From an optimization exercise on the open Yosys and OpenROAD flow, aimed at small area; shortcuts taken in it are not production practice. Function was checked by simulation only, so behaviour that the tests miss may differ from the original. Not every run is shown, and edits may drop behaviour that the tests do not exercise. Power and IR drop assume default switching activity.

[design.v]
module pdp11(clk, reset, initial_pc, halted, waited, trapped, soft_reset,
	     bus_addr, bus_data_out, bus_data_in,
	     bus_rd, bus_wr, bus_byte_op,
	     bus_arbitrate, bus_ack, bus_error,
	     bus_i_access, bus_d_access, bus_cpu_cm,
	     mmu_fetch_va, mmu_valid_incdec,
	     mmu_trap_odd, mmu_abort, mmu_trap, mmu_wr_inhibit, mmu_incdec,
	     bus_int, bus_int_ipl, bus_int_vector, interrupt_ack_ipl, 
	     pc, psw, psw_io_wr);
   input clk, reset;
   input [15:0] initial_pc;
   output 	halted;
   output 	waited;
   output 	trapped;
   output 	soft_reset;
   output [15:0] bus_addr;
   reg [15:0] 	 bus_addr;
   input [15:0]  bus_data_in;
   output [15:0] bus_data_out;
   reg [15:0] 	 bus_data_out;
   output 	 bus_rd, bus_wr, bus_byte_op;
   reg 		 bus_rd, bus_wr, bus_byte_op;
   output 	 bus_arbitrate;
   input 	 bus_ack, bus_error;
   input 	 bus_int;
   input [7:0] 	 bus_int_ipl, bus_int_vector;
   output [7:0]  interrupt_ack_ipl;
   reg [7:0] 	 interrupt_ack_ipl;
   output [15:0] psw;
   output [15:0] pc;
   input 	 psw_io_wr;
   output 	 bus_i_access;
   output 	 bus_d_access;
   output [1:0]  bus_cpu_cm;
   output 	 mmu_fetch_va;
   output 	 mmu_valid_incdec;
   output 	 mmu_trap_odd;
   output 	 mmu_wr_inhibit;
   output [15:0] mmu_incdec;
   input 	 mmu_abort;
   input 	 mmu_trap;
   reg 		 interrupt;
   wire [15:0] 	 bus_addr_mux;
   wire [15:0] 	 bus_data_out_mux;
   wire 	 bus_rd_r, bus_wr_r, bus_byte_op_r;
   reg 		halted;
   reg 		waited;
   wire 	trap;
   reg 		trap_bpt;
   reg 		trap_iot;
   reg 		trap_emt;
   reg 		trap_trap;
   reg 		trap_odd;
   reg 		trap_oflo;
   reg 		trap_bus;
   reg 		trap_ill;
   reg 		trap_res;
   reg 		trap_priv;
   reg 		trap_abort;
   reg 		trace_inhibit;
   reg [7:0] 	vector;
   wire 	trace;
   wire 	odd_fetch;
   wire 	odd_pc;
   wire 	waiting;
   wire 	bus_req;
   reg [15:0] 	psw;
   wire 	cc_n, cc_z, cc_v, cc_c;
   wire [2:0] 	ipl;
   reg [15:0] 	r0, r1, r2, r3, r4, r5;
   reg [15:0] 	r6[0:3];
   reg [15:0] 	pc;
   reg [15:0] 	trap_pc;
   reg [15:0] 	trap_psw;
   wire [15:0] 	sp;
   wire 	assert_wait;
   wire 	assert_halt;
   wire 	assert_reset;
   wire 	assert_bpt;
   wire 	assert_iot;
   wire 	assert_trap_odd;
   wire 	assert_trap_oflo;
   wire 	assert_trap_ill;
   wire 	assert_trap_res;
   wire 	assert_trap_priv;
   wire 	assert_trap_emt;
   wire 	assert_trap_trap;
   wire 	assert_trap_bus;
   wire 	assert_trap_abort;
   wire 	assert_trace_inhibit;
   wire 	deassert_wait;
   wire [3:0] 	isn_15_12;
   wire [6:0] 	isn_15_9;
   wire [9:0] 	isn_15_6;
   wire [8:0] 	isn_14_6;
   wire [5:0] 	isn_11_6;
   wire [2:0] 	isn_11_9;
   wire [5:0] 	isn_5_0;
   wire 	is_isn_rss;
   wire 	is_isn_rdd;
   wire 	is_isn_rxx;
   wire 	is_isn_r32;
   wire 	is_isn_byte;
   wire 	is_isn_mfpx;
   wire 	is_isn_mtpx;
   wire 	is_isn_mfps;
   wire 	is_illegal;
   wire 	is_reserved;
   wire 	no_operand;
   wire 	store_result;
   wire 	store_result32;
   wire 	store_ss_reg;
   wire 	need_srcspec_dd_word,
		need_srcspec_dd_byte,
		need_srcspec_dd;
   wire 	need_destspec_dd_word,
		need_destspec_dd_byte,
		need_destspec_dd,
		need_pop_reg,
		need_pop_pc_psw,
		need_push_state,
		need_dest_data,
		need_src_data;
   wire 	need_s1,
		need_s2,
		need_s4,
		need_d1,
		need_d2,
		need_d4;
   wire [15:0] 	dd_ea_mux;
   wire [15:0] 	ss_ea_mux;
   wire [15:0] 	new_pc;
   wire 	latch_pc;
   wire 	latch_sp;
   wire 	new_cc_n, new_cc_z, new_cc_v, new_cc_c;
   wire 	latch_cc;
   wire [3:0] 	new_psw_cc;
   wire [2:0] 	new_psw_prio;
   wire 	latch_psw_prio;
   wire [15:0] 	new_psw_rti_kernel;
   wire [15:0] 	new_psw_rti_user;
   reg [15:0] 	isn;
   reg [15:0] 	dd_ea;
   reg [15:0] 	ss_ea;
   wire [2:0] 	dd_mode, dd_reg;
   wire 	dd_dest_mem,
		dd_dest_reg,
		dd_ea_ind,
		dd_post_incr,
		dd_pre_dec;
   wire [15:0] 	new_dd_reg_post_incr;
   wire [15:0] 	new_dd_reg_pre_decr;
   wire [15:0] 	new_dd_reg_incdec;
   wire [15:0] 	new_ss_reg_post_incr;
   wire [15:0] 	new_ss_reg_pre_decr;
   wire [15:0] 	new_ss_reg_incdec;
   wire [2:0] 	ss_mode, ss_reg;
   wire [15:0] 	ss_reg_value;	 
   wire [15:0] 	ss_rego1_value;	 
   wire [15:0] 	dd_reg_value;	 
   reg [15:0] 	ss_data;	 
   reg [15:0] 	dd_data;	 
   reg [15:0] 	e1_data;	 
   reg [15:0] 	e32_data;	 
   wire 	ss_ea_ind,
		ss_post_incr,
		ss_pre_dec;
   wire [15:0] 	pc_mux;
   wire [15:0] 	sp_mux;
   wire [15:0] 	ss_data_mux;
   wire [15:0] 	dd_data_mux;
   wire [15:0] 	e1_data_mux;
   wire [15:0] 	e1_result;
   wire [15:0] 	e32_result;
   wire 	e1_advance;
   wire 	ok_to_assert_trap;
   wire 	ok_to_reset_trap;
   wire 	ok_to_reset_trace_inhibit;
   parameter 	mode_kernel = 2'b00;
   parameter 	mode_super  = 2'b01;
   parameter 	mode_undef  = 2'b10;
   parameter 	mode_user   = 2'b11;
   wire [1:0] 	current_mode;
   wire [1:0] 	previous_mode;
   parameter
       h1 = 5'b00000,
       f1 = 5'b00001,
       c1 = 5'b00010,
       s1 = 5'b00011,
       s2 = 5'b00100,
       s3 = 5'b00101,
       s4 = 5'b00110,
       d1 = 5'b00111,
       d2 = 5'b01000,
       d3 = 5'b01001,
       d4 = 5'b01010,
       e1 = 5'b01011,
       w1 = 5'b01100,
       o1 = 5'b01101,
       o2 = 5'b01110,
       o3 = 5'b01111,
       p1 = 5'b10001,
       t0 = 5'b10010,
       t1 = 5'b10011,
       t2 = 5'b10100,
       t3 = 5'b10101,
       t4 = 5'b10110,
       i1 = 5'b10111;
   wire [4:0] 	new_istate;
   reg [4:0] 	istate;
   wire        enable_execute;
   assign      enable_execute = istate == e1 &&
				~is_illegal && ~is_reserved &&
				~trap_odd && ~trap_abort 
&& ~trap_bus;
wire        enable_d1;
assign      enable_d1 = istate == d1 && ~trap_abort && ~trap_bus;
wire        enable_s1;
assign      enable_s1 = istate == s1 && ~trap_abort && ~trap_bus;
   execute exec(.clk(clk), .reset(reset),
		 .enable(enable_execute),
		 .pc(pc), .psw(psw),
		 .ss_data(ss_data), .dd_data(dd_data),
		 .cc_n(cc_n), .cc_z(cc_z), .cc_v(cc_v), .cc_c(cc_c),
		 .current_mode(current_mode),
		 .dd_ea(dd_ea),
		 .ss_reg(ss_reg),
		 .ss_reg_value(ss_reg_value),
		 .ss_rego1_value(ss_rego1_value),
		 .isn(isn),  .r5(r5),
		 .assert_halt(assert_halt),
		 .assert_wait(assert_wait),
		 .assert_trap_priv(assert_trap_priv),
		 .assert_trap_emt(assert_trap_emt), 
		 .assert_trap_trap(assert_trap_trap),
		 .assert_bpt(assert_bpt),
		 .assert_iot(assert_iot),
		 .assert_reset(assert_reset),
		 .assert_trace_inhibit(assert_trace_inhibit),
		 .e1_result(e1_result), .e32_result(e32_result),
		 .e1_advance(e1_advance),
		 .new_pc(new_pc), .latch_pc(latch_pc), .latch_sp(latch_sp),
		 .new_cc_n(new_cc_n), .new_cc_z(new_cc_z), 
		 .new_cc_v(new_cc_v), .new_cc_c(new_cc_c),
		 .latch_cc(latch_cc),
		 .latch_psw_prio(latch_psw_prio),
		 .new_psw_prio(new_psw_prio));
   assign ss_ea_mux =
     (istate == c1 || istate == s1) ?
		     (ss_mode == 0 ? ss_reg_value :
		      ss_mode == 1 ? ss_reg_value :
		      ss_mode == 2 ? ss_reg_value :
		      ss_mode == 3 ? ss_reg_value :
		      ss_mode == 4 ? (ss_reg_value -
      		       		((is_isn_byte && ss_reg < 6) ? 16'd1 : 16'd2)) :
		      ss_mode == 5 ? (ss_reg_value -
      		       		((is_isn_byte && ss_reg < 6) ? 16'd1 : 16'd2)) :
		      ss_mode == 6 ? pc :
		      ss_mode == 7 ? pc :
		      16'b0) :
     istate == s2 ?
		     (ss_mode == 3 ? bus_data_in :
		      ss_mode == 5 ? bus_data_in :
		      ss_mode == 6 ? (bus_data_in + ss_reg_value) :
		      ss_mode == 7 ? (bus_data_in + ss_reg_value) :
		      ss_ea) :
     istate == s3 ? bus_data_in :
     istate == t0 ? ((odd_pc |
		      trap_odd | trap_oflo | trap_bus | trap_res) ? 16'o4 :
		     trap_ill ? 16'o10 :
		     trap_priv ? 16'o10 :
		     (trap_bpt | (trace && ~trap_iot)) ? 16'o14 :
		     trap_iot ? 16'o20 :
		     trap_emt ? 16'o30 :
		     trap_trap ? 16'o34 :
		     trap_abort ? 16'o250 :
 		     interrupt ? { 8'b0, vector } :
		     16'd0) :
     istate == t1 ? ss_ea + 16'd2 :
		     16'd0;
   assign dd_ea_mux = (istate == c1 || istate == d1) ?
		      (dd_mode == 0 ? dd_reg_value :
		       dd_mode == 1 ? dd_reg_value :
		       dd_mode == 2 ? dd_reg_value :
		       dd_mode == 3 ? dd_reg_value :
		       dd_mode == 4 ? (dd_reg_value -
		       		((is_isn_byte && dd_reg < 6) ? 16'd1 : 16'd2)) :
		       dd_mode == 5 ? (dd_reg_value -
				((is_isn_byte && dd_reg < 6) ? 16'd1 : 16'd2)) :
		       dd_mode == 6 ? pc :
		       dd_mode == 7 ? pc :
		       16'b0) :
		      istate == d2 ?
		      (dd_mode == 3 ? bus_data_in :
		       dd_mode == 5 ? bus_data_in :
		       dd_mode == 6 ? (bus_data_in + dd_reg_value) :
		       dd_mode == 7 ? (bus_data_in + dd_reg_value) :
		       dd_ea) :
		      istate == d3 ? bus_data_in :
		      dd_ea;
   assign ss_data_mux =
	       (istate == c1 && (ss_mode == 0 || is_isn_rxx)) ? ss_reg_value :
	       (istate == s4) ? bus_data_in :
	       16'b0;
   assign dd_data_mux =
	       (istate == c1 && is_isn_mfps) ? {8'b0, psw[7:0]} :  
	       (istate == c1 && dd_mode == 0) ? dd_reg_value :
	       (istate == d4) ? bus_data_in :
	       16'b0;
   assign e1_data_mux =
	       (istate == e1) ? e1_result :
	       (istate == o3) ? bus_data_in :
 	       16'b0;
   wire trap_or_int = trap || interrupt || trace || odd_pc;
   assign pc_mux =
	  (istate == f1 && !trap_or_int                  ) ? pc + 16'd2 :
	  (istate == s1 && (ss_mode == 6 || ss_mode == 7)) ? pc + 16'd2 :
	  (istate == d1 && (dd_mode == 6 || dd_mode == 7)) ? pc + 16'd2 :
	  (istate == e1 && latch_pc                      ) ? new_pc :
	  (istate == o1 || istate == t1                  ) ? bus_data_in :
	  pc;
   assign sp_mux =
		  (istate == o1 || istate == o2 || istate == o3) ? sp + 16'd2 :
		  (istate == e1 && latch_sp) ? e1_result :
		  (istate == p1 ) ? sp - 16'd2 :
		  (istate == t3 ) ? sp - 16'd2 :
		  (istate == t4 ) ? sp - 16'd2 :
		  r6[current_mode];
   assign cc_n = psw[3];
   assign cc_z = psw[2];
   assign cc_v = psw[1];
   assign cc_c = psw[0];
   assign ipl  = psw[7:5];
   assign sp = r6[current_mode];
   assign current_mode = psw[15:14];
   assign previous_mode = psw[13:12];
   assign new_psw_cc = {new_cc_n, new_cc_z, new_cc_v, new_cc_c};
   assign new_psw_rti_kernel = { bus_data_in[15:5],
				 bus_data_in[4] | psw[4],
				 bus_data_in[3:0] };
   assign new_psw_rti_user = { 4'b1111, 7'b0,
			       bus_data_in[4] | psw[4],
			       bus_data_in[3:0] };
   wire [15:0] new_psw_wr;
   wire [15:0] new_psw_wr_kernel;
   wire [15:0] new_psw_wr_user;
   assign new_psw_wr = new_psw_wr_kernel;
   assign new_psw_wr_kernel = { bus_data_out_mux[15:5],
				bus_data_in[4] | psw[4],
				bus_data_out_mux[3:0] };
   assign new_psw_wr_user = { psw[15:12] | bus_data_out_mux[15:12],
			      7'b0,
			      bus_data_out_mux[4] | psw[4],
			      bus_data_out_mux[3:0] };
   always @(posedge clk)
     if (reset)
	  psw <= 16'o0340;
     else
       if (~waiting)
       begin
	  case (istate)
	    e1:
	      psw <= { psw[15:8], 
		       latch_psw_prio ? new_psw_prio : psw[7:5],
		       psw[4],
		       latch_cc ? new_psw_cc : psw[3:0]};
	    o2:
	      psw <= current_mode != mode_user ?
		     new_psw_rti_kernel : new_psw_rti_user;
            t2:
	      psw <= { bus_data_in[15:14], psw[15:14], bus_data_in[11:0] };
	    w1:
	      if (psw_io_wr)
		begin
		   if (~bus_byte_op_r)
		     psw <= new_psw_wr;
		   else
		     if (bus_addr_mux[0])
		       psw <= {new_psw_wr[15:8], psw[7:0]};
		     else
		       psw <= {psw[15:8], new_psw_wr[7:0]};
		end
	    default:
	      psw <= psw;
	  endcase
       end
   assign isn_15_12 = isn[15:12];
   assign isn_15_9  = isn[15:9];
   assign isn_15_6  = isn[15:6];
   assign isn_14_6  = isn[14:6];
   assign isn_11_6  = isn[11:6];
   assign isn_11_9  = isn[11:9];
   assign isn_5_0   = isn[5:0];
   assign need_destspec_dd_word =
	(isn_15_6 == 10'o0001) ||				 
	(isn_15_6 == 10'o0003) ||				 
	(isn_15_12 == 0 && (isn_11_6 >= 6'o40 && isn_11_6 <= 6'o63))|| 
	(isn_15_12 == 0 && (isn_11_6 >= 6'o65 && isn_11_6 <= 6'o67))|| 
	(isn_15_12 >= 4'o01 && isn_15_12 <= 4'o06) ||		 
	(isn_15_9 >= 7'o070 && isn_15_9 <= 7'o074) || 		 
	(isn_15_12 == 4'o10 &&
	 (isn_11_6 >= 6'o65 && isn_11_6 <= 6'o66))||		 
	(isn_15_12 == 4'o16);					 
   assign need_destspec_dd_byte =				 
	(isn_15_12 == 4'o10 && (isn_11_6 >= 6'o50 && isn_11_6 <= 6'o64))||
	(isn_15_12 == 4'o10 && (isn_11_6 == 6'o67)) ||		 
	(isn_15_12 >= 4'o11 && isn_15_12 < 4'o16);		 
   assign need_destspec_dd = need_destspec_dd_word | need_destspec_dd_byte;
   assign need_srcspec_dd_word = 
	 (isn_15_12 >= 4'o01 && isn_15_12 <= 4'o06) ||		 
	 (isn_15_12 == 4'o16);					 
   assign need_srcspec_dd_byte = 
	 (isn_15_12 >= 4'o11 && isn_15_12 <= 4'o15);		 
   assign need_srcspec_dd = need_srcspec_dd_word | need_srcspec_dd_byte;
   assign no_operand =
	(isn_15_6 == 10'o0000 && isn_5_0 < 6'o10) ||
	(isn_15_6 == 10'o0002 && (isn_5_0 >= 6'o30 )) ||
	(isn_15_12 == 0 && (isn_11_6 >= 6'o04 && isn_11_6 <= 6'o37)) ||
	(isn_15_9 == 7'o104) ||					 
	0;
   assign is_illegal =
	(isn_15_6 == 10'o0000 && isn_5_0 > 6'o07) ||
	(isn_15_6 == 10'o0000 && isn_5_0 == 6'o07) ||		 
	(isn_15_6 == 10'o0002 && (isn_5_0 >= 6'o10 && isn_5_0 <= 6'o27)) ||
	(isn_15_12 == 4'o07 && (isn_11_9 == 5 || isn_11_9 == 6)) ||
	(isn_15_12 == 4'o17);
   assign is_reserved =
	(isn_15_6 == 10'o0001 && isn[5:3] == 3'b000) ||		 
   	(isn_15_9 == 7'o004 && isn[5:3] == 3'b000);		 
   assign need_pop_reg =					 
			(isn_15_6 == 10'o0002 && (isn_5_0 < 6'o10)) ||
			(isn_15_6 == 10'o0064) ||		 
			(isn_15_6 == 10'o0070) ||		 
			(isn_14_6 == 9'o066);			 
   assign need_pop_pc_psw =					 
	(isn_15_6 == 0 && (isn_5_0 == 6'o02 || isn_5_0 == 6'o06));
   assign need_push_state =
			   (isn_15_9 == 7'o004) ||		 
			   (isn_14_6 == 9'o065);		 
   assign assert_trap_ill = is_illegal;
   assign assert_trap_res = is_reserved;
   assign odd_pc = pc[0];
   assign odd_fetch = (bus_rd_r || bus_wr_r) && bus_addr_mux[0] && ~bus_byte_op_r;
   assign assert_trap_odd = odd_fetch;			 
   reg [1:0] trap_count;
   assign assert_trap_oflo = 				 
			     (istate == s1 && ss_pre_dec &&
			      ss_reg == 6 && new_ss_reg_pre_decr < 16'o0400) ||
			     (istate == d1 && dd_pre_dec &&
			      dd_reg == 6 && new_dd_reg_pre_decr < 16'o0400) ||
			     (trap && (sp - 16'd2) < 16'o0400) ||
	     ((istate == t3 || istate == t4) && trap_count < 2 && (sp - 16'd2) < 16'o0400) ||
			     (interrupt && (sp - 16'd2) < 16'o0400);
   always @(posedge clk)
     if (reset)
       trap_count <= 0;
     else
       if (istate == f1 && ~trap)
	 trap_count <= 0;
       else
	 if (istate == t0 && trap)
	   trap_count <= trap_count + 1;
   assign assert_trap_bus = bus_error;
   assign assert_trap_abort = mmu_abort || mmu_trap;
   assign trace = psw[4] && !trace_inhibit;			 
   assign store_result32 =
			  (isn_15_9 == 7'o070) ||		 
			  (isn_15_9 == 7'o071) ||		 
			  (isn_15_9 == 7'o073);			 
   assign store_result =
		!no_operand &&
		!store_result32 &&
		!(isn_15_9 == 7'o004) &&			 
		!(isn_15_9 == 7'o072) &&			 
		!(isn_15_9 == 7'o077) &&			 
		!(isn_15_6 == 10'o0001) &&			 
		!(isn_15_6 == 10'o0057) &&
		!(isn_15_6 == 10'o1057) &&			 
		!(isn_14_6 == 9'o064) &&			 
		!(isn_14_6 == 9'o065) &&			 
		!(isn_15_12 == 4'o02) &&
		!(isn_15_12 == 4'o12) &&			 
		!(isn_15_12 == 4'o03) &&
		!(isn_15_12 == 4'o13) &&			 
		!((isn_15_6 >= 10'o1000) && (isn_15_6 <= 10'o1037)) && 
		!((isn_15_6 >= 10'o0004) && (isn_15_6 <= 10'o0034));   
   assign need_dest_data = 
		   !(isn_15_12 == 4'o01) &&			 
		   !(isn_15_12 == 4'o11) &&			 
		   !(isn_15_9 == 7'o04) &&			 
		   !((isn_15_6 == 10'o0050) ||
		     (isn_15_6 == 10'o1050)) && 		 
		   !(isn_15_6 == 10'o0001);			 
   assign is_isn_byte = isn[15] &&
			!(isn_15_12 == 4'o16) && 		 
			!is_isn_mtpx && 			 
			!is_isn_mfpx;		 		 
   assign is_isn_rdd = 
		       (isn_15_9 == 7'o004) ||			 
		       (isn_15_9 == 7'o074) ||			 
		       (isn_15_9 == 7'o077);			 
   assign is_isn_rss = 
		       (isn_15_9 == 7'o070) ||			 
		       (isn_15_9 == 7'o071) ||			 
		       (isn_15_9 == 7'o072) ||			 
		       (isn_15_9 == 7'o073);			 
   assign is_isn_rxx = is_isn_rdd || is_isn_rss;
   assign is_isn_r32 = (isn_15_9 == 7'o071);			 
   assign is_isn_mfpx = (isn_14_6 == 9'o065);			 
   assign is_isn_mtpx = (isn_14_6 == 9'o066);			 
   assign is_isn_mfps = (isn_15_6 == 10'o1067);			 
   assign need_src_data =
			 !((isn_15_6 == 10'o0050) ||
			   (isn_15_6 == 10'o1050));		 
   assign ss_mode = isn[11:9];
   assign ss_reg = (isn_15_6 == 10'o0064) ? 3'd5 : isn[8:6];
   assign ss_ea_ind = ss_mode == 7;
   assign store_ss_reg = (isn_15_9 == 004 && ss_reg != 7) ||	 
			 (isn_15_9 == 7'o072) ||		 
			 (isn_15_9 == 7'o077) ||		 
			 (isn_15_6 == 10'o0064);		 
   assign ss_post_incr = need_srcspec_dd &&
			 (ss_mode == 2 || ss_mode == 3);
   assign ss_pre_dec = need_srcspec_dd &&
		       (ss_mode == 4 || ss_mode == 5);
   assign dd_mode = isn[5:3];
   assign dd_reg = isn[2:0];
   assign dd_dest_mem = dd_mode != 0;
   assign dd_dest_reg = dd_mode == 0;
   assign dd_ea_ind = dd_mode == 7;
   assign dd_post_incr = need_destspec_dd &&
			 (dd_mode == 2 || dd_mode == 3);
   assign dd_pre_dec = need_destspec_dd &&
		       (dd_mode == 4 || dd_mode == 5);
   assign new_dd_reg_post_incr = dd_reg_value +
				 ((need_destspec_dd_byte &&
				   dd_reg < 6 && dd_mode == 2) ?
				  16'd1 : 16'd2);
   assign new_dd_reg_pre_decr = dd_reg_value - 
				((need_destspec_dd_byte &&
				  dd_reg < 6 && dd_mode == 4) ?
				 16'd1 : 16'd2);
   assign new_dd_reg_incdec = dd_post_incr ? new_dd_reg_post_incr :
			      new_dd_reg_pre_decr;
   assign new_ss_reg_post_incr = ss_reg_value +
				 ((need_destspec_dd_byte &&
				   ss_reg < 6 && ss_mode == 2) ?
				  16'd1 : 16'd2);
   assign new_ss_reg_pre_decr = ss_reg_value - 
				((need_destspec_dd_byte &&
				  ss_reg < 6 && ss_mode == 4) ?
				 16'd1 : 16'd2);
   assign new_ss_reg_incdec = ss_post_incr ? new_ss_reg_post_incr :
			      new_ss_reg_pre_decr;
   assign ss_reg_value = ss_reg == 0 ? r0 :
			 ss_reg == 1 ? r1 :
			 ss_reg == 2 ? r2 :
			 ss_reg == 3 ? r3 :
			 ss_reg == 4 ? r4 :
			 ss_reg == 5 ? r5 :
			 ss_reg == 6 ? r6[current_mode] :
			 pc;
   assign ss_rego1_value = (ss_reg == 3'd0 || ss_reg == 3'd1) ? r1 :
			   (ss_reg == 3'd2 || ss_reg == 3'd3) ? r3 :
			   (ss_reg == 3'd4 || ss_reg == 3'd5) ? r5 :
			   pc;
   assign dd_reg_value = dd_reg == 0 ? r0 :
			 dd_reg == 1 ? r1 :
			 dd_reg == 2 ? r2 :
			 dd_reg == 3 ? r3 :
			 dd_reg == 4 ? r4 :
			 dd_reg == 5 ? r5 :
			 dd_reg == 6 ? (is_isn_mfpx ?		 
					r6[previous_mode] : r6[current_mode]) :
			 pc;
   assign need_s1 = need_srcspec_dd;
   assign need_d1 = need_destspec_dd;
   assign need_s2 = need_srcspec_dd && (ss_mode == 3 || ss_mode >= 5);
   assign need_d2 = need_destspec_dd && (dd_mode == 3 || dd_mode >= 5);
   assign need_s4 = need_srcspec_dd && ss_mode != 0 && need_src_data;
   assign need_d4 = need_destspec_dd && dd_mode != 0 && need_dest_data;
   assign bus_rd_r =
		  istate == f1 ||
		  (istate == s2 || istate == s3 || istate == s4) ||
		  (istate == d2 || istate == d3 || istate == d4) ||
		  (istate == o1 || istate == o2 || istate == o3) ||
		  (istate == t1 || istate == t2);
   assign bus_wr_r =
		  (istate == w1 && store_result && dd_dest_mem) ||
		  istate == p1 ||
		  (istate == t3 || istate == t4);
   assign bus_data_out_mux =
		  istate == w1 ? e1_data :
		  istate == p1 ? (is_isn_mfpx ?			 
				  dd_data : ss_reg_value) :
		  istate == t3 ? trap_psw :
   		  istate == t4 ? trap_pc :
		  16'b0;
   assign bus_addr_mux =
		    istate == f1 ? pc :
		    istate == s2 ? ss_ea :
		    istate == s3 ? ss_ea :
		    istate == s4 ? ss_ea :
		    istate == d2 ? dd_ea :
    		    istate == d3 ? dd_ea :
    		    istate == d4 ? dd_ea :
		    istate == w1 ? dd_ea :
		    istate == o1 ? sp :
		    istate == o2 ? sp :
		    istate == o3 ? sp :
		    istate == p1 ? sp - 16'd2 :
		    istate == t1 ? ss_ea :
		    istate == t2 ? ss_ea :
		    istate == t3 ? sp - 16'd2 :
		    istate == t4 ? sp - 16'd2 :
		    16'b0;
   always @(posedge clk)
     if (reset)
       begin
	  bus_rd <= 0;
	  bus_wr <= 0;
	  bus_byte_op <= 0;
       end
     else
       begin
	  if ((bus_rd || bus_wr) && bus_ack)
	    begin
	       bus_rd <= 0;
	       bus_wr <= 0;
	       bus_byte_op <= 0;
	    end
	  else
	    if (bus_rd_r)
	      begin
		 bus_byte_op <= bus_byte_op_r;
		 bus_rd <= bus_rd_r;
	      end
	    else
	      if (bus_wr_r)
		begin
		   bus_byte_op <= bus_byte_op_r;
		   bus_wr <= bus_wr_r;
		end
       end
   wire   bus_addr_valid;
   assign bus_addr_valid = bus_rd_r || bus_wr_r;
   always @(posedge clk)
     if (reset)
       begin
	  bus_addr <= initial_pc;
	  bus_data_out <= 0;
       end
     else
       if (bus_addr_valid)
	 begin
	    bus_addr <= bus_addr_mux;
	    bus_data_out <= bus_data_out_mux;
	 end
   assign bus_byte_op_r = (istate == w1 || istate == s4 || istate == d4) ?
			  is_isn_byte: 1'b0;
   assign bus_i_access = istate == f1 ||
			 (istate == s1 && (ss_mode == 6 || ss_mode == 7)) ||
			 (istate == d1 && (dd_mode == 6 || dd_mode == 7));
   assign bus_d_access = (istate == d1 && (dd_mode != 6 && dd_mode != 7)) ||
			  (istate == w1);
   wire force_previous_mode;
   wire force_kernel_mode;
   assign force_kernel_mode = (istate == t1 || istate == t2);
   assign force_previous_mode =
	(is_isn_mfpx && (istate == d2 || istate == d3 || istate == d4)) ||
	(is_isn_mtpx && (istate == d4 || istate == w1));
   assign bus_cpu_cm = force_kernel_mode ? 2'b0 :
		       force_previous_mode ? previous_mode :
		       current_mode;
   assign mmu_fetch_va = istate == f1 && ~trap && ~waiting;
   assign mmu_trap_odd = assert_trap_odd;
   assign mmu_wr_inhibit = (trap_abort || mmu_abort) && istate == w1;
   always @(posedge clk)
     if (reset)
       begin
	  r0 <= 0;
	  r1 <= 0;
	  r2 <= 0;
	  r3 <= 0;
	  r4 <= 0;
	  r5 <= 0;
	  r6[0] <= 0;
	  r6[1] <= 0;
	  r6[2] <= 0;
	  r6[3] <= 0;
	  pc <= initial_pc;
	  trap_pc <= 0;
	  trap_psw <= 0;
	  isn <= 0;
       end
     else
       if (~waiting )
       begin
	  if (istate != w1)
	    pc <= pc_mux; 			 
	  if (istate != w1 && istate != s1 && istate != d1)
	    begin
	       r6[current_mode] <= sp_mux;	 
	    end
	  case (istate)
	    f1:
	    begin
	       isn <= bus_data_in;
	    end
	  c1:
	    begin
	    end
	  s1:
	    begin
	       if (ss_post_incr || ss_pre_dec)
		 case (ss_reg)
		   0: r0 <= new_ss_reg_incdec;
		   1: r1 <= new_ss_reg_incdec;
		   2: r2 <= new_ss_reg_incdec;
		   3: r3 <= new_ss_reg_incdec;
		   4: r4 <= new_ss_reg_incdec;
		   5: r5 <= new_ss_reg_incdec;
		   6: r6[current_mode] <= new_ss_reg_incdec;
		   7: pc <= new_ss_reg_incdec;
		 endcase
	    end  
	  s2:
	    begin
	    end
	  s3:
	    begin
	    end
	  s4:
	    begin
	    end
	  d1:
	    begin
	       if ((dd_post_incr || dd_pre_dec) && enable_d1)
		 case (dd_reg)
		   0: r0 <= new_dd_reg_incdec;
		   1: r1 <= new_dd_reg_incdec;
		   2: r2 <= new_dd_reg_incdec;
		   3: r3 <= new_dd_reg_incdec;
		   4: r4 <= new_dd_reg_incdec;
		   5: r5 <= new_dd_reg_incdec;
		   6: r6[current_mode] <= new_dd_reg_incdec;
		   7: pc <= new_dd_reg_incdec;
		 endcase
	    end
	  d2:
	    begin
	    end
	  d3:
	    begin
	    end
	  d4:
	    begin
	    end
	  e1:
	    begin
	    end
	  w1:
	    begin
	       if (store_result && dd_dest_mem)
		 begin
		 end
	       else
		 if (store_result && dd_dest_reg)
		   begin
		      case (dd_reg)
			0: r0 <= e1_data;
			1: r1 <= e1_data;
			2: r2 <= e1_data;
			3: r3 <= e1_data;
			4: r4 <= e1_data;
			5: r5 <= e1_data;
			6:
			  begin
			     if (is_isn_mtpx)			 
			       r6[previous_mode] <= e1_data;
			     else
			       r6[current_mode] <= e1_data;
			  end
			7: pc <= e1_data;
		      endcase
		   end
		 else
		   if (store_ss_reg)
		     begin
			case (ss_reg)
			  0: r0 <= e1_data;
			  1: r1 <= e1_data;
			  2: r2 <= e1_data;
			  3: r3 <= e1_data;
			  4: r4 <= e1_data;
			  5: r5 <= e1_data;
			  6: r6[current_mode] <= e1_data;
			  7: pc <= e1_data;
			endcase
		     end
		   else
		     if (store_result32)
		       begin
			  case (ss_reg)
			    0: begin r0 <= e32_data; r1 <= e1_data; end
			    1: r1 <= e1_data;
			    2: begin r2 <= e32_data; r3 <= e1_data; end
			    3: r3 <= e1_data;
			    4: begin r4 <= e32_data; r5 <= e1_data; end
			    5: r5 <= e1_data;
			    6: begin
			       r6[current_mode] <= e32_data;
			       pc <= e1_data;
			    end
			    7: pc <= e1_data;
			  endcase
		       end
	    end  
	  o1:
	    begin
	    end
	  o2:
	    begin
	    end
	  o3:
	    begin
	    end
	  p1:
	    begin
	    end
	  t0:
	    begin
	       trap_pc <= pc;
	       trap_psw <= psw;
	    end
	  t1:
	    begin
	    end
	  t2:
	    begin
	    end
	  t3:
	    begin
	    end
	  t4:
	    begin
	    end
	  i1:
	    begin
	    end
	 default:
	    begin
	    end
	endcase  
       end
   assign ok_to_assert_trap =
			     istate == f1 || istate == c1 || istate == e1 ||
			     istate == s4 || istate == d4 || istate == w1 ||
			     istate == t3 || istate == t4 ||
			     istate == s1 || istate == d1;
   assign ok_to_reset_trap = istate == t1;
   assign ok_to_reset_trace_inhibit = istate == f1;
   assign trapped = trap;
   assign trap =
            trap_bpt || trap_iot || trap_emt || trap_trap ||
	    trap_res || trap_ill || trap_odd || trap_oflo ||
	    trap_priv || trap_bus || trap_abort;
   assign soft_reset = (istate == e1 || istate == w1) && assert_reset;
   always @(posedge clk)
     if (reset)
       begin
	  trap_bpt <= 0;
	  trap_iot <= 0;
	  trap_emt <= 0;
	  trap_trap <= 0;
	  trap_res <= 0;
	  trap_ill <= 0;
	  trap_odd <= 0;
	  trap_oflo <= 0;
	  trap_priv <= 0;
	  trap_bus <= 0;
	  trap_abort <= 0;
	  trace_inhibit <= 0;
       end
   else
     begin
	if (ok_to_reset_trap)
	  begin
	     trap_odd <= 0;
	     if (~trap_odd && ~trap_ill && ~trap_res &&
		 ~trap_priv && ~trap_bpt && ~trap_iot &&
		 ~trap_emt && ~trap_trap && ~trap_bus &&
		 ~trap_abort)
	       trap_oflo <= 0;
	     trap_ill <= 0;
	     trap_res <= 0;
	     trap_priv <= 0;
	     trap_bpt <= 0;
	     trap_iot <= 0;
	     trap_emt <= 0;
	     trap_trap <= 0;
	     trap_bus <= 0;
	     trap_abort <= 0;
	  end
	else
	  if (ok_to_assert_trap)
	    begin
	       if (assert_trap_odd)
		    trap_odd <= 1;
	       if (assert_trap_oflo)
		    trap_oflo <= 1;
	       if (assert_trap_bus)
		    trap_bus <= 1;
	       if (assert_trap_abort)
		    trap_abort <= 1;
	       if (istate == c1)
		 begin
		    if (assert_trap_ill)
		      trap_ill <= 1;
		    if (assert_trap_res)
		      trap_res <= 1;
		 end
               if (istate == e1)
		 begin
		    if (assert_trap_priv)
                      trap_priv <= 1;
		    if (assert_bpt)
                      trap_bpt <= 1;
		    if (assert_iot)
                      trap_iot <= 1;
		    if (assert_trap_emt)
                      trap_emt <= 1;
		    if (assert_trap_trap)
                      trap_trap <= 1;
		    if (assert_trace_inhibit)
		      trace_inhibit <= 1;
		 end
	    end  
	if (ok_to_reset_trace_inhibit)
	  trace_inhibit <= 0;
     end
   assign deassert_wait =   istate == i1;
   always @(posedge clk)
     if (reset)
       begin
	  halted <= 0;
	  waited <= 0;
       end
     else
       begin
	  if (istate == e1)
	    begin
	       if (assert_halt)
		 begin
		    halted <= 1;
		 end
	       if (assert_wait)
		 begin
		    waited <= 1;
		 end
	    end  
	  else
	    if (deassert_wait)
	      begin
		 waited <= 0;
	      end
       end
   wire ok_to_assert_int;
   assign ok_to_assert_int = istate == f1 || istate == i1 ||
			     istate == s4 || istate == d4 || istate == w1;
   wire ipl_below;
   wire [7:0] ipl_winner;
   ipl_below ibf(clk, reset, ipl, bus_int_ipl, ipl_below, ipl_winner);
   always @(posedge clk)
     if (reset)
       begin
	  interrupt <= 0;
	  interrupt_ack_ipl <= 0;
       end
     else
       if (ok_to_assert_int)
	 begin
	    if (bus_int & ipl_below && ~interrupt)
	    begin
               interrupt <= 1;
	       interrupt_ack_ipl <= ipl_winner ;
               vector <= bus_int_vector;
            end
	  else
	    begin
	       interrupt_ack_ipl <= 0;
	    end
       end
     else
       if (istate == t4)
	 begin
	    interrupt <= 0;
	    interrupt_ack_ipl <= 0;
	    vector <= 0;
	 end
   wire do_push_state;
   assign do_push_state = need_push_state && !(assert_trap_bus || trap_bus);
   assign new_istate =
		      istate == f1 ? ((trap||interrupt||trace||odd_pc) ? t0 :
        			      c1) :
		       istate == c1 ? ((is_illegal || is_reserved) ? f1 :
        			       no_operand ? e1 :
        			       need_s1 ? s1 :
        			       need_d1 ? d1 :
				       e1):
		       istate == s1 ? (need_s2 ? s2 :
				       need_s4 ? s4 :
				       d1) :
		       istate == s2 ? (ss_ea_ind ? s3 :
        			       need_s4 ? s4 :
				       d1) :
		       istate == s3 ? s4 :
		       istate == s4 ? d1 :
		       istate == d1 ? (need_d2 ? d2 : 
        			       need_d4 ? d4 :
        			       do_push_state ? p1 :
        			       e1) :
		       istate == d2 ? (dd_ea_ind ? d3 :
        			       need_d4 ? d4 :
        			       do_push_state ? p1 :
        			       e1) :
		       istate == d3 ? (need_d4 ? d4 :
        			       do_push_state ? p1 :
        			       e1) :
		       istate == d4 ? (do_push_state ? p1 :
        			       e1) :
		       istate == e1 ? (~e1_advance ? e1 :
				       need_pop_reg ? o3 :
				       need_pop_pc_psw ? o1 :
        			       w1) :
		       istate == w1 ? (halted ? h1 :
				       waited ? i1 :
				       f1) :
		       istate == o1 ? o2 :
		       istate == o2 ? f1 :
		       istate == o3 ? w1 :
		       istate == p1 ? e1 :
		       istate == t0 ? t1 :		       
		       istate == t1 ? t2 :
		       istate == t2 ? t3 :
		       istate == t3 ? t4 :
		       istate == t4 ? f1 :
		       istate == i1 ? (interrupt ? f1 : i1) :
		       istate == h1 ? h1 :
		       istate;
   assign bus_req = bus_rd_r || bus_wr_r;
   assign waiting = bus_req && !bus_ack;
   assign bus_arbitrate = istate == f1;
   always @(posedge clk)
     if (reset)
       istate <= f1;
     else
       istate <= waiting ? istate : new_istate;
   always @(posedge clk)
     if (reset)
       begin
	  ss_data <= 0;
	  dd_data <= 0;
	  ss_ea <= 0;
	  dd_ea <= 0;
	  e1_data <= 0;
	  e32_data <= 0;
       end
     else
       if (~waiting )
       begin
	  ss_ea <= (istate == c1 ||
		    istate == s1 ||
		    istate == s2 ||
		    istate == s3 ||
		    istate == t0 ||
		    istate == t1) ?
		   ss_ea_mux : ss_ea;
	  dd_ea <= (istate == c1 ||
		    istate == d1 ||
		    istate == d2 ||
		    istate == d3) ?
		   dd_ea_mux : dd_ea;
	  if (istate == c1 || istate == s4)
	       ss_data <= ss_data_mux;
	  if (istate == c1 || istate == d4)
	       dd_data <= dd_data_mux;
	  if (istate == e1 || istate == o3)
	    e1_data <= e1_data_mux;
	  if (istate == e1)
	    e32_data <= e32_result;
       end
   reg [15:0] reg_incdec;
   reg 	      reg_valid_incdec;
   wire [4:0] ss_reg_delta, dd_reg_delta;
   wire ss_reg_delta_1, dd_reg_delta_1;
   assign dd_reg_delta_1 = (need_destspec_dd_byte && dd_reg < 6 && dd_mode == 2);
   assign ss_reg_delta_1 = (is_isn_byte  && ss_reg < 6 && ss_mode == 2);
   assign dd_reg_delta = dd_post_incr ?
			 (dd_reg_delta_1 ? 5'b00001 : 5'b00010) :
			 (dd_reg_delta_1 ? 5'b11111 : 5'b11110);   
   assign ss_reg_delta = ss_post_incr ?
			 (ss_reg_delta_1 ? 5'b00001 : 5'b00010) :
			 (ss_reg_delta_1 ? 5'b11111 : 5'b11110);   
   assign mmu_incdec = reg_incdec;
   assign mmu_valid_incdec = reg_valid_incdec;
   always @(posedge clk)
     if (reset)
       reg_valid_incdec <= 0;
     else
       reg_valid_incdec <= (istate == s1) || (istate == d1);
   always @(posedge clk)
     if (reset)
       reg_incdec <= 0;
     else
       begin
	  if ((ss_post_incr || ss_pre_dec) && istate == s1)
	    reg_incdec <= { reg_incdec[15:8], ss_reg_delta, ss_reg };
	  if ((dd_post_incr || dd_pre_dec) && istate == d1)
	    reg_incdec <= { dd_reg_delta, dd_reg, reg_incdec[7:0] };
       end
endmodule
module execute(clk, reset, enable,
	       pc, psw,
	       ss_data, dd_data,
	       cc_n, cc_z, cc_v, cc_c,
	       current_mode,
	       dd_ea, ss_reg, ss_reg_value, ss_rego1_value,
	       isn, r5,
	       assert_halt, assert_wait, assert_trap_priv, assert_trap_emt, 
	       assert_trap_trap, assert_bpt, assert_iot, assert_reset,
	       assert_trace_inhibit,
	       e1_result, e32_result, e1_advance,
	       new_pc, latch_pc, latch_sp,
	       new_cc_n, new_cc_z, new_cc_v, new_cc_c,
	       latch_cc, latch_psw_prio, new_psw_prio);
   input clk;
   input reset;
   input enable;
   input [15:0] pc, psw;
   input [15:0] ss_data, dd_data;
   input 	cc_n, cc_z, cc_v, cc_c;
   input [1:0] 	current_mode;
   input [15:0] dd_ea;
   input [15:0] isn;
   input [15:0] r5;
   input [2:0] 	ss_reg;
   input [15:0]	ss_reg_value, ss_rego1_value;
   output 	assert_halt, assert_wait, assert_trap_priv, assert_trap_emt, 
		assert_trap_trap, assert_bpt, assert_iot, assert_reset;
   output 	assert_trace_inhibit;
   output [15:0] e1_result ;
   output [15:0] new_pc;
   output [15:0] e32_result ;
   output 	 e1_advance;
   output 	 latch_pc;
   output 	 latch_sp;
   output 	 new_cc_n, new_cc_z, new_cc_v, new_cc_c;
   output 	 latch_cc, latch_psw_prio;
   output [2:0]  new_psw_prio;
   wire [15:0] 	 div_result;
   wire [15:0] 	 div_remainder;
   wire [31:0] 	 mul_result;
   wire [31:0] 	 shift_result;
   reg 		assert_halt, assert_wait, assert_trap_priv, assert_trap_emt, 
		assert_trap_trap, assert_bpt, assert_iot, assert_reset;
   reg 		assert_trace_inhibit;
   reg [15:0] e1_result, new_pc;
   reg [15:0] e32_result;
   reg 	      latch_pc;
   reg 	      latch_sp;
   reg 	      new_cc_n, new_cc_z, new_cc_v, new_cc_c;
   reg 	      latch_cc, latch_psw_prio;
   reg [2:0]  new_psw_prio;
   reg [5:0]  shift;
   wire       e32_result_sign, e32_result_zero;
   wire       e1_result_sign, e1_result_byte_sign;
   wire       e1_result_zero, e1_result_byte_zero;
   wire       dd_data_sign, dd_data_zero, ss_data_sign;
   assign e32_result_sign = e32_result[15];
   assign e32_result_zero = e1_result == 16'b0 && e32_result == 16'b0;
   assign e1_result_sign = e1_result[15];
   assign e1_result_byte_sign = e1_result[7];
   assign e1_result_zero = e1_result == 16'b0;
   assign e1_result_byte_zero = e1_result[7:0] == 8'b0;
   assign dd_data_sign = dd_data[15];
   assign dd_data_zero = dd_data == 16'b0;
   assign ss_data_sign = ss_data[15];
   wire [7:0] pc_offset;
   wire [15:0] new_pc_w, new_pc_b, new_pc_sob;
   add8 add8_pc(pc_offset, isn[7:0], isn[7:0]);
   assign new_pc_w = pc + { 8'b0, pc_offset};
   assign new_pc_b = pc + { 8'hff, pc_offset };
   assign new_pc_sob = pc - {9'b0, isn[5:0], 1'b0};
   parameter 	mode_kernel = 2'b00;
   parameter 	mode_super  = 2'b01;
   parameter 	mode_undef  = 2'b10;
   parameter 	mode_user   = 2'b11;
   wire   mul_done;
   wire   div_done;
   wire   shift_done;
   reg 	  mul_ready;
   reg 	  div_ready;
   reg 	  shift_ready;
   reg   div_abort;
   wire   shift_out;
   wire   sign_change16;
   wire   sign_change32;
   wire   div_overflow;
   wire   mul_overflow;
   wire   e1_advance;
   wire   is_isn_muldiv;
   mul1616 mul1616_box(.clk(clk), .reset(reset),
		       .ready(mul_ready),
		       .done(mul_done),
		       .multiplier(ss_data),
		       .multiplicand(dd_data),
		       .product(mul_result),
		       .overflow(mul_overflow));
   div3216 div3216_box(.clk(clk), .reset(reset),
		       .ready(div_ready),
		       .done(div_done),
		       .dividend({ss_reg_value, ss_rego1_value}),
		       .divider(dd_data),
		       .quotient(div_result),
   		       .remainder(div_remainder),
		       .overflow(div_overflow));
   wire [31:0] shift_in;
   wire shift_sign_change16, shift_sign_change32;
   shift32 shift32_box(.clk(clk), .reset(reset),
		       .ready(shift_ready),
		       .done(shift_done),
		       .in(shift_in),
		       .out(shift_result),
		       .shift(shift),
		       .last_bit(shift_out),
		       .sign_change16(shift_sign_change16),
		       .sign_change32(shift_sign_change32));
   wire   is_ash, is_ashc, is_ashx;
   assign is_ash = (isn[15:9] == 7'o072) ? 1'b1 : 1'b0;		 
   assign is_ashc = (isn[15:9] == 7'o073) ? 1'b1 : 1'b0;	 
   assign is_ashx = is_ash | is_ashc;
   assign shift_in = is_ash ?
		     {ss_data[15] ? 16'hffff : 16'b0,ss_data} :	 
		     {ss_reg_value, ss_rego1_value};		 
   assign is_isn_muldiv =
			 (isn[15:9] == 7'o070) ||		 
			 (isn[15:9] == 7'o071);			 
   assign e1_advance = is_isn_muldiv ? (mul_done || div_done || div_abort) :
		       is_ashx ? (shift_done) : 1'b1;
   always @( enable or isn or pc or psw or ss_data or dd_data or
	    ss_reg or ss_reg_value or ss_rego1_value or
	    dd_ea or
	    cc_n or cc_z or cc_v or cc_c or isn or
	    e32_result or e32_result_sign or e32_result_zero or
	    e1_result or e1_result_sign or e1_result_zero or
	    e1_result_byte_sign or e1_result_byte_zero or
	    mul_result or div_result or div_remainder or
	    div_overflow or mul_overflow or
	    dd_data_sign or dd_data_zero or ss_data_sign or
	    pc_offset or new_pc_w or new_pc_b or new_pc_sob or
	    current_mode or r5 or
	    shift_result or shift_out or
	    shift_sign_change16 or shift_sign_change32
           )
     if (~enable) begin
	assert_halt = 0;
	assert_wait = 0;
	assert_trap_priv = 0;
	assert_trap_emt = 0;
	assert_trap_trap = 0;
	assert_bpt = 0;
	assert_iot = 0;
	assert_reset = 0;
	assert_trace_inhibit = 0;
	e1_result = 0;
	e32_result = 0;
	new_pc = 0;
	latch_pc = 0;
	latch_sp = 0;
	new_cc_n = 0;
	new_cc_z = 0;
	new_cc_v = 0;
	new_cc_c = 0;
	latch_cc = 0;
	latch_psw_prio = 0;
	new_psw_prio = 0;
	mul_ready = 0;
	div_ready = 0;
	div_abort = 0;
	shift_ready = 0;
	shift = 0;
     end
     else
       begin
	assert_halt = 0;
	assert_wait = 0;
	assert_trap_priv = 0;
	assert_trap_emt = 0;
	assert_trap_trap = 0;
	assert_bpt = 0;
	assert_iot = 0;
	assert_reset = 0;
	assert_trace_inhibit = 0;
	e1_result = 0;
	e32_result = 0;
	new_pc = 0;
	latch_pc = 0;
	latch_sp = 0;
	new_cc_n = cc_n;
	new_cc_z = cc_z;
	new_cc_v = cc_v;
	new_cc_c = cc_c;
	latch_cc = 0;
	latch_psw_prio = 0;
	new_psw_prio = 0;
	mul_ready = 0;
	div_ready = 0;
	div_abort = 0;
	shift_ready = 0;
	shift = 0;
	if (isn[15:12] == 0)
	  begin
	     if (isn[11:6] == 6'o00 && isn[5:0] < 6'o10)
	       begin
		  case (isn[2:0])
		    0:					     
		      begin
			   assert_halt = 1;
		      end
		    1:					     
		      begin
		      end
		    3:					     
		      begin
			 assert_bpt = 1;
		      end
		    4:					     
		      begin
			 assert_iot = 1;
			 assert_trace_inhibit = 1;
		      end
		    5:					     
		      begin
			 if (current_mode == mode_kernel)
			   assert_reset = 1;
		      end
		    2:					     
		      begin
			 if (0) $display("e: RTI");
		      end
		    6:					     
		      begin
			 assert_trace_inhibit = 1;
		      end
		    7:					     
		      e1_result = 16'h1234;
		  endcase  
	       end  
	     else
	       begin
		  if (0) $display("e: pc & cc %o", isn[11:6]);
		  case (isn[11:6])
		    6'o01:					     
		      begin
			 if (0) $display("e: JMP; dest_ea %o", dd_ea);
			 new_pc = dd_ea;
			 latch_pc = isn[5:3] != 3'b000;
		      end
		    6'o02:					     
		      case (isn[5:0])
			6'o00, 6'o01, 6'o02, 6'o03,
			  6'o04, 6'o05, 6'o06, 6'o07:
			    begin
			       if (0) $display("e: RTS");
			       new_pc = dd_data;
			       latch_pc = 1;
			    end
			6'o30:				    	     
			  begin
			     new_psw_prio = isn[2:0];
			     latch_psw_prio = 1;
			  end
			6'o40, 6'o41, 6'o42, 6'o43,
			  6'o44, 6'o45, 6'o46, 6'o47,
			  6'o50, 6'o51, 6'o52, 6'o53,
			  6'o54, 6'o55, 6'o56, 6'o57:
			    begin
			       if (isn[3]) new_cc_n = 0;
			       if (isn[2]) new_cc_z = 0;
			       if (isn[1]) new_cc_v = 0;
			       if (isn[0]) new_cc_c = 0;
			       latch_cc = 1;
			    end
			6'o60, 6'o61, 6'o62, 6'o63,
			  6'o64, 6'o65, 6'o66, 6'o67,
			  6'o70, 6'o71, 6'o72, 6'o73,
			  6'o74, 6'o75, 6'o76, 6'o77:
			    begin
			       if (isn[3]) new_cc_n = 1;
			       if (isn[2]) new_cc_z = 1;
			       if (isn[1]) new_cc_v = 1;
			       if (isn[0]) new_cc_c = 1;
			       latch_cc = 1;
			    end
			default:
			  begin
			  end
		      endcase  
		    6'o03:					     
		      begin
			 if (0) $display("e: SWAB");
			 e1_result = {dd_data[7:0],dd_data[15:8]};
			 new_cc_n = e1_result_byte_sign;
			 new_cc_z = e1_result_byte_zero;
			 new_cc_v = 0;
			 new_cc_c = 0;
			 latch_cc = 1;
		      end
		    6'o04, 6'o05:				     
		      begin
			 new_pc = new_pc_w;
			 latch_pc = 1;
			 if (0) $display("e: br; isn %o, pc %o, new_pc %o",
					 isn, pc, new_pc);
		      end
		    6'o06, 6'o07:				     
		      begin
			 new_pc = new_pc_b;
			 latch_pc = 1;
		      end
		    6'o10, 6'o11:				     
		      begin
			 new_pc = new_pc_w;
			 latch_pc = ~cc_z;
		      end
		    6'o12, 6'o13:				     
		      begin
			 new_pc = new_pc_b;
			 latch_pc = ~cc_z;
		      end
		    6'o14, 6'o15:				     
		      begin
			 new_pc = new_pc_w;
			 latch_pc = cc_z;
		      end
		    6'o16, 6'o17:				     
		      begin
			 new_pc = new_pc_b;
			 latch_pc = cc_z;
		      end
		    6'o20, 6'o21:				     
		      begin
			 new_pc = new_pc_w;
			 latch_pc = (cc_n ^ cc_v) ? 1'b0 : 1'b1;
		      end
		    6'o22, 6'o23:				     
		      begin
			 new_pc = new_pc_b;
			 latch_pc = (cc_n ^ cc_v) ? 1'b0 : 1'b1;
		      end
		    6'o24, 6'o25:				     
		      begin
			 new_pc = new_pc_w;
			 latch_pc = (cc_n ^ cc_v);
		      end
		    6'o26, 6'o27:				     
		      begin
			 new_pc = new_pc_b;
			 latch_pc = (cc_n ^ cc_v);
		      end
		    6'o30, 6'o31:				     
		      begin
			 new_pc = new_pc_w;
			 latch_pc = (cc_z || cc_n ^ cc_v) ? 1'b0 : 1'b1;
		      end
		    6'o32, 6'o33:				     
		      begin
			 new_pc = new_pc_b;
			 latch_pc = (cc_z || cc_n ^ cc_v) ? 1'b0 : 1'b1;
		      end
		    6'o34, 6'o35:				     
		      begin
			 new_pc = new_pc_w;
			 latch_pc = (cc_z || cc_n ^ cc_v);
		      end
		    6'o36, 6'o37:				     
		      begin
			 new_pc = new_pc_b;
			 latch_pc = (cc_z || cc_n ^ cc_v);
		      end
		    6'o40, 6'o41, 6'o42, 6'o43,	     
		      6'o44, 6'o45, 6'o46, 6'o47:
			begin
			   if (0) $display("e: JSR r%d; dd_data %o, dd_ea %o",
					   ss_reg, dd_data, dd_ea);
			   e1_result = pc;
			   new_pc = dd_ea;
			   latch_pc = isn[5:3] != 3'b000;
			end
		    6'o50:					     
		      begin
			 new_cc_n = 0;
			 new_cc_v = 0;
			 new_cc_c = 0;
			 new_cc_z = 1;
			 latch_cc = 1;
			 e1_result = 0;
		      end
		    6'o51:					     
		      begin
			 e1_result = ~dd_data;
			 new_cc_n = e1_result_sign;
			 new_cc_z = e1_result_zero;
			 new_cc_v = 0;
			 new_cc_c = 1;
			 latch_cc = 1;
		      end
		    6'o52:					     
		      begin
			 e1_result = dd_data + 16'd1;
			 new_cc_n = e1_result_sign;
			 new_cc_z = e1_result_zero;
			 new_cc_v = (e1_result == 16'o100000);
			 latch_cc = 1;
		      end
		    6'o53:					     
		      begin
			 e1_result = dd_data - 16'd1;
			 new_cc_n = e1_result_sign;
			 new_cc_z = e1_result_zero;
			 new_cc_v = (e1_result == 16'o77777);
			 latch_cc = 1;
		      end
		    6'o54:					     
		      begin
			 e1_result = -dd_data;
			 new_cc_n = e1_result_sign;
			 new_cc_z = e1_result_zero;
			 new_cc_v = (e1_result == 16'o100000);
			 new_cc_c = new_cc_z ^ 1'b1;
			 latch_cc = 1;
		      end
		    6'o55:					     
		      begin
			 e1_result = dd_data + {15'b0, cc_c};
			 new_cc_n = e1_result_sign;
			 new_cc_z = e1_result_zero;
			 new_cc_v = (cc_c && (e1_result == 16'o100000));
			 new_cc_c = cc_c & new_cc_z;
			 latch_cc = 1;
		      end
		    6'o56:					     
		      begin
			 e1_result = dd_data - {15'b0, cc_c};
			 new_cc_n = e1_result_sign;
			 new_cc_z = e1_result_zero;
			 new_cc_v = (cc_c && (e1_result == 16'o77777));
			 new_cc_c = (cc_c && (e1_result == 16'o177777));
			 latch_cc = 1;
		      end
		    6'o57:					     
		      begin
			 e1_result = dd_data;
			 new_cc_n = e1_result_sign;
			 new_cc_z = e1_result_zero;
			 new_cc_v = 0;
			 new_cc_c = 0;
			 latch_cc = 1;
		      end
		    6'o60:					     
		      begin
			 e1_result = {cc_c, dd_data[15:1]};
			 new_cc_n = e1_result_sign;
			 new_cc_z = e1_result_zero;
			 new_cc_c = dd_data[0];
			 new_cc_v = new_cc_n ^ new_cc_c;
			 latch_cc = 1;
		      end
		    6'o61:					     
		      begin
			 e1_result = {dd_data[14:0], cc_c};
			 new_cc_n = e1_result_sign;
			 new_cc_z = e1_result_zero;
			 new_cc_c = dd_data_sign;
			 new_cc_v = new_cc_n ^ new_cc_c;
			 latch_cc = 1;
		      end
		    6'o62:					     
		      begin
			 e1_result = {dd_data[15], dd_data[15:1]};
			 new_cc_n = e1_result_sign;
			 new_cc_z = e1_result_zero;
			 new_cc_c = dd_data[0];
			 new_cc_v = new_cc_n ^ new_cc_c;
			 latch_cc = 1;
		      end
		    6'o63:					     
		      begin
			 e1_result = {dd_data[14:0], 1'b0};
			 new_cc_n = e1_result_sign;
			 new_cc_z = e1_result_zero;
			 new_cc_c = dd_data[15];
			 new_cc_v = new_cc_n ^ new_cc_c;
			 latch_cc = 1;
		      end
		    6'o64:					     
		      begin
			 e1_result = new_pc_w;
			 latch_sp = 1;
			 new_pc = r5;
			 latch_pc = 1;
		      end
		    6'o65:					     
		      begin
			 new_cc_n = dd_data_sign;
			 new_cc_z = dd_data_zero;
			 new_cc_v = 0;
			 latch_cc = 1;
		      end
		    6'o66:					     
		      begin
			 new_cc_n = dd_data_sign;
			 new_cc_z = dd_data_zero;
			 new_cc_v = 0;
			 latch_cc = 1;
		      end
		    6'o67:					     
		      begin
			 e1_result = cc_n ? 16'hffff : 16'b0;
			 new_cc_z = cc_n ^ 1'b1;
			 new_cc_v = 0;
			 latch_cc = 1;
		      end
		    6'o70,					     
		      6'o72,					     
		      6'o73:					     
			begin
			end
		    default:
		      begin
		      end
		  endcase  
	       end  
	  end  
	else
	  begin
	     if (0) $display("e: isn[15:12] != 0 (%o)", isn[15:12]);
	     case (isn[15:12])
	       4'o00:
		 begin
		 end
	       4'o01:					     
		 begin
		    e1_result = ss_data;
		    new_cc_n = e1_result_sign;
		    new_cc_z = e1_result_zero;
		    new_cc_v = 0;
		    latch_cc = 1;
		    if (0) $display("e: mov ss_data %o, e1_result %o",
				    ss_data, e1_result);
		 end
	       4'o02:					     
		 begin
		    e1_result = ss_data - dd_data;
		    new_cc_n = e1_result_sign;
		    new_cc_z = e1_result_zero;
		    new_cc_v = (ss_data[15] ^ dd_data[15]) &
			       (~dd_data[15] ^ e1_result[15]);
		    new_cc_c = ss_data < dd_data;
		    latch_cc = 1;
		 end
	       4'o03:					     
		 begin
		    e1_result = ss_data & dd_data;
		    new_cc_n = e1_result_sign;
		    new_cc_z = e1_result_zero;
		    new_cc_v = 0;
		    latch_cc = 1;
		 end
	       4'o04:					     
		 begin
		    e1_result = ~ss_data & dd_data;
		    new_cc_n = e1_result_sign;
		    new_cc_z = e1_result_zero;
		    new_cc_v = 0;
		    latch_cc = 1;
		 end
	       4'o05:					     
		 begin
		    e1_result = ss_data | dd_data;
		    new_cc_n = e1_result_sign;
		    new_cc_z = e1_result_zero;
		    new_cc_v = 0;
		    latch_cc = 1;
		 end
	       4'o06:					     
		 begin
		    e1_result = ss_data + dd_data;
		    new_cc_n = e1_result_sign;
		    new_cc_z = e1_result_zero;
		    new_cc_v = (~ss_data[15] ^ dd_data[15]) &
			       (ss_data[15] ^ e1_result[15]);
		    new_cc_c = (e1_result < ss_data);
		    latch_cc = 1;
		    if (0) $display("e: add, new_cc_z %o", new_cc_z);
		 end
	       04'o7:
		 case (isn[11:9]) 
		   0:					     
		     begin
			if (0) $display("e: MUL %o %o %o",
					ss_data, dd_data, mul_result);
			mul_ready = 1;
			e32_result = mul_result[31:16];
			e1_result = mul_result[15:0];
			new_cc_n = e32_result_sign;
			new_cc_z = e32_result_zero;
			new_cc_v = 0;
			new_cc_c = mul_overflow;
			latch_cc = 1;
		     end
		   1:					     
		     begin
			if (dd_data == 0)
			  begin
			     e32_result = ss_reg_value;
			     e1_result = ss_rego1_value;
			     new_cc_n = 0;
			     new_cc_z = 1;
			     new_cc_v = 1;
			     new_cc_c = 1;
			     latch_cc = 1;
			     div_abort = 1;
			  end
			else if ((ss_reg_value == 16'h8000 &&
				  ss_rego1_value == 0) &&
				 (dd_data == 16'o177777))
			  begin
			     e32_result = ss_reg_value;
			     e1_result = ss_rego1_value;
			     new_cc_v = 1;
			     new_cc_z = 1;
			     new_cc_n = 1;
			     new_cc_c = 1;
			     latch_cc = 1;
			     div_abort = 1;
			  end
			else begin
			   div_ready = 1;
			   e32_result = div_result;
			   e1_result = div_remainder;
			   if (div_overflow)
			     begin
				e32_result = ss_reg_value;
				e1_result = ss_rego1_value;
				new_cc_n = e32_result_sign;
				new_cc_z = 0;
				new_cc_v = 1;
				new_cc_c = 0;
			     end else begin
				new_cc_n = e32_result_sign;
				new_cc_z = e32_result == 16'b0;
				new_cc_v = 0;
				new_cc_c = 0;
			     end
			   latch_cc = 1;
			end
		     end  
		   2:					     
		     begin
			shift = dd_data[5:0];
			shift_ready = 1;
			e1_result = shift_result[15:0];
			new_cc_n = e1_result_sign;
			new_cc_z = e1_result_zero;
			new_cc_v = shift == 0 ? 1'b0 : shift_sign_change16;
			new_cc_c = shift[5] ? shift_out : shift_result[16];
			latch_cc = 1;
		     end  
		   3:					     
		     begin
			shift = dd_data[5:0];
			shift_ready = 1;
			e32_result = shift_result[31:16];
			e1_result = shift_result[15:0];
			new_cc_n = e32_result_sign;
			new_cc_z = e32_result_zero;
			new_cc_v = shift == 0 ? 1'b0 : shift_sign_change32;
			new_cc_c = shift_out;
			latch_cc = 1;
		     end
		   4:					     
		     begin
			e1_result = ss_data ^ dd_data;
			new_cc_n = e1_result_sign;
			new_cc_z = e1_result_zero;
			new_cc_v = 0;
			latch_cc = 1;
		     end
		   5:					     
		     begin
		     end
		   6:					     
		     begin
		     end
		   7:					     
		     begin
			e1_result = ss_data - 16'd1;
			new_pc = new_pc_sob;
			latch_pc = ~e1_result_zero;
		     end
		 endcase  
	       4'o10:
		 begin
		    if (0) $display("e: 010 isn[11:6] %o", isn[11:6]);
		 case (isn[11:6])
		   6'o00, 6'o01:				 
		     begin
			new_pc = new_pc_w;
			latch_pc = ~cc_n;
		     end
		   6'o02, 6'o03:				 
		     begin
			new_pc = new_pc_b;
			latch_pc = ~cc_n;
		     end
		   6'o04, 6'o05:				 
		     begin
			new_pc = new_pc_w;
			latch_pc = cc_n;
		     end
		   6'o06, 6'o07:				 
		     begin
			new_pc = new_pc_b;
			latch_pc = cc_n;
		     end
		   6'o10, 6'o11:				 
		     begin
			new_pc = new_pc_w;
			latch_pc = ~(cc_c | cc_z);
		     end
		   6'o12, 6'o13:				 
		     begin
			new_pc = new_pc_b;
			latch_pc = ~(cc_c | cc_z);
		     end
		   6'o14, 6'o15:				 
		     begin
			new_pc = new_pc_w;
			latch_pc = (cc_c | cc_z);
		     end
		   6'o16, 6'o17:				 
		     begin
			new_pc = new_pc_b;
			latch_pc = (cc_c | cc_z);
		     end
		   6'o20, 6'o21:				 
		     begin
			new_pc = new_pc_w;
			latch_pc = ~cc_v;
		     end
		   6'o22, 6'o23:				 
		     begin
			new_pc = new_pc_b;
			latch_pc = ~cc_v;
		     end
		   6'o24, 6'o25:				 
		     begin
			new_pc = new_pc_w;
			latch_pc = cc_v;
		     end
		   6'o26, 6'o27:				 
		     begin
			new_pc = new_pc_b;
			latch_pc = cc_v;
		     end
		   6'o30, 6'o31:				 
		     begin
			new_pc = new_pc_w;
			latch_pc = ~cc_c;
		     end
		   6'o32, 6'o33:				 
		     begin
			new_pc = new_pc_b;
			latch_pc = ~cc_c;
		     end
		   6'o34, 6'o35:				 
		     begin
			new_pc = new_pc_w;
			latch_pc = cc_c;
		     end
		   6'o36, 6'o37:				 
		     begin
			new_pc = new_pc_b;
			latch_pc = cc_c;
		     end
		   6'o40, 6'o41, 6'o42, 6'o43:	 
		     begin
			assert_trap_emt = 1;
		     end
		   6'o44, 6'o45, 6'o46, 6'o47:	 
		     begin
			assert_trap_trap = 1;
		     end
		   6'o50:				 
		     begin
			e1_result = {dd_data[15:8], 8'b0};
			new_cc_n = 0;
			new_cc_v = 0;
			new_cc_c = 0;
			new_cc_z = 1;
			latch_cc = 1;
		     end
		   6'o51:				 
		     begin
			e1_result = {8'b0, ~dd_data[7:0]};
			new_cc_n = e1_result_byte_sign;
			new_cc_z = e1_result_byte_zero;
			new_cc_v = 0;
			new_cc_c = 1;
			latch_cc = 1;
		     end
		   6'o52:				 
		     begin
			e1_result = {dd_data[15:8], (dd_data[7:0] + 8'd1)};
			new_cc_n = e1_result_byte_sign;
			new_cc_z = e1_result_byte_zero;
			new_cc_v = 0;
			latch_cc = 1;
		     end
		   6'o53:				 
		     begin
			e1_result = {dd_data[15:8], (dd_data[7:0] - 8'd1)};
			new_cc_n = e1_result_byte_sign;
			new_cc_z = e1_result_byte_zero;
			new_cc_v = e1_result[7:0] == 8'o177;
			latch_cc = 1;
		     end
		   6'o54:				 
		     begin
			e1_result = {dd_data[15:8], -dd_data[7:0]};
			new_cc_n = e1_result_byte_sign;
			new_cc_z = e1_result_byte_zero;
			new_cc_v = e1_result[7:0] == 8'o200;
			new_cc_c = new_cc_z ^ 1'b1;
			latch_cc = 1;
		     end
		   6'o55:				 
		     begin
			e1_result = {
				     dd_data[15:8],
				     dd_data[7:0] + {7'b0, cc_c}
				     };
			new_cc_n = e1_result_byte_sign;
			new_cc_z = e1_result_byte_zero;
			new_cc_v = cc_c && (e1_result[7:0] == 8'o200);
			new_cc_c = cc_c & new_cc_z;
			latch_cc = 1;
		     end
		   6'o56:				 
		     begin
			e1_result = {
				     dd_data[15:8],
				     dd_data[7:0] - {7'b0, cc_c}
				     };
			new_cc_n = e1_result_byte_sign;
			new_cc_z = e1_result_byte_zero;
			new_cc_v = cc_c && (e1_result[7:0] == 8'o177);
			new_cc_c = cc_c && (e1_result[7:0] == 8'o377);
			latch_cc = 1;
		     end
		   6'o57:				 
		     begin
			e1_result = {8'b0, dd_data[7:0]};
			new_cc_n = e1_result_byte_sign;
			new_cc_z = e1_result_byte_zero;
			new_cc_v = 0;
			new_cc_c = 0;
			latch_cc = 1;
		     end
		   6'o60:				 
		     begin
			e1_result = {dd_data[15:8], cc_c, dd_data[7:1]};
			new_cc_n = e1_result_byte_sign;
			new_cc_z = e1_result_byte_zero;
			new_cc_c = dd_data[0];
			new_cc_v = new_cc_n ^ new_cc_c;
			latch_cc = 1;
		     end
		   6'o61:				 
		     begin
			e1_result = {dd_data[15:8], dd_data[6:0], cc_c};
			new_cc_n = e1_result_byte_sign;
			new_cc_z = e1_result_byte_zero;
			new_cc_c = dd_data[7];
			new_cc_v = new_cc_n ^ new_cc_c;
			latch_cc = 1;
		     end
		   6'o62:				 
		     begin
			e1_result = {dd_data[15:8], dd_data[7], dd_data[7:1]};
			new_cc_n = e1_result_byte_sign;
			new_cc_z = e1_result_byte_zero;
			new_cc_c = dd_data[0];
			new_cc_v = new_cc_n ^ new_cc_c;
			latch_cc = 1;
		     end
		   6'o63:				 
		     begin
			e1_result = {dd_data[15:8], dd_data[6:0], 1'b0};
			new_cc_n = e1_result_byte_sign;
			new_cc_z = e1_result_byte_zero;
			new_cc_c = dd_data[7];
			new_cc_v = new_cc_n ^ new_cc_c;
			latch_cc = 1;
		     end
		   6'o64:				 
		     begin
			new_psw_prio = dd_data[7:5];
			latch_psw_prio = 1;
			new_cc_n = dd_data[3];
			new_cc_z = dd_data[2];
			new_cc_v = dd_data[1];
			new_cc_c = dd_data[0];
			latch_cc = 1;
		     end
		   6'o65:				 
		     begin
			new_cc_n = dd_data_sign;
			new_cc_z = dd_data_zero;
			new_cc_v = 0;
			latch_cc = 1;
		     end
		   6'o66:				 
		     begin
			new_cc_n = dd_data_sign;
			new_cc_z = dd_data_zero;
			new_cc_v = 0;
			latch_cc = 1;
		     end
		   6'o67:				 
		     begin
			new_cc_n = e1_result_sign;
			new_cc_z = e1_result_zero;
			new_cc_v = 0;
			latch_cc = 1;
			e1_result = psw[7] ? (16'o177400 | psw) : psw;
		     end
		   default:
		     begin
		     end
		 endcase  
		 end
	       4'o11:					     
		 begin
		    e1_result = {ss_data[7] ? 8'hff : 8'b0, ss_data[7:0]};
		    new_cc_n = e1_result_byte_sign;
		    new_cc_z = e1_result_byte_zero;
		    new_cc_v = 0;
		    latch_cc = 1;
		 end
	       4'o12:					     
		 begin
		    e1_result = {8'b0, ss_data[7:0] - dd_data [7:0]};
		    new_cc_n = e1_result_byte_sign;
		    new_cc_z = e1_result_byte_zero;
		    new_cc_v = (ss_data[7] ^ dd_data[7]) &
			       (~dd_data[7] ^ e1_result[7]);
		    new_cc_c = ss_data[7:0] < dd_data[7:0];
		    latch_cc = 1;
		 end
	       4'o13:					     
		 begin
		    e1_result = {dd_data[15:8], ss_data[7:0] & dd_data[7:0]};
		    new_cc_n = e1_result_byte_sign;
		    new_cc_z = e1_result_zero;
		    new_cc_v = 0;
		    latch_cc = 1;
		 end
	       4'o14:					     
		 begin
		    e1_result = {dd_data[15:8], ~ss_data[7:0] & dd_data[7:0]};
		    new_cc_n = e1_result_byte_sign;
		    new_cc_z = e1_result_zero;
		    new_cc_v = 0;
		    latch_cc = 1;
		 end
	       4'o15:					     
		 begin
		    e1_result = {dd_data[15:8], ss_data[7:0] | dd_data[7:0]};
		    new_cc_n = e1_result_byte_sign;
		    new_cc_z = e1_result_zero;
		    new_cc_v = 0;
		    latch_cc = 1;
		 end
	       4'o16:					     
		 begin
		    if (0) $display("e: SUB %o %o", ss_data, dd_data);
		    e1_result = dd_data - ss_data;
		    new_cc_n = e1_result_sign;
		    new_cc_z = e1_result_zero;
		    new_cc_v = ((ss_data[15] ^ dd_data[15]) &
				(~ss_data[15] ^ e1_result[15]));
		    new_cc_c = dd_data < ss_data;
		    latch_cc = 1;
		 end  
	       4'o17:
		 begin
		 end
	     endcase  
	  end  
     end  
endmodule  
module mul1616(clk, reset, ready, done, multiplier, multiplicand,
	       product, overflow); 
   input         clk;
   input 	 reset;
   input 	 ready;
   input [15:0]  multiplier, multiplicand;
   output 	 done;
   output [31:0] product;
   output 	 overflow;
   reg [31:0]    product, product_temp;
   reg [15:0]    multiplier_copy;
   reg [31:0]    multiplicand_copy;
   reg           negative_output;
   reg [4:0]     bitnum; 
   reg [1:0] 	 state;
   wire [1:0] 	 next_state;
   parameter 	 idle = 2'd0;
   parameter 	 running = 2'd1;
   parameter 	 last = 2'd2;
   assign 	 done = state == last;
   assign overflow = ($signed(product) > 32'sh00007fff) ||
		     ($signed(product) < 32'shffff8000);
   always @(posedge clk)
     if (reset)
       state <= idle;
     else
       state <= next_state;
   assign next_state = (state == idle && ready) ? running :
		       (state == running) ? (bitnum == 5'd1 ? last : running) :
		       (state == last) ? (ready ? last : idle) : idle;
   always @(posedge clk)
     if (reset)
       begin
	  bitnum <= 0;
	  negative_output <= 0;
	  product <= 0;
	  product_temp <= 0;
	  multiplicand_copy <= 0;
	  multiplier_copy <= 0;
       end
   else
     if (state == idle)
       begin
          bitnum            <= 5'd16;
          product           <= 0;
          product_temp      <= 0;
          multiplicand_copy <= !multiplicand[15] ? 
                               { 16'd0, multiplicand } : 
                               { 16'd0, ~multiplicand + 16'b1};
          multiplier_copy   <= !multiplier[15] ?
                              multiplier : ~multiplier + 16'b1; 
	  negative_output <= multiplier[15] ^ multiplicand[15];
       end 
     else
       if (bitnum != 0)
	 begin
            if (multiplier_copy[0] == 1'b1)
	      product_temp <= product_temp + multiplicand_copy;
            product <= !negative_output ? 
		       product_temp : ~product_temp + 32'b1;
            multiplier_copy <= multiplier_copy >> 1;
            multiplicand_copy <= multiplicand_copy << 1;
            bitnum <= bitnum - 5'b1;
	 end
endmodule
module div3216(clk, reset, ready, done,
	       dividend, divider, quotient, remainder, overflow);
   input         clk;
   input 	 reset;
   input 	 ready;
   input [31:0]  dividend;
   input [15:0]  divider;
   output [15:0] quotient;
   output [15:0] remainder;
   output 	 done;
   output 	 overflow;
   reg [31:0]    quotient_temp;
   reg [63:0] 	 dividend_copy, divider_copy;
   reg           negative_output;
   wire [63:0] 	 diff;
   reg [5:0]     bitnum; 
   reg [1:0] 	 state;
   wire [1:0] 	 next_state;
   parameter 	 idle = 2'd0;
   parameter 	 running = 2'd1;
   parameter 	 last = 2'd2;
   assign 	 done = state == last;
   always @(posedge clk)
     if (reset)
       state <= idle;
     else
       state <= next_state;
   assign next_state = (state == idle && ready) ? running :
		       (state == running) ? (bitnum == 6'd1 ? last : running) :
		       (state == last) ? (ready ? last : idle) : idle;
   assign diff = dividend_copy - divider_copy;
   assign quotient = ~negative_output ?
		     quotient_temp[15:0] : ~quotient_temp[15:0] + 16'b1;
   assign remainder = ~dividend[31]  ?
		      dividend_copy[15:0] : ~dividend_copy[15:0] + 16'b1;
   assign overflow = ($signed(quotient_temp) > 32'sh00008000) ||
		     ($signed(quotient_temp) < 32'shffff8000);
   always @(posedge clk) 
     if (reset)
       begin
	  bitnum <= 0;
	  negative_output <= 0;
	  quotient_temp <= 0;
	  dividend_copy <= 0;
	  divider_copy <= 0;
       end
     else
       if (state == idle)
	 begin
            bitnum <= 6'd32;
            quotient_temp <= 0;
            dividend_copy <= !dividend[31] ? 
                             {32'd0, dividend} : 
                             {32'd0, ~dividend + 32'b1};
            divider_copy <= !divider[15] ? 
			    {17'b0, divider, 31'd0} : 
			    {17'b0, ~divider + 16'b1, 31'd0};
            negative_output <= (divider[15] && !dividend[31]) ||
			       (!divider[15] && dividend[31]);
	 end 
       else
	 if (bitnum != 0)
	   begin
              quotient_temp <= { quotient_temp[30:0], diff[63] ? 1'b0 : 1'b1 };
	      if (~diff[63])
		dividend_copy <= diff;
              divider_copy <= { 1'b0, divider_copy[63:1] };
              bitnum <= bitnum - 6'b1;
	   end
endmodule
module shift32(clk, reset, ready, done, in, out, shift,
	       last_bit, sign_change16, sign_change32); 
   input         clk;
   input 	 reset;
   input 	 ready;
   input [31:0]  in;
   input [5:0] 	 shift;
   output 	 done;
   output [31:0] out;
   reg [31:0] 	 out;
   output 	 last_bit;
   reg 		 last_bit;
   output 	 sign_change16;
   reg 		 sign_change16;
   output 	 sign_change32;
   reg 		 sign_change32;
   reg [5:0] 	 count; 
   wire 	 final_bit;
   reg [1:0] 	 state;
   wire [1:0] 	 next_state;
   wire 	 up;
   wire 	 sign_different16, sign_different32;
   parameter 	 idle    = 2'b00;
   parameter 	 running = 2'b01;
   parameter 	 last    = 2'b10;
   assign 	 done = state == last;
   assign 	 up = ~shift[5];
   always @(posedge clk)
     if (reset)
       state <= idle;
     else
       state <= next_state;
   assign next_state = (state == idle && ready) ? (shift==6'd0 ? last:running) :
		       (state == running) ? (final_bit ? last : running) :
			 (state == last) ? (ready ? last : idle) :
				 idle;
   assign final_bit = up ? (count == 6'd1) : (count == -6'd1);
   assign sign_different16 = out[15] ^ out[14];
   assign sign_different32 = out[31] ^ out[30];
   always @(posedge clk)
     if (reset)
       begin
	  count <= 0;
	  out <= 0;
	  last_bit <= 0;
       end
   else
     if (state == idle)
       begin
          count <= shift;
	  out <= in;
	  sign_change16 <= 0;
	  sign_change32 <= 0;
	  last_bit <= 0;
       end 
     else
       if (state == running)
	 if (up)
	   begin
	      last_bit <= out[31];
	      out <= { out[30:0], 1'b0 };
	      count <= count - 6'b1;
	      if (sign_different16)
		sign_change16 <= 1'b1;
	      if (sign_different32)
		sign_change32 <= 1'b1;
	   end
	 else
	   begin
	      last_bit <= out[0];
	      out <= { in[31], out[31:1] };
	      count <= count + 6'b1;
	   end
endmodule
module add8(result, arg1, arg2);
   input [7:0] arg1, arg2;
   output [7:0] result;
   assign result = arg1 + arg2;
endmodule
module ipl_below(clk, reset, ipl, asserting, result, winner);
   input clk;
   input reset;
   input [2:0] ipl;
   input [7:0] asserting;
   output      result;
   reg 	       result;
   output [7:0] winner;
   always @(ipl or asserting)
     begin
	case (ipl)
	  0: result = |asserting[7:1];
	  1: result = |asserting[7:2];
	  2: result = |asserting[7:3];
	  3: result = |asserting[7:4];
	  4: result = |asserting[7:5];
	  5: result = |asserting[7:6];
	  6: result = |asserting[7];
	  7: result = 0;
	endcase  
     end
   wire [7:0] mask, hot;
   assign mask =
		ipl == 0 ? 8'hfe :
		ipl == 1 ? 8'hfc :
		ipl == 2 ? 8'hf8 :
		ipl == 3 ? 8'hf0 :
		ipl == 4 ? 8'he0 :
		ipl == 5 ? 8'hc0 :
		ipl == 6 ? 8'h80 :
		0;
   assign hot = asserting & mask;
   assign winner =
   		  hot[7] ? 8'h80 :
		  hot[6] ? 8'h40 :
		  hot[5] ? 8'h20 :
		  hot[4] ? 8'h10 :
		  hot[3] ? 8'h08 :
		  hot[2] ? 8'h04 :
		  hot[1] ? 8'h02 :
		  hot[0] ? 8'h01 :
		  0;
endmodule
[run.sh]
#!/bin/bash
# synth_recipe.tcl (not shown) runs the flow's synth.tcl, then flattens the netlist and writes it again
# the make line also repeats each setting of config.mk as NAME=value (left out here)
make -C /OpenROAD-flow-scripts/flow DESIGN_CONFIG=/design/flow/config.mk WORK_HOME=/design/flow/orfs CLKGATE_MAP_FILE= SYNTH_SCRIPT=/design/flow/synth_recipe.tcl finish
[config.mk]
export PLATFORM = sky130hd
export DESIGN_NAME = pdp11
export DESIGN_NICKNAME = pdp11
export VERILOG_FILES = /design/flow/design.v
export SDC_FILE = /design/flow/constraint.sdc
export NUM_CORES = 4
export LEC_CHECK = 0
export CAP_MARGIN = 35
export CORE_MARGIN = 2
export CORE_UTILIZATION = 30
export SLEW_MARGIN = 35
[constraint.sdc]
create_clock -name core_clock -period 14.0 [get_ports {clk}]
set_input_delay 2.8000 -clock core_clock [delete_from_list [all_inputs] [get_ports {clk}]]
set_output_delay 2.8000 -clock core_clock [all_outputs]
set_load 0.01 [all_outputs]
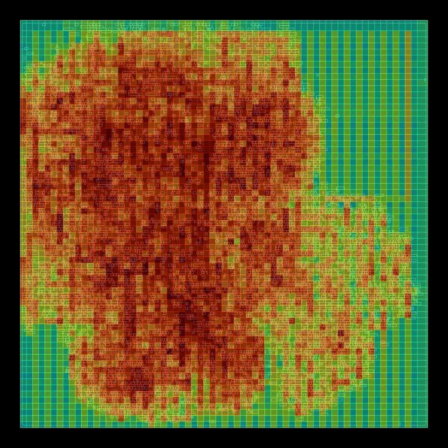
(run_1/congestion.png)
DR WL/cell: 36.37 µm
M3 GR Usage: 14.24%
met1 GRT Util: 47.14%
Finished Core Util: 34.49%

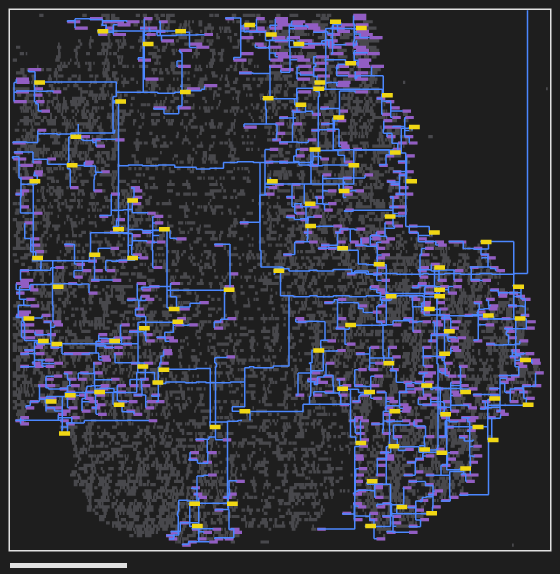
(run_1/clk_routes.png)
Bar = 100 µm.
Purple marks flip-flops, count 737. Blue marks clock wires, length 13500 µm. Yellow marks clock drivers, count 97.
There are 98 routed clock nets.

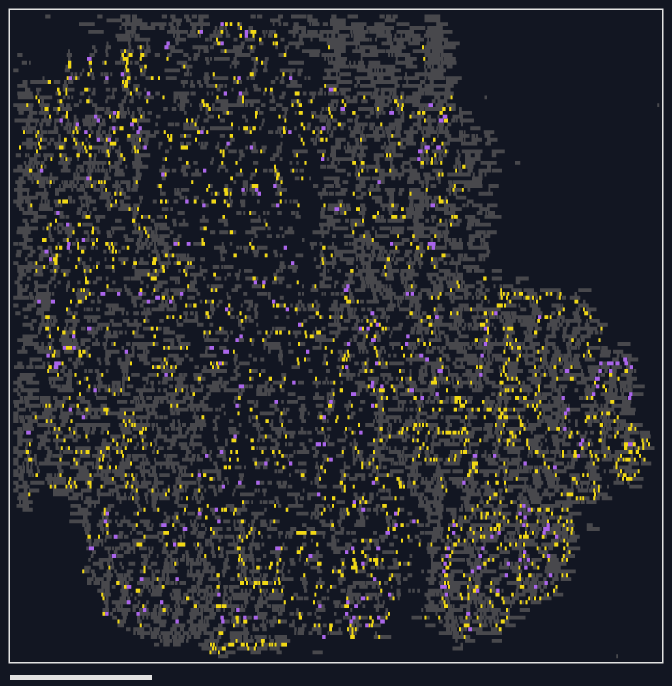
(run_1/logic_types.png)
Bar = 100 µm.
Purple marks AND and OR gates, cells 280, most used or3_1, where all over the die. Yellow marks NAND gates, cells 1553, most used nand2_1, where all over the die.

==> results_dict.tcl, run 1 <==
set metrics [dict create \
    status "no timing/DRC/antenna violations" \
    insertion_delay_ns 0.84 \
    tritoncts "built" \
    synth_flop_cell "dfxtp_1" \
    yosys_warnings 6 \
    place_area_mm2 0.06765 \
    inverters 285 \
    antenna_found_initial 54 \
    busiest_layer "met2" \
    antenna_left 0 \
    r2r_slack_ns 4.71 \
    final_cell_mix "nand2_1, nor2_1, a21oi_1" \
    post_cts_resized 0 \
    syn-instance-count 8633 \
    largest-register "r6" \
    grt_max_degree 177 \
    grt_first_pass_wirelength_um 563900 \
    min_path_type "reg2reg" \
    power_uw 19150 \
    setup-tns-final_ns 0 \
    critical_path_peak_fanout 39 \
    synth_commonest_cells "nand2_1, nor2_1, a21oi_1, dfxtp_1, clkbuf_1" \
    wl_met1_um 158400 \
    drv_slew 0 \
    period_share_pct 69.03 \
    worst_slack_ns 4.336 \
    synth_seq_cells 737 \
    cp.arrival_ns 6.86 \
    path_buf_inv 6 \
    cts_sinks 737 \
    cpMaxStageDelayCell "nand2_1" \
    final_cells 11421 \
    largestRegisters "r6 x64, exec.div3216_box.dividend_copy x63, exec.div3216_box.divider_copy x47" \
    synthArstFlopShare_pct 0 \
    layout.nets 8824 \
    seq_cells 737 \
    core-area_mm2 0.2071 \
    num_tap_cells 2788 \
    grtUsageTotal_pct 37.75 \
    drive_gt1_share_pct 9.502 \
    die_x_um 460.2 \
    layout_min_cycle_time_ns 9.664 \
    drt_wl_total_um 415400 \
    cts_buffer_depth 3 \
    clockBufferCount 125 \
    path_depth 14 \
    worst_pin_slew_ns 1.249 \
    crit_end "mmu_fetch_va" \
    cts_made_buffers 97 \
    synth_xor_area_share_pct 4.981 \
    ioPinCount 160 \
    cp-start-kind "flop" \
    buf_share_pct 5.960 \
    yosys.area_share.simple_pct 23.60 \
    die_height_um 460.2 \
    switching_share_pct 58.80 \
    min_from "exec.div3216_box.dividend_copy[35]" \
    relSlewSlack_pct 15.85 \
    syn2layout_area_growth_pct 14.41 \
    grt.overflow.total 0 \
    p_int_uw 7889 \
    r2r_cells 19 \
    combPwrFrac_pct 68.3 \
    yosys.cell_count.top_type "nand2_1" \
    synth_top_area_share_pct 20.24 \
]
==> run 2: changes to the inputs <==
--- a/design.v
+++ b/design.v
@@ -1208,5 +1208,5 @@
    wire   sign_change32;
    wire   div_overflow;
-   wire   mul_overflow;
+   wire   mul_flag_n, mul_flag_z, mul_flag_c;
    wire   e1_advance;
    wire   is_isn_muldiv;
@@ -1217,5 +1217,6 @@
 		       .multiplicand(dd_data),
 		       .product(mul_result),
-		       .overflow(mul_overflow));
+		       .flag_n(mul_flag_n), .flag_z(mul_flag_z),
+		       .flag_c(mul_flag_c));
    div3216 div3216_box(.clk(clk), .reset(reset),
 		       .ready(div_ready),
@@ -1257,5 +1258,5 @@
 	    e1_result_byte_sign or e1_result_byte_zero or
 	    mul_result or div_result or div_remainder or
-	    div_overflow or mul_overflow or
+	    div_overflow or mul_flag_n or mul_flag_z or mul_flag_c or
 	    dd_data_sign or dd_data_zero or ss_data_sign or
 	    pc_offset or new_pc_w or new_pc_b or new_pc_sob or
@@ -1715,8 +1716,8 @@
 			e32_result = mul_result[31:16];
 			e1_result = mul_result[15:0];
-			new_cc_n = e32_result_sign;
-			new_cc_z = e32_result_zero;
+			new_cc_n = mul_flag_n;
+			new_cc_z = mul_flag_z;
 			new_cc_v = 0;
-			new_cc_c = mul_overflow;
+			new_cc_c = mul_flag_c;
 			latch_cc = 1;
 		     end
@@ -2114,5 +2115,5 @@
 endmodule  
 module mul1616(clk, reset, ready, done, multiplier, multiplicand,
-	       product, overflow); 
+	       product, flag_n, flag_z, flag_c);
    input         clk;
    input 	 reset;
@@ -2121,10 +2122,7 @@
    output 	 done;
    output [31:0] product;
-   output 	 overflow;
-   reg [31:0]    product, product_temp;
-   reg [15:0]    multiplier_copy;
-   reg [31:0]    multiplicand_copy;
-   reg           negative_output;
-   reg [4:0]     bitnum; 
+   output 	 flag_n, flag_z, flag_c;
+   reg [31:0] 	 p;
+   reg [4:0] 	 bitnum;
    reg [1:0] 	 state;
    wire [1:0] 	 next_state;
@@ -2133,6 +2131,4 @@
    parameter 	 last = 2'd2;
    assign 	 done = state == last;
-   assign overflow = ($signed(product) > 32'sh00007fff) ||
-		     ($signed(product) < 32'shffff8000);
    always @(posedge clk)
      if (reset)
@@ -2143,38 +2139,45 @@
 		       (state == running) ? (bitnum == 5'd1 ? last : running) :
 		       (state == last) ? (ready ? last : idle) : idle;
+   wire [15:0] mp = multiplier[15] ? (~multiplier + 16'd1) : multiplier;
+   wire [15:0] mc = multiplicand[15] ? (~multiplicand + 16'd1) : multiplicand;
+   wire        negative_output = multiplier[15] ^ multiplicand[15];
+   wire [16:0] sum = {1'b0, p[31:16]} + {1'b0, p[0] ? mc : 16'd0};
    always @(posedge clk)
-     if (reset)
-       begin
-	  bitnum <= 0;
-	  negative_output <= 0;
-	  product <= 0;
-	  product_temp <= 0;
-	  multiplicand_copy <= 0;
-	  multiplier_copy <= 0;
-       end
-   else
      if (state == idle)
        begin
-          bitnum            <= 5'd16;
-          product           <= 0;
-          product_temp      <= 0;
-          multiplicand_copy <= !multiplicand[15] ? 
-                               { 16'd0, multiplicand } : 
-                               { 16'd0, ~multiplicand + 16'b1};
-          multiplier_copy   <= !multiplier[15] ?
-                              multiplier : ~multiplier + 16'b1; 
-	  negative_output <= multiplier[15] ^ multiplicand[15];
-       end 
+	  bitnum <= 5'd16;
+	  p <= {16'd0, mp};
+       end
      else
-       if (bitnum != 0)
+       if (state == running)
 	 begin
-            if (multiplier_copy[0] == 1'b1)
-	      product_temp <= product_temp + multiplicand_copy;
-            product <= !negative_output ? 
-		       product_temp : ~product_temp + 32'b1;
-            multiplier_copy <= multiplier_copy >> 1;
-            multiplicand_copy <= multiplicand_copy << 1;
-            bitnum <= bitnum - 5'b1;
+	    if (~bitnum[4])
+	      p <= {sum, p[15:1]};
+	    bitnum <= bitnum - 5'd1;
 	 end
+   wire [31:0] pt = {1'b0, p[31:1]};
+   assign product = negative_output ? (~pt + 32'd1) : pt;
+   reg 	       any, ge, other;
+   integer     b;
+   always @(*)
+     begin
+	any = 1'b0;
+	ge = 1'b0;
+	other = 1'b0;
+	for (b = 1; b < 32; b = b + 1)
+	  if (b > bitnum)
+	    begin
+	       any = any | p[b];
+	       if (b >= bitnum + 16)
+		 ge = ge | p[b];
+	       if (b != bitnum + 16)
+		 other = other | p[b];
+	    end
+     end
+   wire        at15 = p[{1'b1, bitnum[3:0]}];
+   wire        gt = ge & (~at15 | other);
+   assign flag_z = ~any;
+   assign flag_n = negative_output & any;
+   assign flag_c = negative_output ? gt : ge;
 endmodule
 module div3216(clk, reset, ready, done,
@@ -2189,9 +2192,8 @@
    output 	 done;
    output 	 overflow;
-   reg [31:0]    quotient_temp;
-   reg [63:0] 	 dividend_copy, divider_copy;
-   reg           negative_output;
-   wire [63:0] 	 diff;
-   reg [5:0]     bitnum; 
+   reg [14:0] 	 r;
+   reg [15:0] 	 q;
+   reg 		 q_big;
+   reg [5:0]     bitnum;
    reg [1:0] 	 state;
    wire [1:0] 	 next_state;
@@ -2208,43 +2210,30 @@
 		       (state == running) ? (bitnum == 6'd1 ? last : running) :
 		       (state == last) ? (ready ? last : idle) : idle;
-   assign diff = dividend_copy - divider_copy;
-   assign quotient = ~negative_output ?
-		     quotient_temp[15:0] : ~quotient_temp[15:0] + 16'b1;
-   assign remainder = ~dividend[31]  ?
-		      dividend_copy[15:0] : ~dividend_copy[15:0] + 16'b1;
-   assign overflow = ($signed(quotient_temp) > 32'sh00008000) ||
-		     ($signed(quotient_temp) < 32'shffff8000);
-   always @(posedge clk) 
-     if (reset)
+   wire [31:0] 	 dividend_abs = dividend[31] ? (~dividend + 32'd1) : dividend;
+   wire [15:0] 	 d = divider[15] ? (~divider + 16'd1) : divider;
+   wire 	 negative_output = divider[15] ^ dividend[31];
+   wire [4:0] 	 idx = bitnum[4:0] - 5'd1;
+   wire [15:0] 	 trial = {r, dividend_abs[idx]};
+   wire [16:0] 	 diff = {1'b0, trial} - {1'b0, d};
+   wire 	 fits = ~diff[16];
+   always @(posedge clk)
+     if (state == idle)
        begin
-	  bitnum <= 0;
-	  negative_output <= 0;
-	  quotient_temp <= 0;
-	  dividend_copy <= 0;
-	  divider_copy <= 0;
+          bitnum <= 6'd32;
+	  r <= 15'd0;
+	  q <= 16'd0;
+	  q_big <= 1'b0;
        end
      else
-       if (state == idle)
+       if (state == running)
 	 begin
-            bitnum <= 6'd32;
-            quotient_temp <= 0;
-            dividend_copy <= !dividend[31] ? 
-                             {32'd0, dividend} : 
-                             {32'd0, ~dividend + 32'b1};
-            divider_copy <= !divider[15] ? 
-			    {17'b0, divider, 31'd0} : 
-			    {17'b0, ~divider + 16'b1, 31'd0};
-            negative_output <= (divider[15] && !dividend[31]) ||
-			       (!divider[15] && dividend[31]);
-	 end 
-       else
-	 if (bitnum != 0)
-	   begin
-              quotient_temp <= { quotient_temp[30:0], diff[63] ? 1'b0 : 1'b1 };
-	      if (~diff[63])
-		dividend_copy <= diff;
-              divider_copy <= { 1'b0, divider_copy[63:1] };
-              bitnum <= bitnum - 6'b1;
-	   end
+	    r <= fits ? diff[14:0] : trial[14:0];
+	    q <= {q[14:0], fits};
+	    q_big <= q_big | q[15];
+            bitnum <= bitnum - 6'b1;
+	 end
+   assign quotient = ~negative_output ? q : ~q + 16'b1;
+   assign remainder = ~dividend[31] ? {1'b0, r} : ~{1'b0, r} + 16'b1;
+   assign overflow = q_big || (q[15] && q[14:0] != 15'd0);
 endmodule
 module shift32(clk, reset, ready, done, in, out, shift,
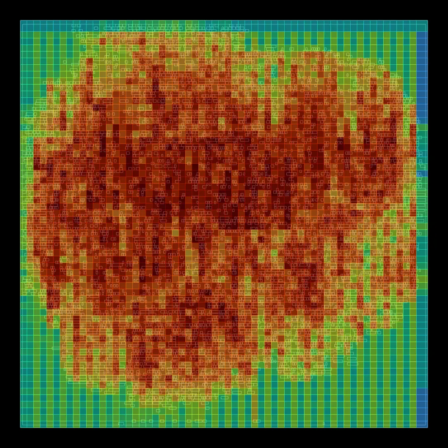
(run_2/congestion.png)
M3 GR Usage: 14.34%
gr busiest metal: met2
DR WL/cell: 39.01 µm
GR Util met2: 56.62%
Finished Core Util: 34.62%

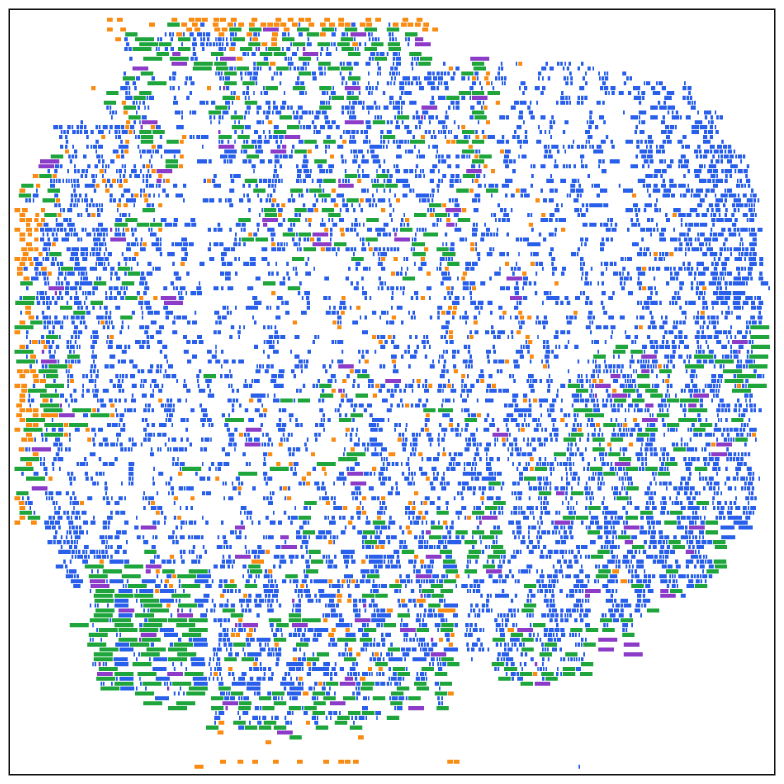
(run_2/placement_by_type.png)
Green marks flops, cells 545. Blue marks combinational and other logic, cells 6197. Purple marks clock drivers and dummy loads, cells 136. Orange marks other buffers and delay cells, cells 499.
fraction of area in registers: 19.89%
FP Rows: 154

==> results_dict.tcl, run 2 <==
set metrics [dict create \
    status "no timing/DRC/antenna violations" \
    first_global_vias 60079 \
    port_buffers 156 \
    post_cts_resized 0 \
    path_cells "buf_4 -> inv_2 -> buf_4 -> nand2_1 -> buf_4 -> o31ai_1 -> o211a_1 -> o221ai_1 -> o21a_1 -> o22ai_1 -> a211o_1 -> buf_4 -> nor3b_1 -> clkdlybuf4s50_1" \
    combPwrFrac_pct 71.7 \
    seq_area_mm2 0.01215 \
    seq_cells 545 \
    synth_xor_area_share_pct 5.352 \
    min_from "trap_psw[12]" \
    period_share_pct 71.78 \
    layout.nets 7582 \
    critPathMaxStageDelay_ns 0.79 \
    crit_type "reg2out" \
    largest-register "r6" \
    num_tap_cells 2340 \
    synth_compound_area_share_pct 31.47 \
    final_cells 9739 \
    cts_sinks 545 \
    yosys.cell_count.top_type "nand2_1" \
    multi_input_area_share_pct 62.74 \
    grtUsageTotal_pct 40.17 \
    synth_flop_cell "dfxtp_1" \
    max_freq_mhz 99.52 \
    r2r_slack_ns 4.31 \
    synthMuxAreaShare_pct 6.056 \
    tritoncts "built" \
    ioPinCount 160 \
    ys_seq_area_share_pct 22.74 \
    buf_share_pct 6.896 \
    synth_seq_cells 545 \
    syn_area_per_cell_um2 7.194 \
    dp_cells 9578 \
    cp.arrival_ns 7.25 \
    syn2layout_area_growth_pct 14.56 \
    worst_pin_slew_ns 1.218 \
    setup-tns-final_ns 0 \
    cpMaxStageDelayCell "o31ai_1" \
    final_cell_mix "nand2_1, nor2_1, a21oi_1" \
    relSlewSlack_pct 17.96 \
    cts_buffer_depth 3 \
    largest_reg_flops 64 \
    grt_first_pass_wirelength_um 509900 \
    min_path_type "reg2reg" \
    largestRegisters "r6 x64, exec.mul1616_box.p x32, exec.shift32_box.out x32" \
    place_area_mm2 0.05829 \
    yosys.area_share.simple_pct 22.77 \
    drv_slew 0 \
    power_uw 16930 \
    synth_cell_type_count 109 \
    cts_made_buffers 75 \
    cp-start-kind "flop" \
    critical_path_peak_fanout 38 \
    yosys_warnings 6 \
    cp-startpoint "isn[11]" \
    r2r_cells 37 \
    p_leak_uw 0.02137 \
    antenna_found_initial 37 \
    grt.overflow.total 0 \
    synthArstFlopShare_pct 0 \
    path_buf_inv 6 \
    layout_min_cycle_time_ns 10.05 \
    switching_share_pct 60.86 \
    path_depth 14 \
    core-area_mm2 0.1765 \
    syn-instance-count 7415 \
    synth_top_area_share_pct 15.87 \
    wl_met1_um 138400 \
    synth_area_leaders "dfxtp_1, edfxtp_1, nand2_1, nor2_1, a21oi_1" \
    use_met1_pct 48.60 \
    crit_end "mmu_trap_odd" \
    insertion_delay_ns 0.75 \
    drt_wl_total_um 379900 \
    die_x_um 425.7 \
    r2r-start "isn[6]" \
    dieArea_mm2 0.1812 \
    inverters 213 \
    die_height_um 425.7 \
    p_switching_uw 10300 \
    antenna_left 0 \
    p_int_uw 6627 \
    clockBufferCount 100 \
    viasPerCell 6.840 \
    drive_gt1_share_pct 10.32 \
    grt_max_degree 139 \
    hold_buffers 0 \
    synth_commonest_cells "nand2_1, nor2_1, a21oi_1, clkbuf_1, o21ai_0" \
    worst_slack_ns 3.951 \
]
==> run 3: too many edits to list; what changed since run 2 <==
design.v: 2360 -> 2249 lines; modules unchanged: 1
  pdp11: edited, 1122 -> 996 lines
  execute: edited, 993 -> 1027 lines
  eis_unit: new, 159 lines
  add8: edited, 5 -> 6 lines
  radd: new, 18 lines
  removed: mul1616, div3216, shift32
==> module add8 as of run 3 <==
module add8(result, arg1, arg2);
   input [7:0] arg1, arg2;
   output [7:0] result;
   wire 	co;
   radd #(8) a(.a(arg1), .b(arg2), .ci(1'b0), .s(result), .co(co));
endmodule
==> module eis_unit as of run 3 <==
module eis_unit(clk, reset, op_div, op_shift, ready, done,
		multiplier, operand, dividend, shift_in, shift,
		product, mul_n, mul_z, mul_c,
		quotient, remainder, div_overflow,
		shift_result, last_bit, sign_change16, sign_change32);
   input         clk;
   input 	 reset;
   input 	 op_div;		 
   input 	 op_shift;
   input 	 ready;
   output 	 done;
   input [15:0]  multiplier;		 
   input [15:0]  operand;		 
   input [31:0]  dividend;
   input [31:0]  shift_in;
   input [5:0] 	 shift;
   output [31:0] product;
   output 	 mul_n, mul_z, mul_c;
   output [15:0] quotient, remainder;
   output 	 div_overflow;
   output [31:0] shift_result;
   output 	 last_bit, sign_change16, sign_change32;
   reg [31:0] 	 acc;
   reg [5:0] 	 cnt;
   reg 		 last_bit, sign_change16, sign_change32;
   reg [1:0] 	 state;
   wire [1:0] 	 next_state;
   parameter 	 idle = 2'd0;
   parameter 	 running = 2'd1;
   parameter 	 last = 2'd2;
   assign 	 done = state == last;
   wire 	 up = ~shift[5];
   wire 	 final_bit = (op_shift & ~up) ? (cnt == 6'd63) : (cnt == 6'd1);
   always @(posedge clk)
     if (reset)
       state <= idle;
     else
       state <= next_state;
   assign next_state = (state == idle && ready) ?
		       ((op_shift && shift == 6'd0) ? last : running) :
		       (state == running) ? (final_bit ? last : running) :
		       (state == last) ? (ready ? last : idle) : idle;
   wire [15:0] mp, mc;
   wire [31:0] dividend_abs;
   wire        mp_co, mc_co, dv_co;
   radd #(16) mp_abs(.a(multiplier ^ {16{multiplier[15]}}), .b(16'd0),
		     .ci(multiplier[15]), .s(mp), .co(mp_co));
   radd #(16) mc_abs(.a(operand ^ {16{operand[15]}}), .b(16'd0),
		     .ci(operand[15]), .s(mc), .co(mc_co));
   radd #(32) dv_abs(.a(dividend ^ {32{dividend[31]}}), .b(32'd0),
		     .ci(dividend[31]), .s(dividend_abs), .co(dv_co));
   wire [16:0] mul_sum;
   radd #(16) mul_add(.a(acc[31:16]), .b(acc[0] ? mc : 16'd0), .ci(1'b0),
		      .s(mul_sum[15:0]), .co(mul_sum[16]));
   wire [4:0]  idx = cnt[4:0] - 5'd1;
   wire [15:0] trial = {acc[30:16], dividend_abs[idx]};
   wire [15:0] diff;
   wire        diff_co;
   radd #(16) div_sub(.a(trial), .b(~mc), .ci(1'b1), .s(diff), .co(diff_co));
   wire        fits = diff_co;
   always @(posedge clk)
     if (state == idle)
       begin
	  sign_change16 <= 1'b0;
	  sign_change32 <= 1'b0;
	  last_bit <= 1'b0;
	  if (op_shift)
	    begin
	       cnt <= shift;
	       acc <= shift_in;
	    end
	  else if (op_div)
	    begin
	       cnt <= 6'd32;
	       acc <= 32'd0;
	    end
	  else
	    begin
	       cnt <= 6'd16;
	       acc <= {16'd0, mp};
	    end
       end
     else
       if (state == running)
	 begin
	    if (op_shift)
	      begin
		 if (up)
		   begin
		      last_bit <= acc[31];
		      acc <= {acc[30:0], 1'b0};
		      cnt <= cnt - 6'd1;
		      if (acc[15] ^ acc[14])
			sign_change16 <= 1'b1;
		      if (acc[31] ^ acc[30])
			sign_change32 <= 1'b1;
		   end
		 else
		   begin
		      last_bit <= acc[0];
		      acc <= {shift_in[31], acc[31:1]};
		      cnt <= cnt + 6'd1;
		   end
	      end
	    else if (op_div)
	      begin
		 acc <= {acc[31] | acc[15],
			 fits ? diff[14:0] : trial[14:0],
			 acc[14:0], fits};
		 cnt <= cnt - 6'd1;
	      end
	    else
	      begin
		 if (~cnt[4])
		   acc <= {mul_sum, acc[15:1]};
		 cnt <= cnt - 6'd1;
	      end
	 end
   assign shift_result = acc;
   reg 	       any, ge, other;
   integer     b;
   always @(*)
     begin
	any = 1'b0;
	ge = 1'b0;
	other = 1'b0;
	for (b = 1; b < 32; b = b + 1)
	  if (b > cnt[4:0])
	    begin
	       any = any | acc[b];
	       if (b >= cnt[4:0] + 16)
		 ge = ge | acc[b];
	       if (b != cnt[4:0] + 16)
		 other = other | acc[b];
	    end
     end
   wire        mul_neg = multiplier[15] ^ operand[15];
   wire        at15 = acc[{1'b1, cnt[3:0]}];
   wire        gt = ge & (~at15 | other);
   assign mul_z = ~any;
   assign mul_n = mul_neg & any;
   assign mul_c = mul_neg ? gt : ge;
   wire        div_neg = operand[15] ^ dividend[31];
   wire [15:0] lo_in = op_div ? {1'b0, acc[30:16]} : acc[16:1];
   wire        lo_neg = op_div ? dividend[31] : mul_neg;
   wire [16:0] lo_out;
   radd #(16) lo_add(.a(lo_in ^ {16{lo_neg}}), .b(16'd0), .ci(lo_neg),
		     .s(lo_out[15:0]), .co(lo_out[16]));
   wire [15:0] hi_in = op_div ? acc[15:0] : {1'b0, acc[31:17]};
   wire        hi_neg = op_div ? div_neg : mul_neg;
   wire [15:0] hi_out;
   wire        hi_co;
   radd #(16) hi_add(.a(hi_in ^ {16{hi_neg}}), .b(16'd0),
		     .ci(op_div ? div_neg : lo_out[16]), .s(hi_out), .co(hi_co));
   assign product = {hi_out, lo_out[15:0]};
   assign quotient = hi_out;
   assign remainder = lo_out[15:0];
   assign div_overflow = acc[31] || (acc[15] && acc[14:0] != 15'd0);
endmodule
==> module radd as of run 3 <==
module radd(a, b, ci, s, co);
   parameter W = 16;
   input [W-1:0]  a, b;
   input 	  ci;
   output [W-1:0] s;
   output 	  co;
   wire [W:0] 	  c;
   assign c[0] = ci;
   genvar 	  i;
   generate
      for (i = 0; i < W; i = i + 1)
	begin : bit_
	   assign s[i] = a[i] ^ b[i] ^ c[i];
	   assign c[i+1] = (a[i] & b[i]) | (c[i] & (a[i] ^ b[i]));
	end
   endgenerate
   assign co = c[W];
endmodule
--- a/config.mk
+++ b/config.mk
@@ -6,6 +6,7 @@
 export NUM_CORES = 4
 export LEC_CHECK = 0
+export ABC_AREA = 1
 export CAP_MARGIN = 35
 export CORE_MARGIN = 2
-export CORE_UTILIZATION = 30
+export CORE_UTILIZATION = 45
 export SLEW_MARGIN = 35
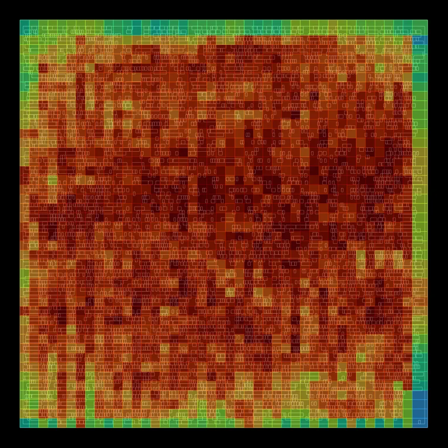
(run_3/congestion.png)
met1 GRT Util: 68.89%
gr usage total: 59.00%
M3 GR Usage: 35.20%

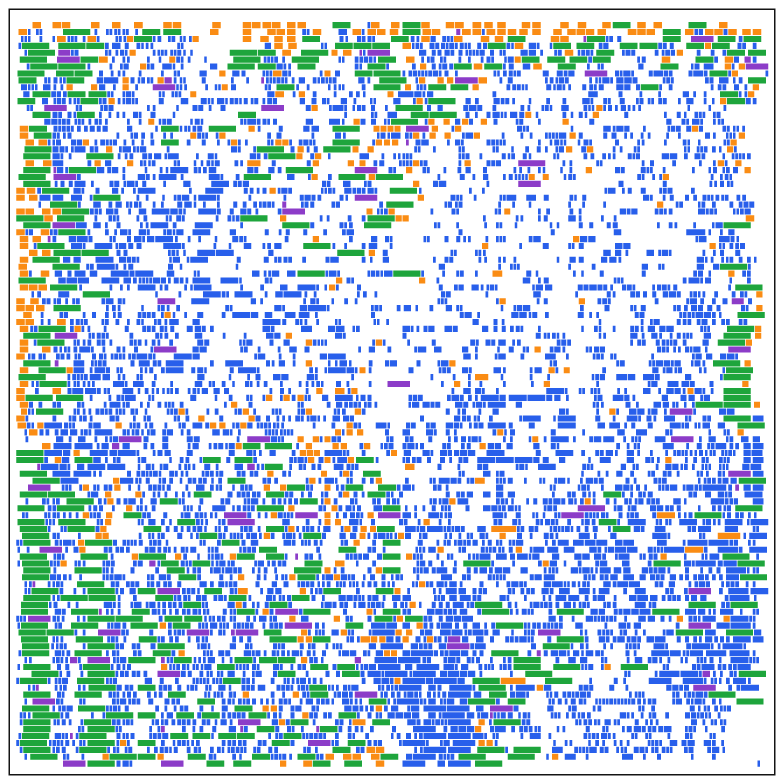
(run_3/placement_by_type.png)
Orange marks other buffers and delay cells, cells 460. Blue marks combinational and other logic, cells 5259. Green marks flops, cells 386. Purple marks clock drivers and dummy loads, cells 90.
core area: 0.08716 mm²
Finished Core Util: 52.92%
Design Area, Final: 0.04612 mm²

==> results_dict.tcl, run 3 <==
set metrics [dict create \
    status "failed layout checks" \
    so.violations "negative setup slack" \
    crit_end "exec.eis_box.acc[27]" \
    antenna_left 0 \
    busiest_layer "met2" \
    yosys_warnings 4 \
    first_global_vias 46319 \
    min_path_type "reg2reg" \
    p_int_uw 5185 \
    grt_first_pass_wirelength_um 372500 \
    largestRegisters "r6 x64, exec.eis_box.acc x32" \
    worst_slack_ns -0.03814 \
    cpMaxStageDelayCell "edfxtp_1" \
    synth_top_area_share_pct 15.57 \
    die_height_um 301.1 \
    seq_area_share_pct 21.23 \
    place_area_mm2 0.04365 \
    post_cts_resized 45 \
    power_uw 13700 \
    inverters 781 \
    layout.nets 6459 \
    die_x_um 301.1 \
    antenna_found_initial 52 \
    synthMuxAreaShare_pct 0 \
    viasPerCell 7.185 \
    final_cell_mix "nand2_1, inv_1, o21ai_0" \
    use_met2_pct 76.02 \
    buf_share_pct 8.613 \
    cts_sinks 386 \
    crit_type "reg2reg" \
    seq_cells 386 \
    rows 108 \
    wl_met1_um 92440 \
    worst_pin_slew_ns 1.164 \
    insertion_delay_ns 0.73 \
    relSlewSlack_pct 21.58 \
    cp-startpoint "isn[7]" \
    setup_viol 4 \
    p_leak_uw 0.01926 \
    max_freq_mhz 71.23 \
    min_from "reg_incdec[11]" \
    final_cells 7414 \
    synth_xor_area_share_pct 2.470 \
    clockBufferCount 66 \
    critPathMaxStageDelay_ns 0.44 \
    yosys.cell_count.top_type "nand2_1" \
    layout_min_cycle_time_ns 14.04 \
    setup-tns-final_ns -0.06773 \
    num_tap_cells 1155 \
    ioPinCount 160 \
    hold_buffers 0 \
    syn-instance-count 6013 \
    synthArstFlopShare_pct 0 \
    p_switching_uw 8515 \
    drt_wl_total_um 276600 \
    path_buf_inv 6 \
    synth_flop_cell "edfxtp_1" \
    synth_area_leaders "edfxtp_1, nand2_1, dfxtp_1, o21ai_0, a21oi_1" \
    synth_seq_cells 386 \
    cp.arrival_ns 14.46 \
    largest-register "r6" \
    yosys.area_share.simple_pct 22.35 \
    drv_slew 0 \
    wire_per_inst_um 37.30 \
    syn_area_per_cell_um2 6.606 \
    dp_cells 7244 \
    ys_seq_area_share_pct 24.65 \
    r2r_slack_ns -0.04 \
    drive_gt1_share_pct 9.153 \
]
==> run 4: changes to the inputs <==
--- a/design.v
+++ b/design.v
@@ -242,5 +242,5 @@
    wire [2:0]  ea_mode = ea_s ? ss_mode : dd_mode;
    wire [2:0]  ea_reg = ea_s ? ss_reg : dd_reg;
-   wire [15:0] ea_rv = ea_s ? ss_reg_value : dd_reg_value;
+   wire [15:0] ea_rv = reg_b;
    wire        ea_in2 = (istate == s2 || istate == d2);
    wire [15:0] ea_addend = ea_in2 ? bus_data_in :
@@ -292,10 +292,10 @@
    assign ss_ea_plus2[0] = ss_ea[0];
    assign ss_data_mux =
-	       (istate == c1 && (ss_mode == 0 || is_isn_rxx)) ? ss_reg_value :
+	       (istate == c1 && rb_src_c1) ? ss_reg_value :
 	       (istate == s4) ? bus_data_in :
 	       16'b0;
    assign dd_data_mux =
 	       (istate == c1 && is_isn_mfps) ? {8'b0, psw[7:0]} :  
-	       (istate == c1 && dd_mode == 0) ? dd_reg_value :
+	       (istate == c1 && dd_mode == 0 && ~rb_src_c1) ? dd_reg_value :
 	       (istate == d4) ? bus_data_in :
 	       16'b0;
@@ -523,25 +523,25 @@
    assign dd_pre_dec = need_destspec_dd &&
 		       (dd_mode == 4 || dd_mode == 5);
-   assign ss_reg_value = ss_reg == 0 ? r0 :
-			 ss_reg == 1 ? r1 :
-			 ss_reg == 2 ? r2 :
-			 ss_reg == 3 ? r3 :
-			 ss_reg == 4 ? r4 :
-			 ss_reg == 5 ? r5 :
-			 ss_reg == 6 ? r6[current_mode] :
-			 pc;
+   wire        is_isn_ashc = isn_15_9 == 7'o073;
+   wire        rb_src_c1 = is_isn_rxx && ~is_isn_ashc;
+   wire        rb_dd = (istate == c1 && ~rb_src_c1) ||
+	       (istate == d1 && ~(is_isn_ashc && dd_mode == 0)) ||
+	       istate == d2;
+   wire [2:0]  rb_reg = rb_dd ? dd_reg : ss_reg;
+   wire [1:0]  rb_bank = (rb_dd && is_isn_mfpx) ? previous_mode : current_mode;
+   wire [15:0] reg_b = rb_reg == 0 ? r0 :
+	       rb_reg == 1 ? r1 :
+	       rb_reg == 2 ? r2 :
+	       rb_reg == 3 ? r3 :
+	       rb_reg == 4 ? r4 :
+	       rb_reg == 5 ? r5 :
+	       rb_reg == 6 ? r6[rb_bank] :
+	       pc;
+   assign ss_reg_value = reg_b;
    assign ss_rego1_value = (ss_reg == 3'd0 || ss_reg == 3'd1) ? r1 :
 			   (ss_reg == 3'd2 || ss_reg == 3'd3) ? r3 :
 			   (ss_reg == 3'd4 || ss_reg == 3'd5) ? r5 :
 			   pc;
-   assign dd_reg_value = dd_reg == 0 ? r0 :
-			 dd_reg == 1 ? r1 :
-			 dd_reg == 2 ? r2 :
-			 dd_reg == 3 ? r3 :
-			 dd_reg == 4 ? r4 :
-			 dd_reg == 5 ? r5 :
-			 dd_reg == 6 ? (is_isn_mfpx ?		 
-					r6[previous_mode] : r6[current_mode]) :
-			 pc;
+   assign dd_reg_value = reg_b;
    assign need_s1 = need_srcspec_dd;
    assign need_d1 = need_destspec_dd;
@@ -954,4 +954,6 @@
 	  if (istate == c1 || istate == s4)
 	    ss_data <= ss_data_mux;
+	  else if (istate == s1 && ss_mode == 0)
+	    ss_data <= reg_b;
 	  else if (istate == e1 && e1_advance)
 	    ss_data <= e32_result;
@@ -960,4 +962,6 @@
 	  if (istate == c1 || istate == d4)
 	    dd_data <= dd_data_mux;
+	  else if (istate == d1 && rb_src_c1 && dd_mode == 0)
+	    dd_data <= reg_b;
 	  else if ((istate == e1 && e1_advance) || istate == o3)
 	    dd_data <= e1_data_mux;
@@ -2054,4 +2058,5 @@
    assign 	 done = state == last;
    wire 	 up = ~shift[5];
+   wire 	 div_op = op_div & ~op_shift;
    wire 	 final_bit = (op_shift & ~up) ? (cnt == 6'd63) : (cnt == 6'd1);
    always @(posedge clk)
@@ -2064,18 +2069,25 @@
 		       (state == running) ? (final_bit ? last : running) :
 		       (state == last) ? (ready ? last : idle) : idle;
-   wire [15:0] mp, mc;
-   wire [31:0] dividend_abs;
-   wire        mp_co, mc_co, dv_co;
-   radd #(16) mp_abs(.a(multiplier ^ {16{multiplier[15]}}), .b(16'd0),
-		     .ci(multiplier[15]), .s(mp), .co(mp_co));
+   wire [15:0] mc;
+   wire        mc_co;
    radd #(16) mc_abs(.a(operand ^ {16{operand[15]}}), .b(16'd0),
 		     .ci(operand[15]), .s(mc), .co(mc_co));
-   radd #(32) dv_abs(.a(dividend ^ {32{dividend[31]}}), .b(32'd0),
-		     .ci(dividend[31]), .s(dividend_abs), .co(dv_co));
+   wire        mul_bit = acc[0] ^ (multiplier[15] & last_bit);
    wire [16:0] mul_sum;
-   radd #(16) mul_add(.a(acc[31:16]), .b(acc[0] ? mc : 16'd0), .ci(1'b0),
+   radd #(16) mul_add(.a(acc[31:16]),
+		      .b((~op_shift & mul_bit) ? mc : 16'd0), .ci(1'b0),
 		      .s(mul_sum[15:0]), .co(mul_sum[16]));
    wire [4:0]  idx = cnt[4:0] - 5'd1;
-   wire [15:0] trial = {acc[30:16], dividend_abs[idx]};
+   reg 	       lower_nz;
+   integer     k;
+   always @(*)
+     begin
+	lower_nz = 1'b0;
+	for (k = 0; k < 31; k = k + 1)
+	  if (k < idx)
+	    lower_nz = lower_nz | dividend[k];
+     end
+   wire        dividend_bit = dividend[idx] ^ (dividend[31] & lower_nz);
+   wire [15:0] trial = {acc[30:16], dividend_bit};
    wire [15:0] diff;
    wire        diff_co;
@@ -2101,5 +2113,5 @@
 	    begin
 	       cnt <= 6'd16;
-	       acc <= {16'd0, mp};
+	       acc <= {16'd0, multiplier};
 	    end
        end
@@ -2107,36 +2119,21 @@
        if (state == running)
 	 begin
+	    if ((op_shift & ~up) | (~op_shift & ~div_op & ~cnt[4]))
+	      acc <= {op_shift ? acc[31] : mul_sum[16], mul_sum[15:0], acc[15:1]};
+	    if ((op_shift & up) | div_op)
+	      acc <= {div_op ? (acc[31] | acc[15]) : acc[30],
+		      div_op ? (fits ? diff[14:0] : trial[14:0]) : acc[29:15],
+		      acc[14:0], div_op & fits};
+	    cnt <= cnt + ((op_shift & ~up) ? 6'd1 : 6'h3f);
 	    if (op_shift)
 	      begin
-		 if (up)
-		   begin
-		      last_bit <= acc[31];
-		      acc <= {acc[30:0], 1'b0};
-		      cnt <= cnt - 6'd1;
-		      if (acc[15] ^ acc[14])
-			sign_change16 <= 1'b1;
-		      if (acc[31] ^ acc[30])
-			sign_change32 <= 1'b1;
-		   end
-		 else
-		   begin
-		      last_bit <= acc[0];
-		      acc <= {shift_in[31], acc[31:1]};
-		      cnt <= cnt + 6'd1;
-		   end
-	      end
-	    else if (op_div)
-	      begin
-		 acc <= {acc[31] | acc[15],
-			 fits ? diff[14:0] : trial[14:0],
-			 acc[14:0], fits};
-		 cnt <= cnt - 6'd1;
-	      end
-	    else
-	      begin
-		 if (~cnt[4])
-		   acc <= {mul_sum, acc[15:1]};
-		 cnt <= cnt - 6'd1;
+		 last_bit <= up ? acc[31] : acc[0];
+		 if (up & (acc[15] ^ acc[14]))
+		   sign_change16 <= 1'b1;
+		 if (up & (acc[31] ^ acc[30]))
+		   sign_change32 <= 1'b1;
 	      end
+	    else if (~div_op & ~cnt[4])
+	      last_bit <= last_bit | acc[0];
 	 end
    assign shift_result = acc;
--- a/config.mk
+++ b/config.mk
@@ -9,4 +9,6 @@
 export CAP_MARGIN = 35
 export CORE_MARGIN = 2
-export CORE_UTILIZATION = 45
+export CORE_UTILIZATION = 35
+export CTS_CLUSTER_DIAMETER = 100
+export CTS_CLUSTER_SIZE = 24
 export SLEW_MARGIN = 35
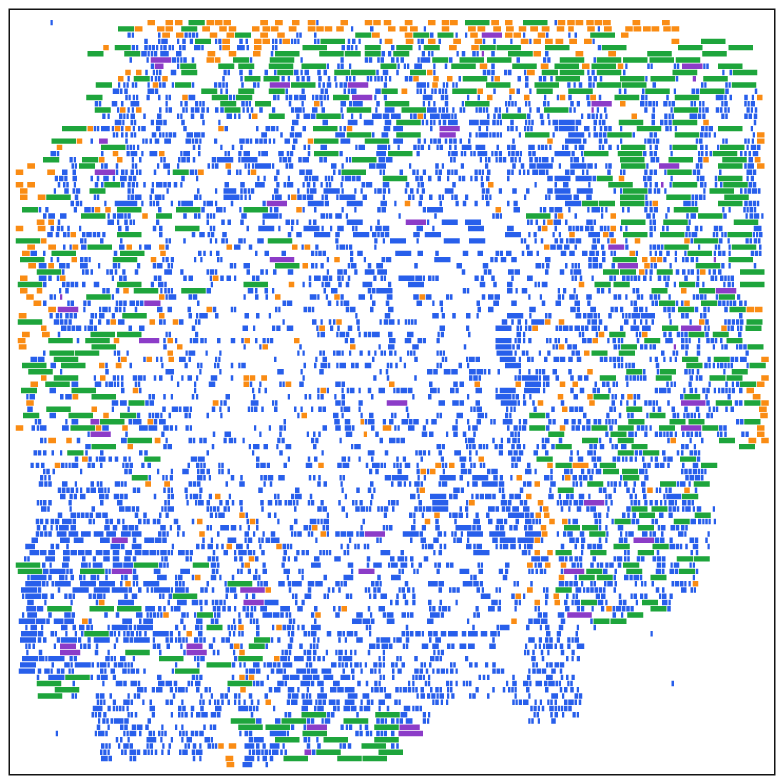
(run_4/placement_by_type.png)
Blue marks combinational and other logic, cells 4983. Green marks flops, cells 384. Orange marks other buffers and delay cells, cells 403. Purple marks clock drivers and dummy loads, cells 53.

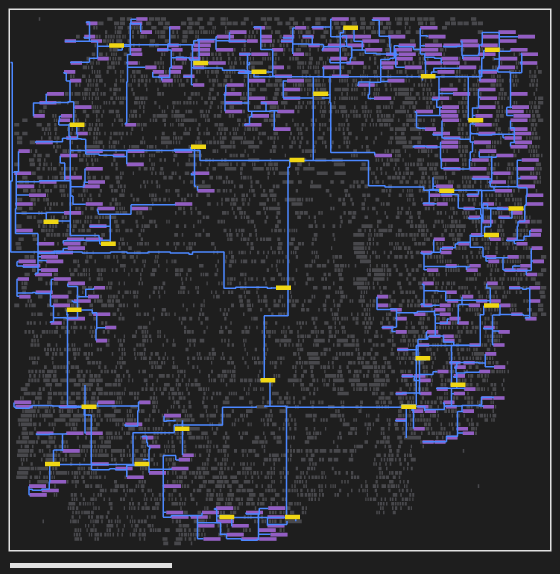
(run_4/clk_routes.png)
Bar = 100 µm.
Purple marks flip-flops, count 384. Blue marks clock wires, length 6150 µm. Yellow marks clock drivers, count 29.
There are 30 routed clock nets. Position of the flops: all over the die.
Max Clock Skew: 0.08198 ns
Clk pwr share: 7.5%
Clk Latency, worst-skew pair: 0.72 ns
total clock network power: 1030 µW

==> results_dict.tcl, run 4 <==
set metrics [dict create \
    drive_gt1_share_pct 7.676 \
    yosys.cell_count.top_type "nand2_1" \
    ys_seq_area_share_pct 25.69 \
    worst_pin_slew_ns 1.071 \
    max_freq_mhz 77.45 \
    top_layer_used "met5" \
    grt_max_degree 93 \
    comb_power_uw 10900 \
    cp.arrival_ns 13.52 \
    place_ws_ns 1.521 \
    power_uw 13790 \
    layout_min_cycle_time_ns 12.91 \
    status "no timing/DRC/antenna violations" \
    p_leak_uw 0.01769 \
    grt.overflow.total 0 \
    via_count 47900 \
    worst_slack_ns 1.088 \
    cp-startpoint "isn[11]" \
    use_met2_pct 61.59 \
    drt_wl_total_um 255400 \
    cpMaxStageDelayCell "edfxtp_1" \
    largest_reg_flops 64 \
    dp_cells 7171 \
    setup_viol 0 \
    syn-instance-count 5715 \
    synth_cell_type_count 71 \
    clockBufferCount 35 \
    hold_buffers 0 \
    critical_path_peak_fanout 19 \
    num_tap_cells 1403 \
    grtUsageTotal_pct 44.04 \
    largest-register "r6" \
    antenna_left 0 \
    synthArstFlopShare_pct 0 \
    cts_made_buffers 29 \
    min_from "interrupt_ack_ipl[4]" \
    num-multi-input-gates 4269 \
    yosys_warnings 4 \
    port_buffers 156 \
    final_util_pct 40.01 \
    synth_compound_area_share_pct 29.58 \
    inverters 714 \
    syn2layout_area_growth_pct 13.18 \
    synth_area_leaders "edfxtp_1, nand2_1, dfxtp_1, o21ai_0, a21oi_1" \
    combPwrFrac_pct 78.9 \
    hold_ws_ns 0.4696 \
    critPathMaxStageDelay_ns 0.60 \
    path_depth 65 \
    tritoncts "built" \
    hold_path_depth 2 \
    pg_seq_uw 1890 \
    relSlewSlack_pct 26.73 \
    hpwl_um 193100 \
    dominant_cells "multi-input gates" \
    synth_seq_cells 384 \
    r2r-start "isn[11]" \
    hold_viol 0 \
    wl_met1_um 95320 \
    cts_buffer_depth 3 \
    die_height_um 333.3 \
    gr-usage-met3_pct 17.56 \
    synth_top_area_share_pct 16.30 \
    core-area_mm2 0.1074 \
    first_global_vias 43023 \
    required_ns 14.61 \
    design_area_mm2 0.04295 \
    p_switching_uw 8933 \
    seq_area_share_pct 22.70 \
    buf_share_pct 7.973 \
    viasPerCell 6.611 \
    critPathTopFamily "adder cells" \
    cp-start-kind "flop" \
    synth_xor_area_share_pct 1.616 \
    busiest_layer "met2" \
    drv_slew 0 \
    use_met1_pct 55.58 \
    r2r_cells 65 \
    crit_end "psw[2]" \
    synth_flop_cell "edfxtp_1" \
    synth_commonest_cells "nand2_1, o21ai_0, inv_1, nor2_1, a21oi_1" \
    wire_per_inst_um 35.25 \
    period_share_pct 92.23 \
    switching_share_pct 64.76 \
    critPathMostFrequentCell "ha_1" \
    min_path_type "reg2reg" \
    seq_area_mm2 0.009749 \
    path_buf_inv 5 \
    ioPinCount 160 \
    seq_cells 384 \
    yosys.area_share.simple_pct 23.45 \
    final_cells 7246 \
    synthMuxAreaShare_pct 0 \
    place_area_mm2 0.04175 \
    largestRegisters "r6 x64, exec.eis_box.acc x32" \
    rows 120 \
    r2r_slack_ns 1.09 \
    layout.nets 6063 \
    syn_area_per_cell_um2 6.640 \
    multi_input_area_share_pct 56.29 \
    post_cts_resized 0 \
    p_int_uw 4860 \
    dieArea_mm2 0.1111 \
    crit_type "reg2reg" \
    die_x_um 333.3 \
    antenna_cells 20 \
    final_cell_mix "nand2_1, inv_1, o21ai_0" \
    cts_sinks 384 \
    grt_first_pass_wirelength_um 345700 \
    antenna_found_initial 23 \
    setup-tns-final_ns 0 \
]

## Gallery

Logic cells by family.
Bar = 100 µm.
(a)
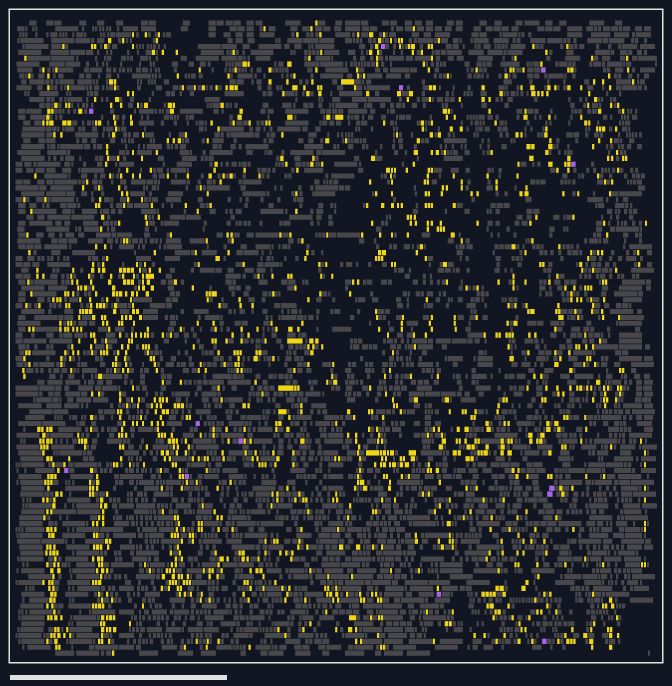
(b)
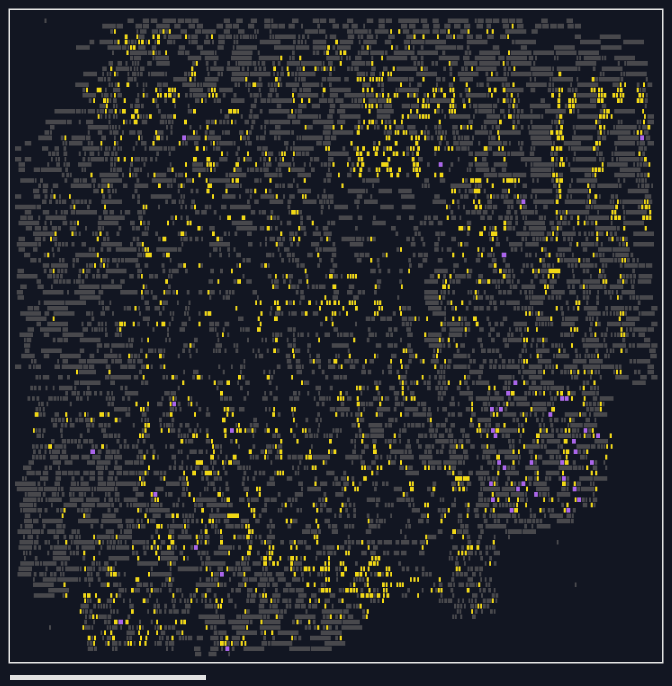
(c)
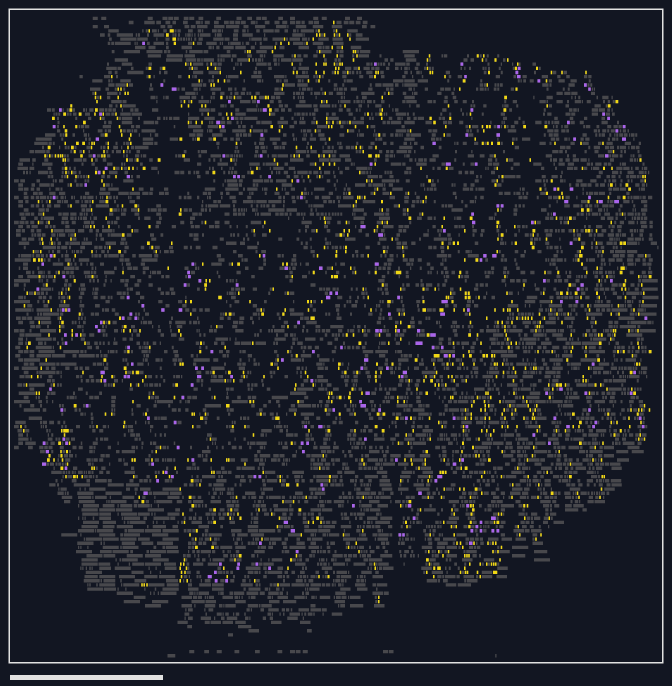
- run 2 = (c)
- run 3 = (a)
- run 4 = (b)


==> notes/layouts.md <==
Pictures saved along the way, in no particular order.

Metal layers overlaid.
Two of the layers only.
picture 1
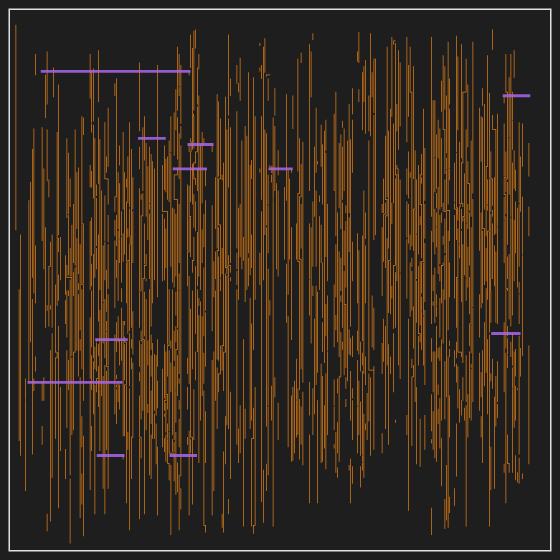
picture 2
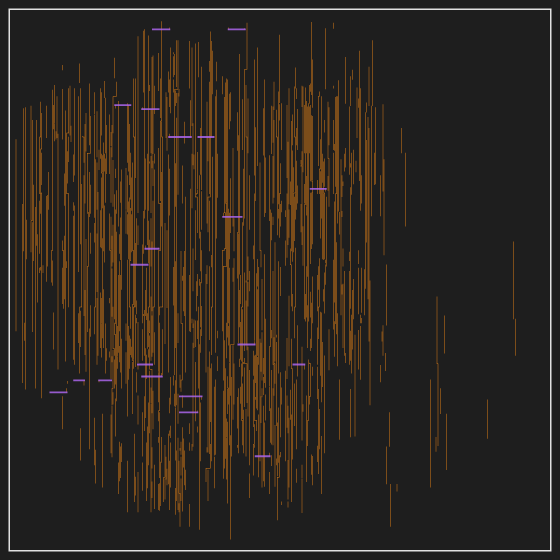
picture 3
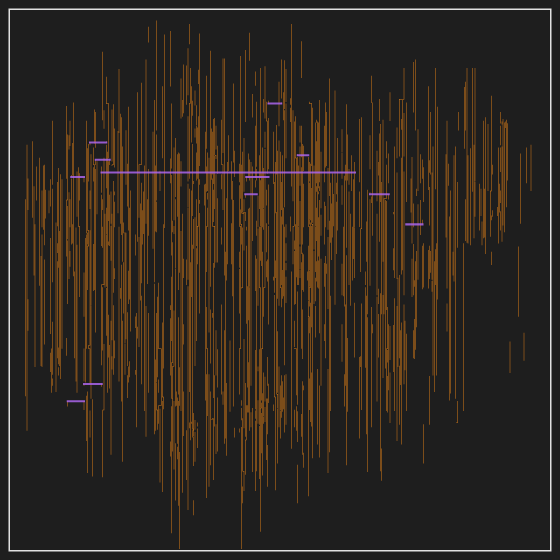
picture 4
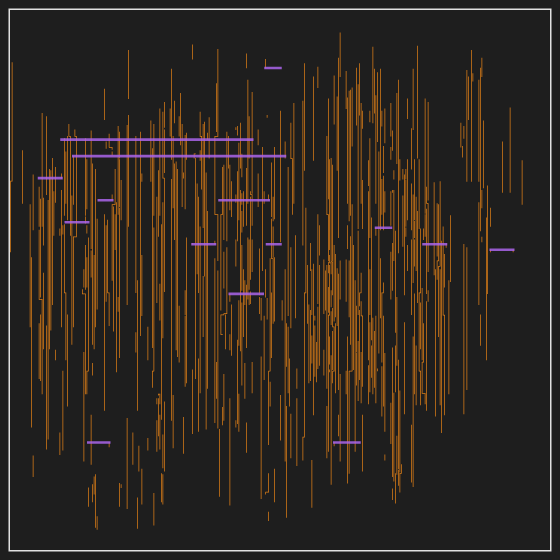
For run 2, see picture 3.
For run 4, see picture 4.
For run 1, see picture 2.
For run 3, see picture 1.

Key to picture 3:
Orange marks metal 4, wire length 39.0 mm. Purple marks metal 5, wire length 333 µm.

port drivers added, routing unchanged:
The results above use ideal ports. As a check the final layouts listed here were re-extracted and re-timed, cells and wires unchanged.
Step 1 assumes that a clkbuf_16 drives the clock port and a buf_2 every other input.
Step 2 adds t to the input delays and takes it off the output delays; t is the mean of the earliest and latest rising clock arrival at the registers after step 1. Input paths then give back, and output paths get back, about the clock's delay inside the block.
Slacks: no drivers / after step 1 / after step 2; pairs: no drivers / after step 1.
| run | shift t [ns] | setup WS [ns] | clock arrival spread, ns | worst register clock-pin slew, ns | worst data-port slew with drivers (ns) |
|---|---|---|---|---|---|
| run 1 | 0.895 | 4.336 / 4.254 / 4.709 | 0.048 / 0.049 | 0.07 / 0.07 | 0.11 |
| run 2 | 0.811 | 3.951 / 3.864 / 4.312 | 0.048 / 0.049 | 0.07 / 0.07 | 0.05 |
| run 3 | 0.782 | -0.038 / -0.038 / -0.038 | 0.061 / 0.061 | 0.07 / 0.07 | 0.08 |
| run 4 | 0.758 | 1.088 / 1.088 / 1.088 | 0.082 / 0.082 | 0.11 / 0.11 | 0.07 |
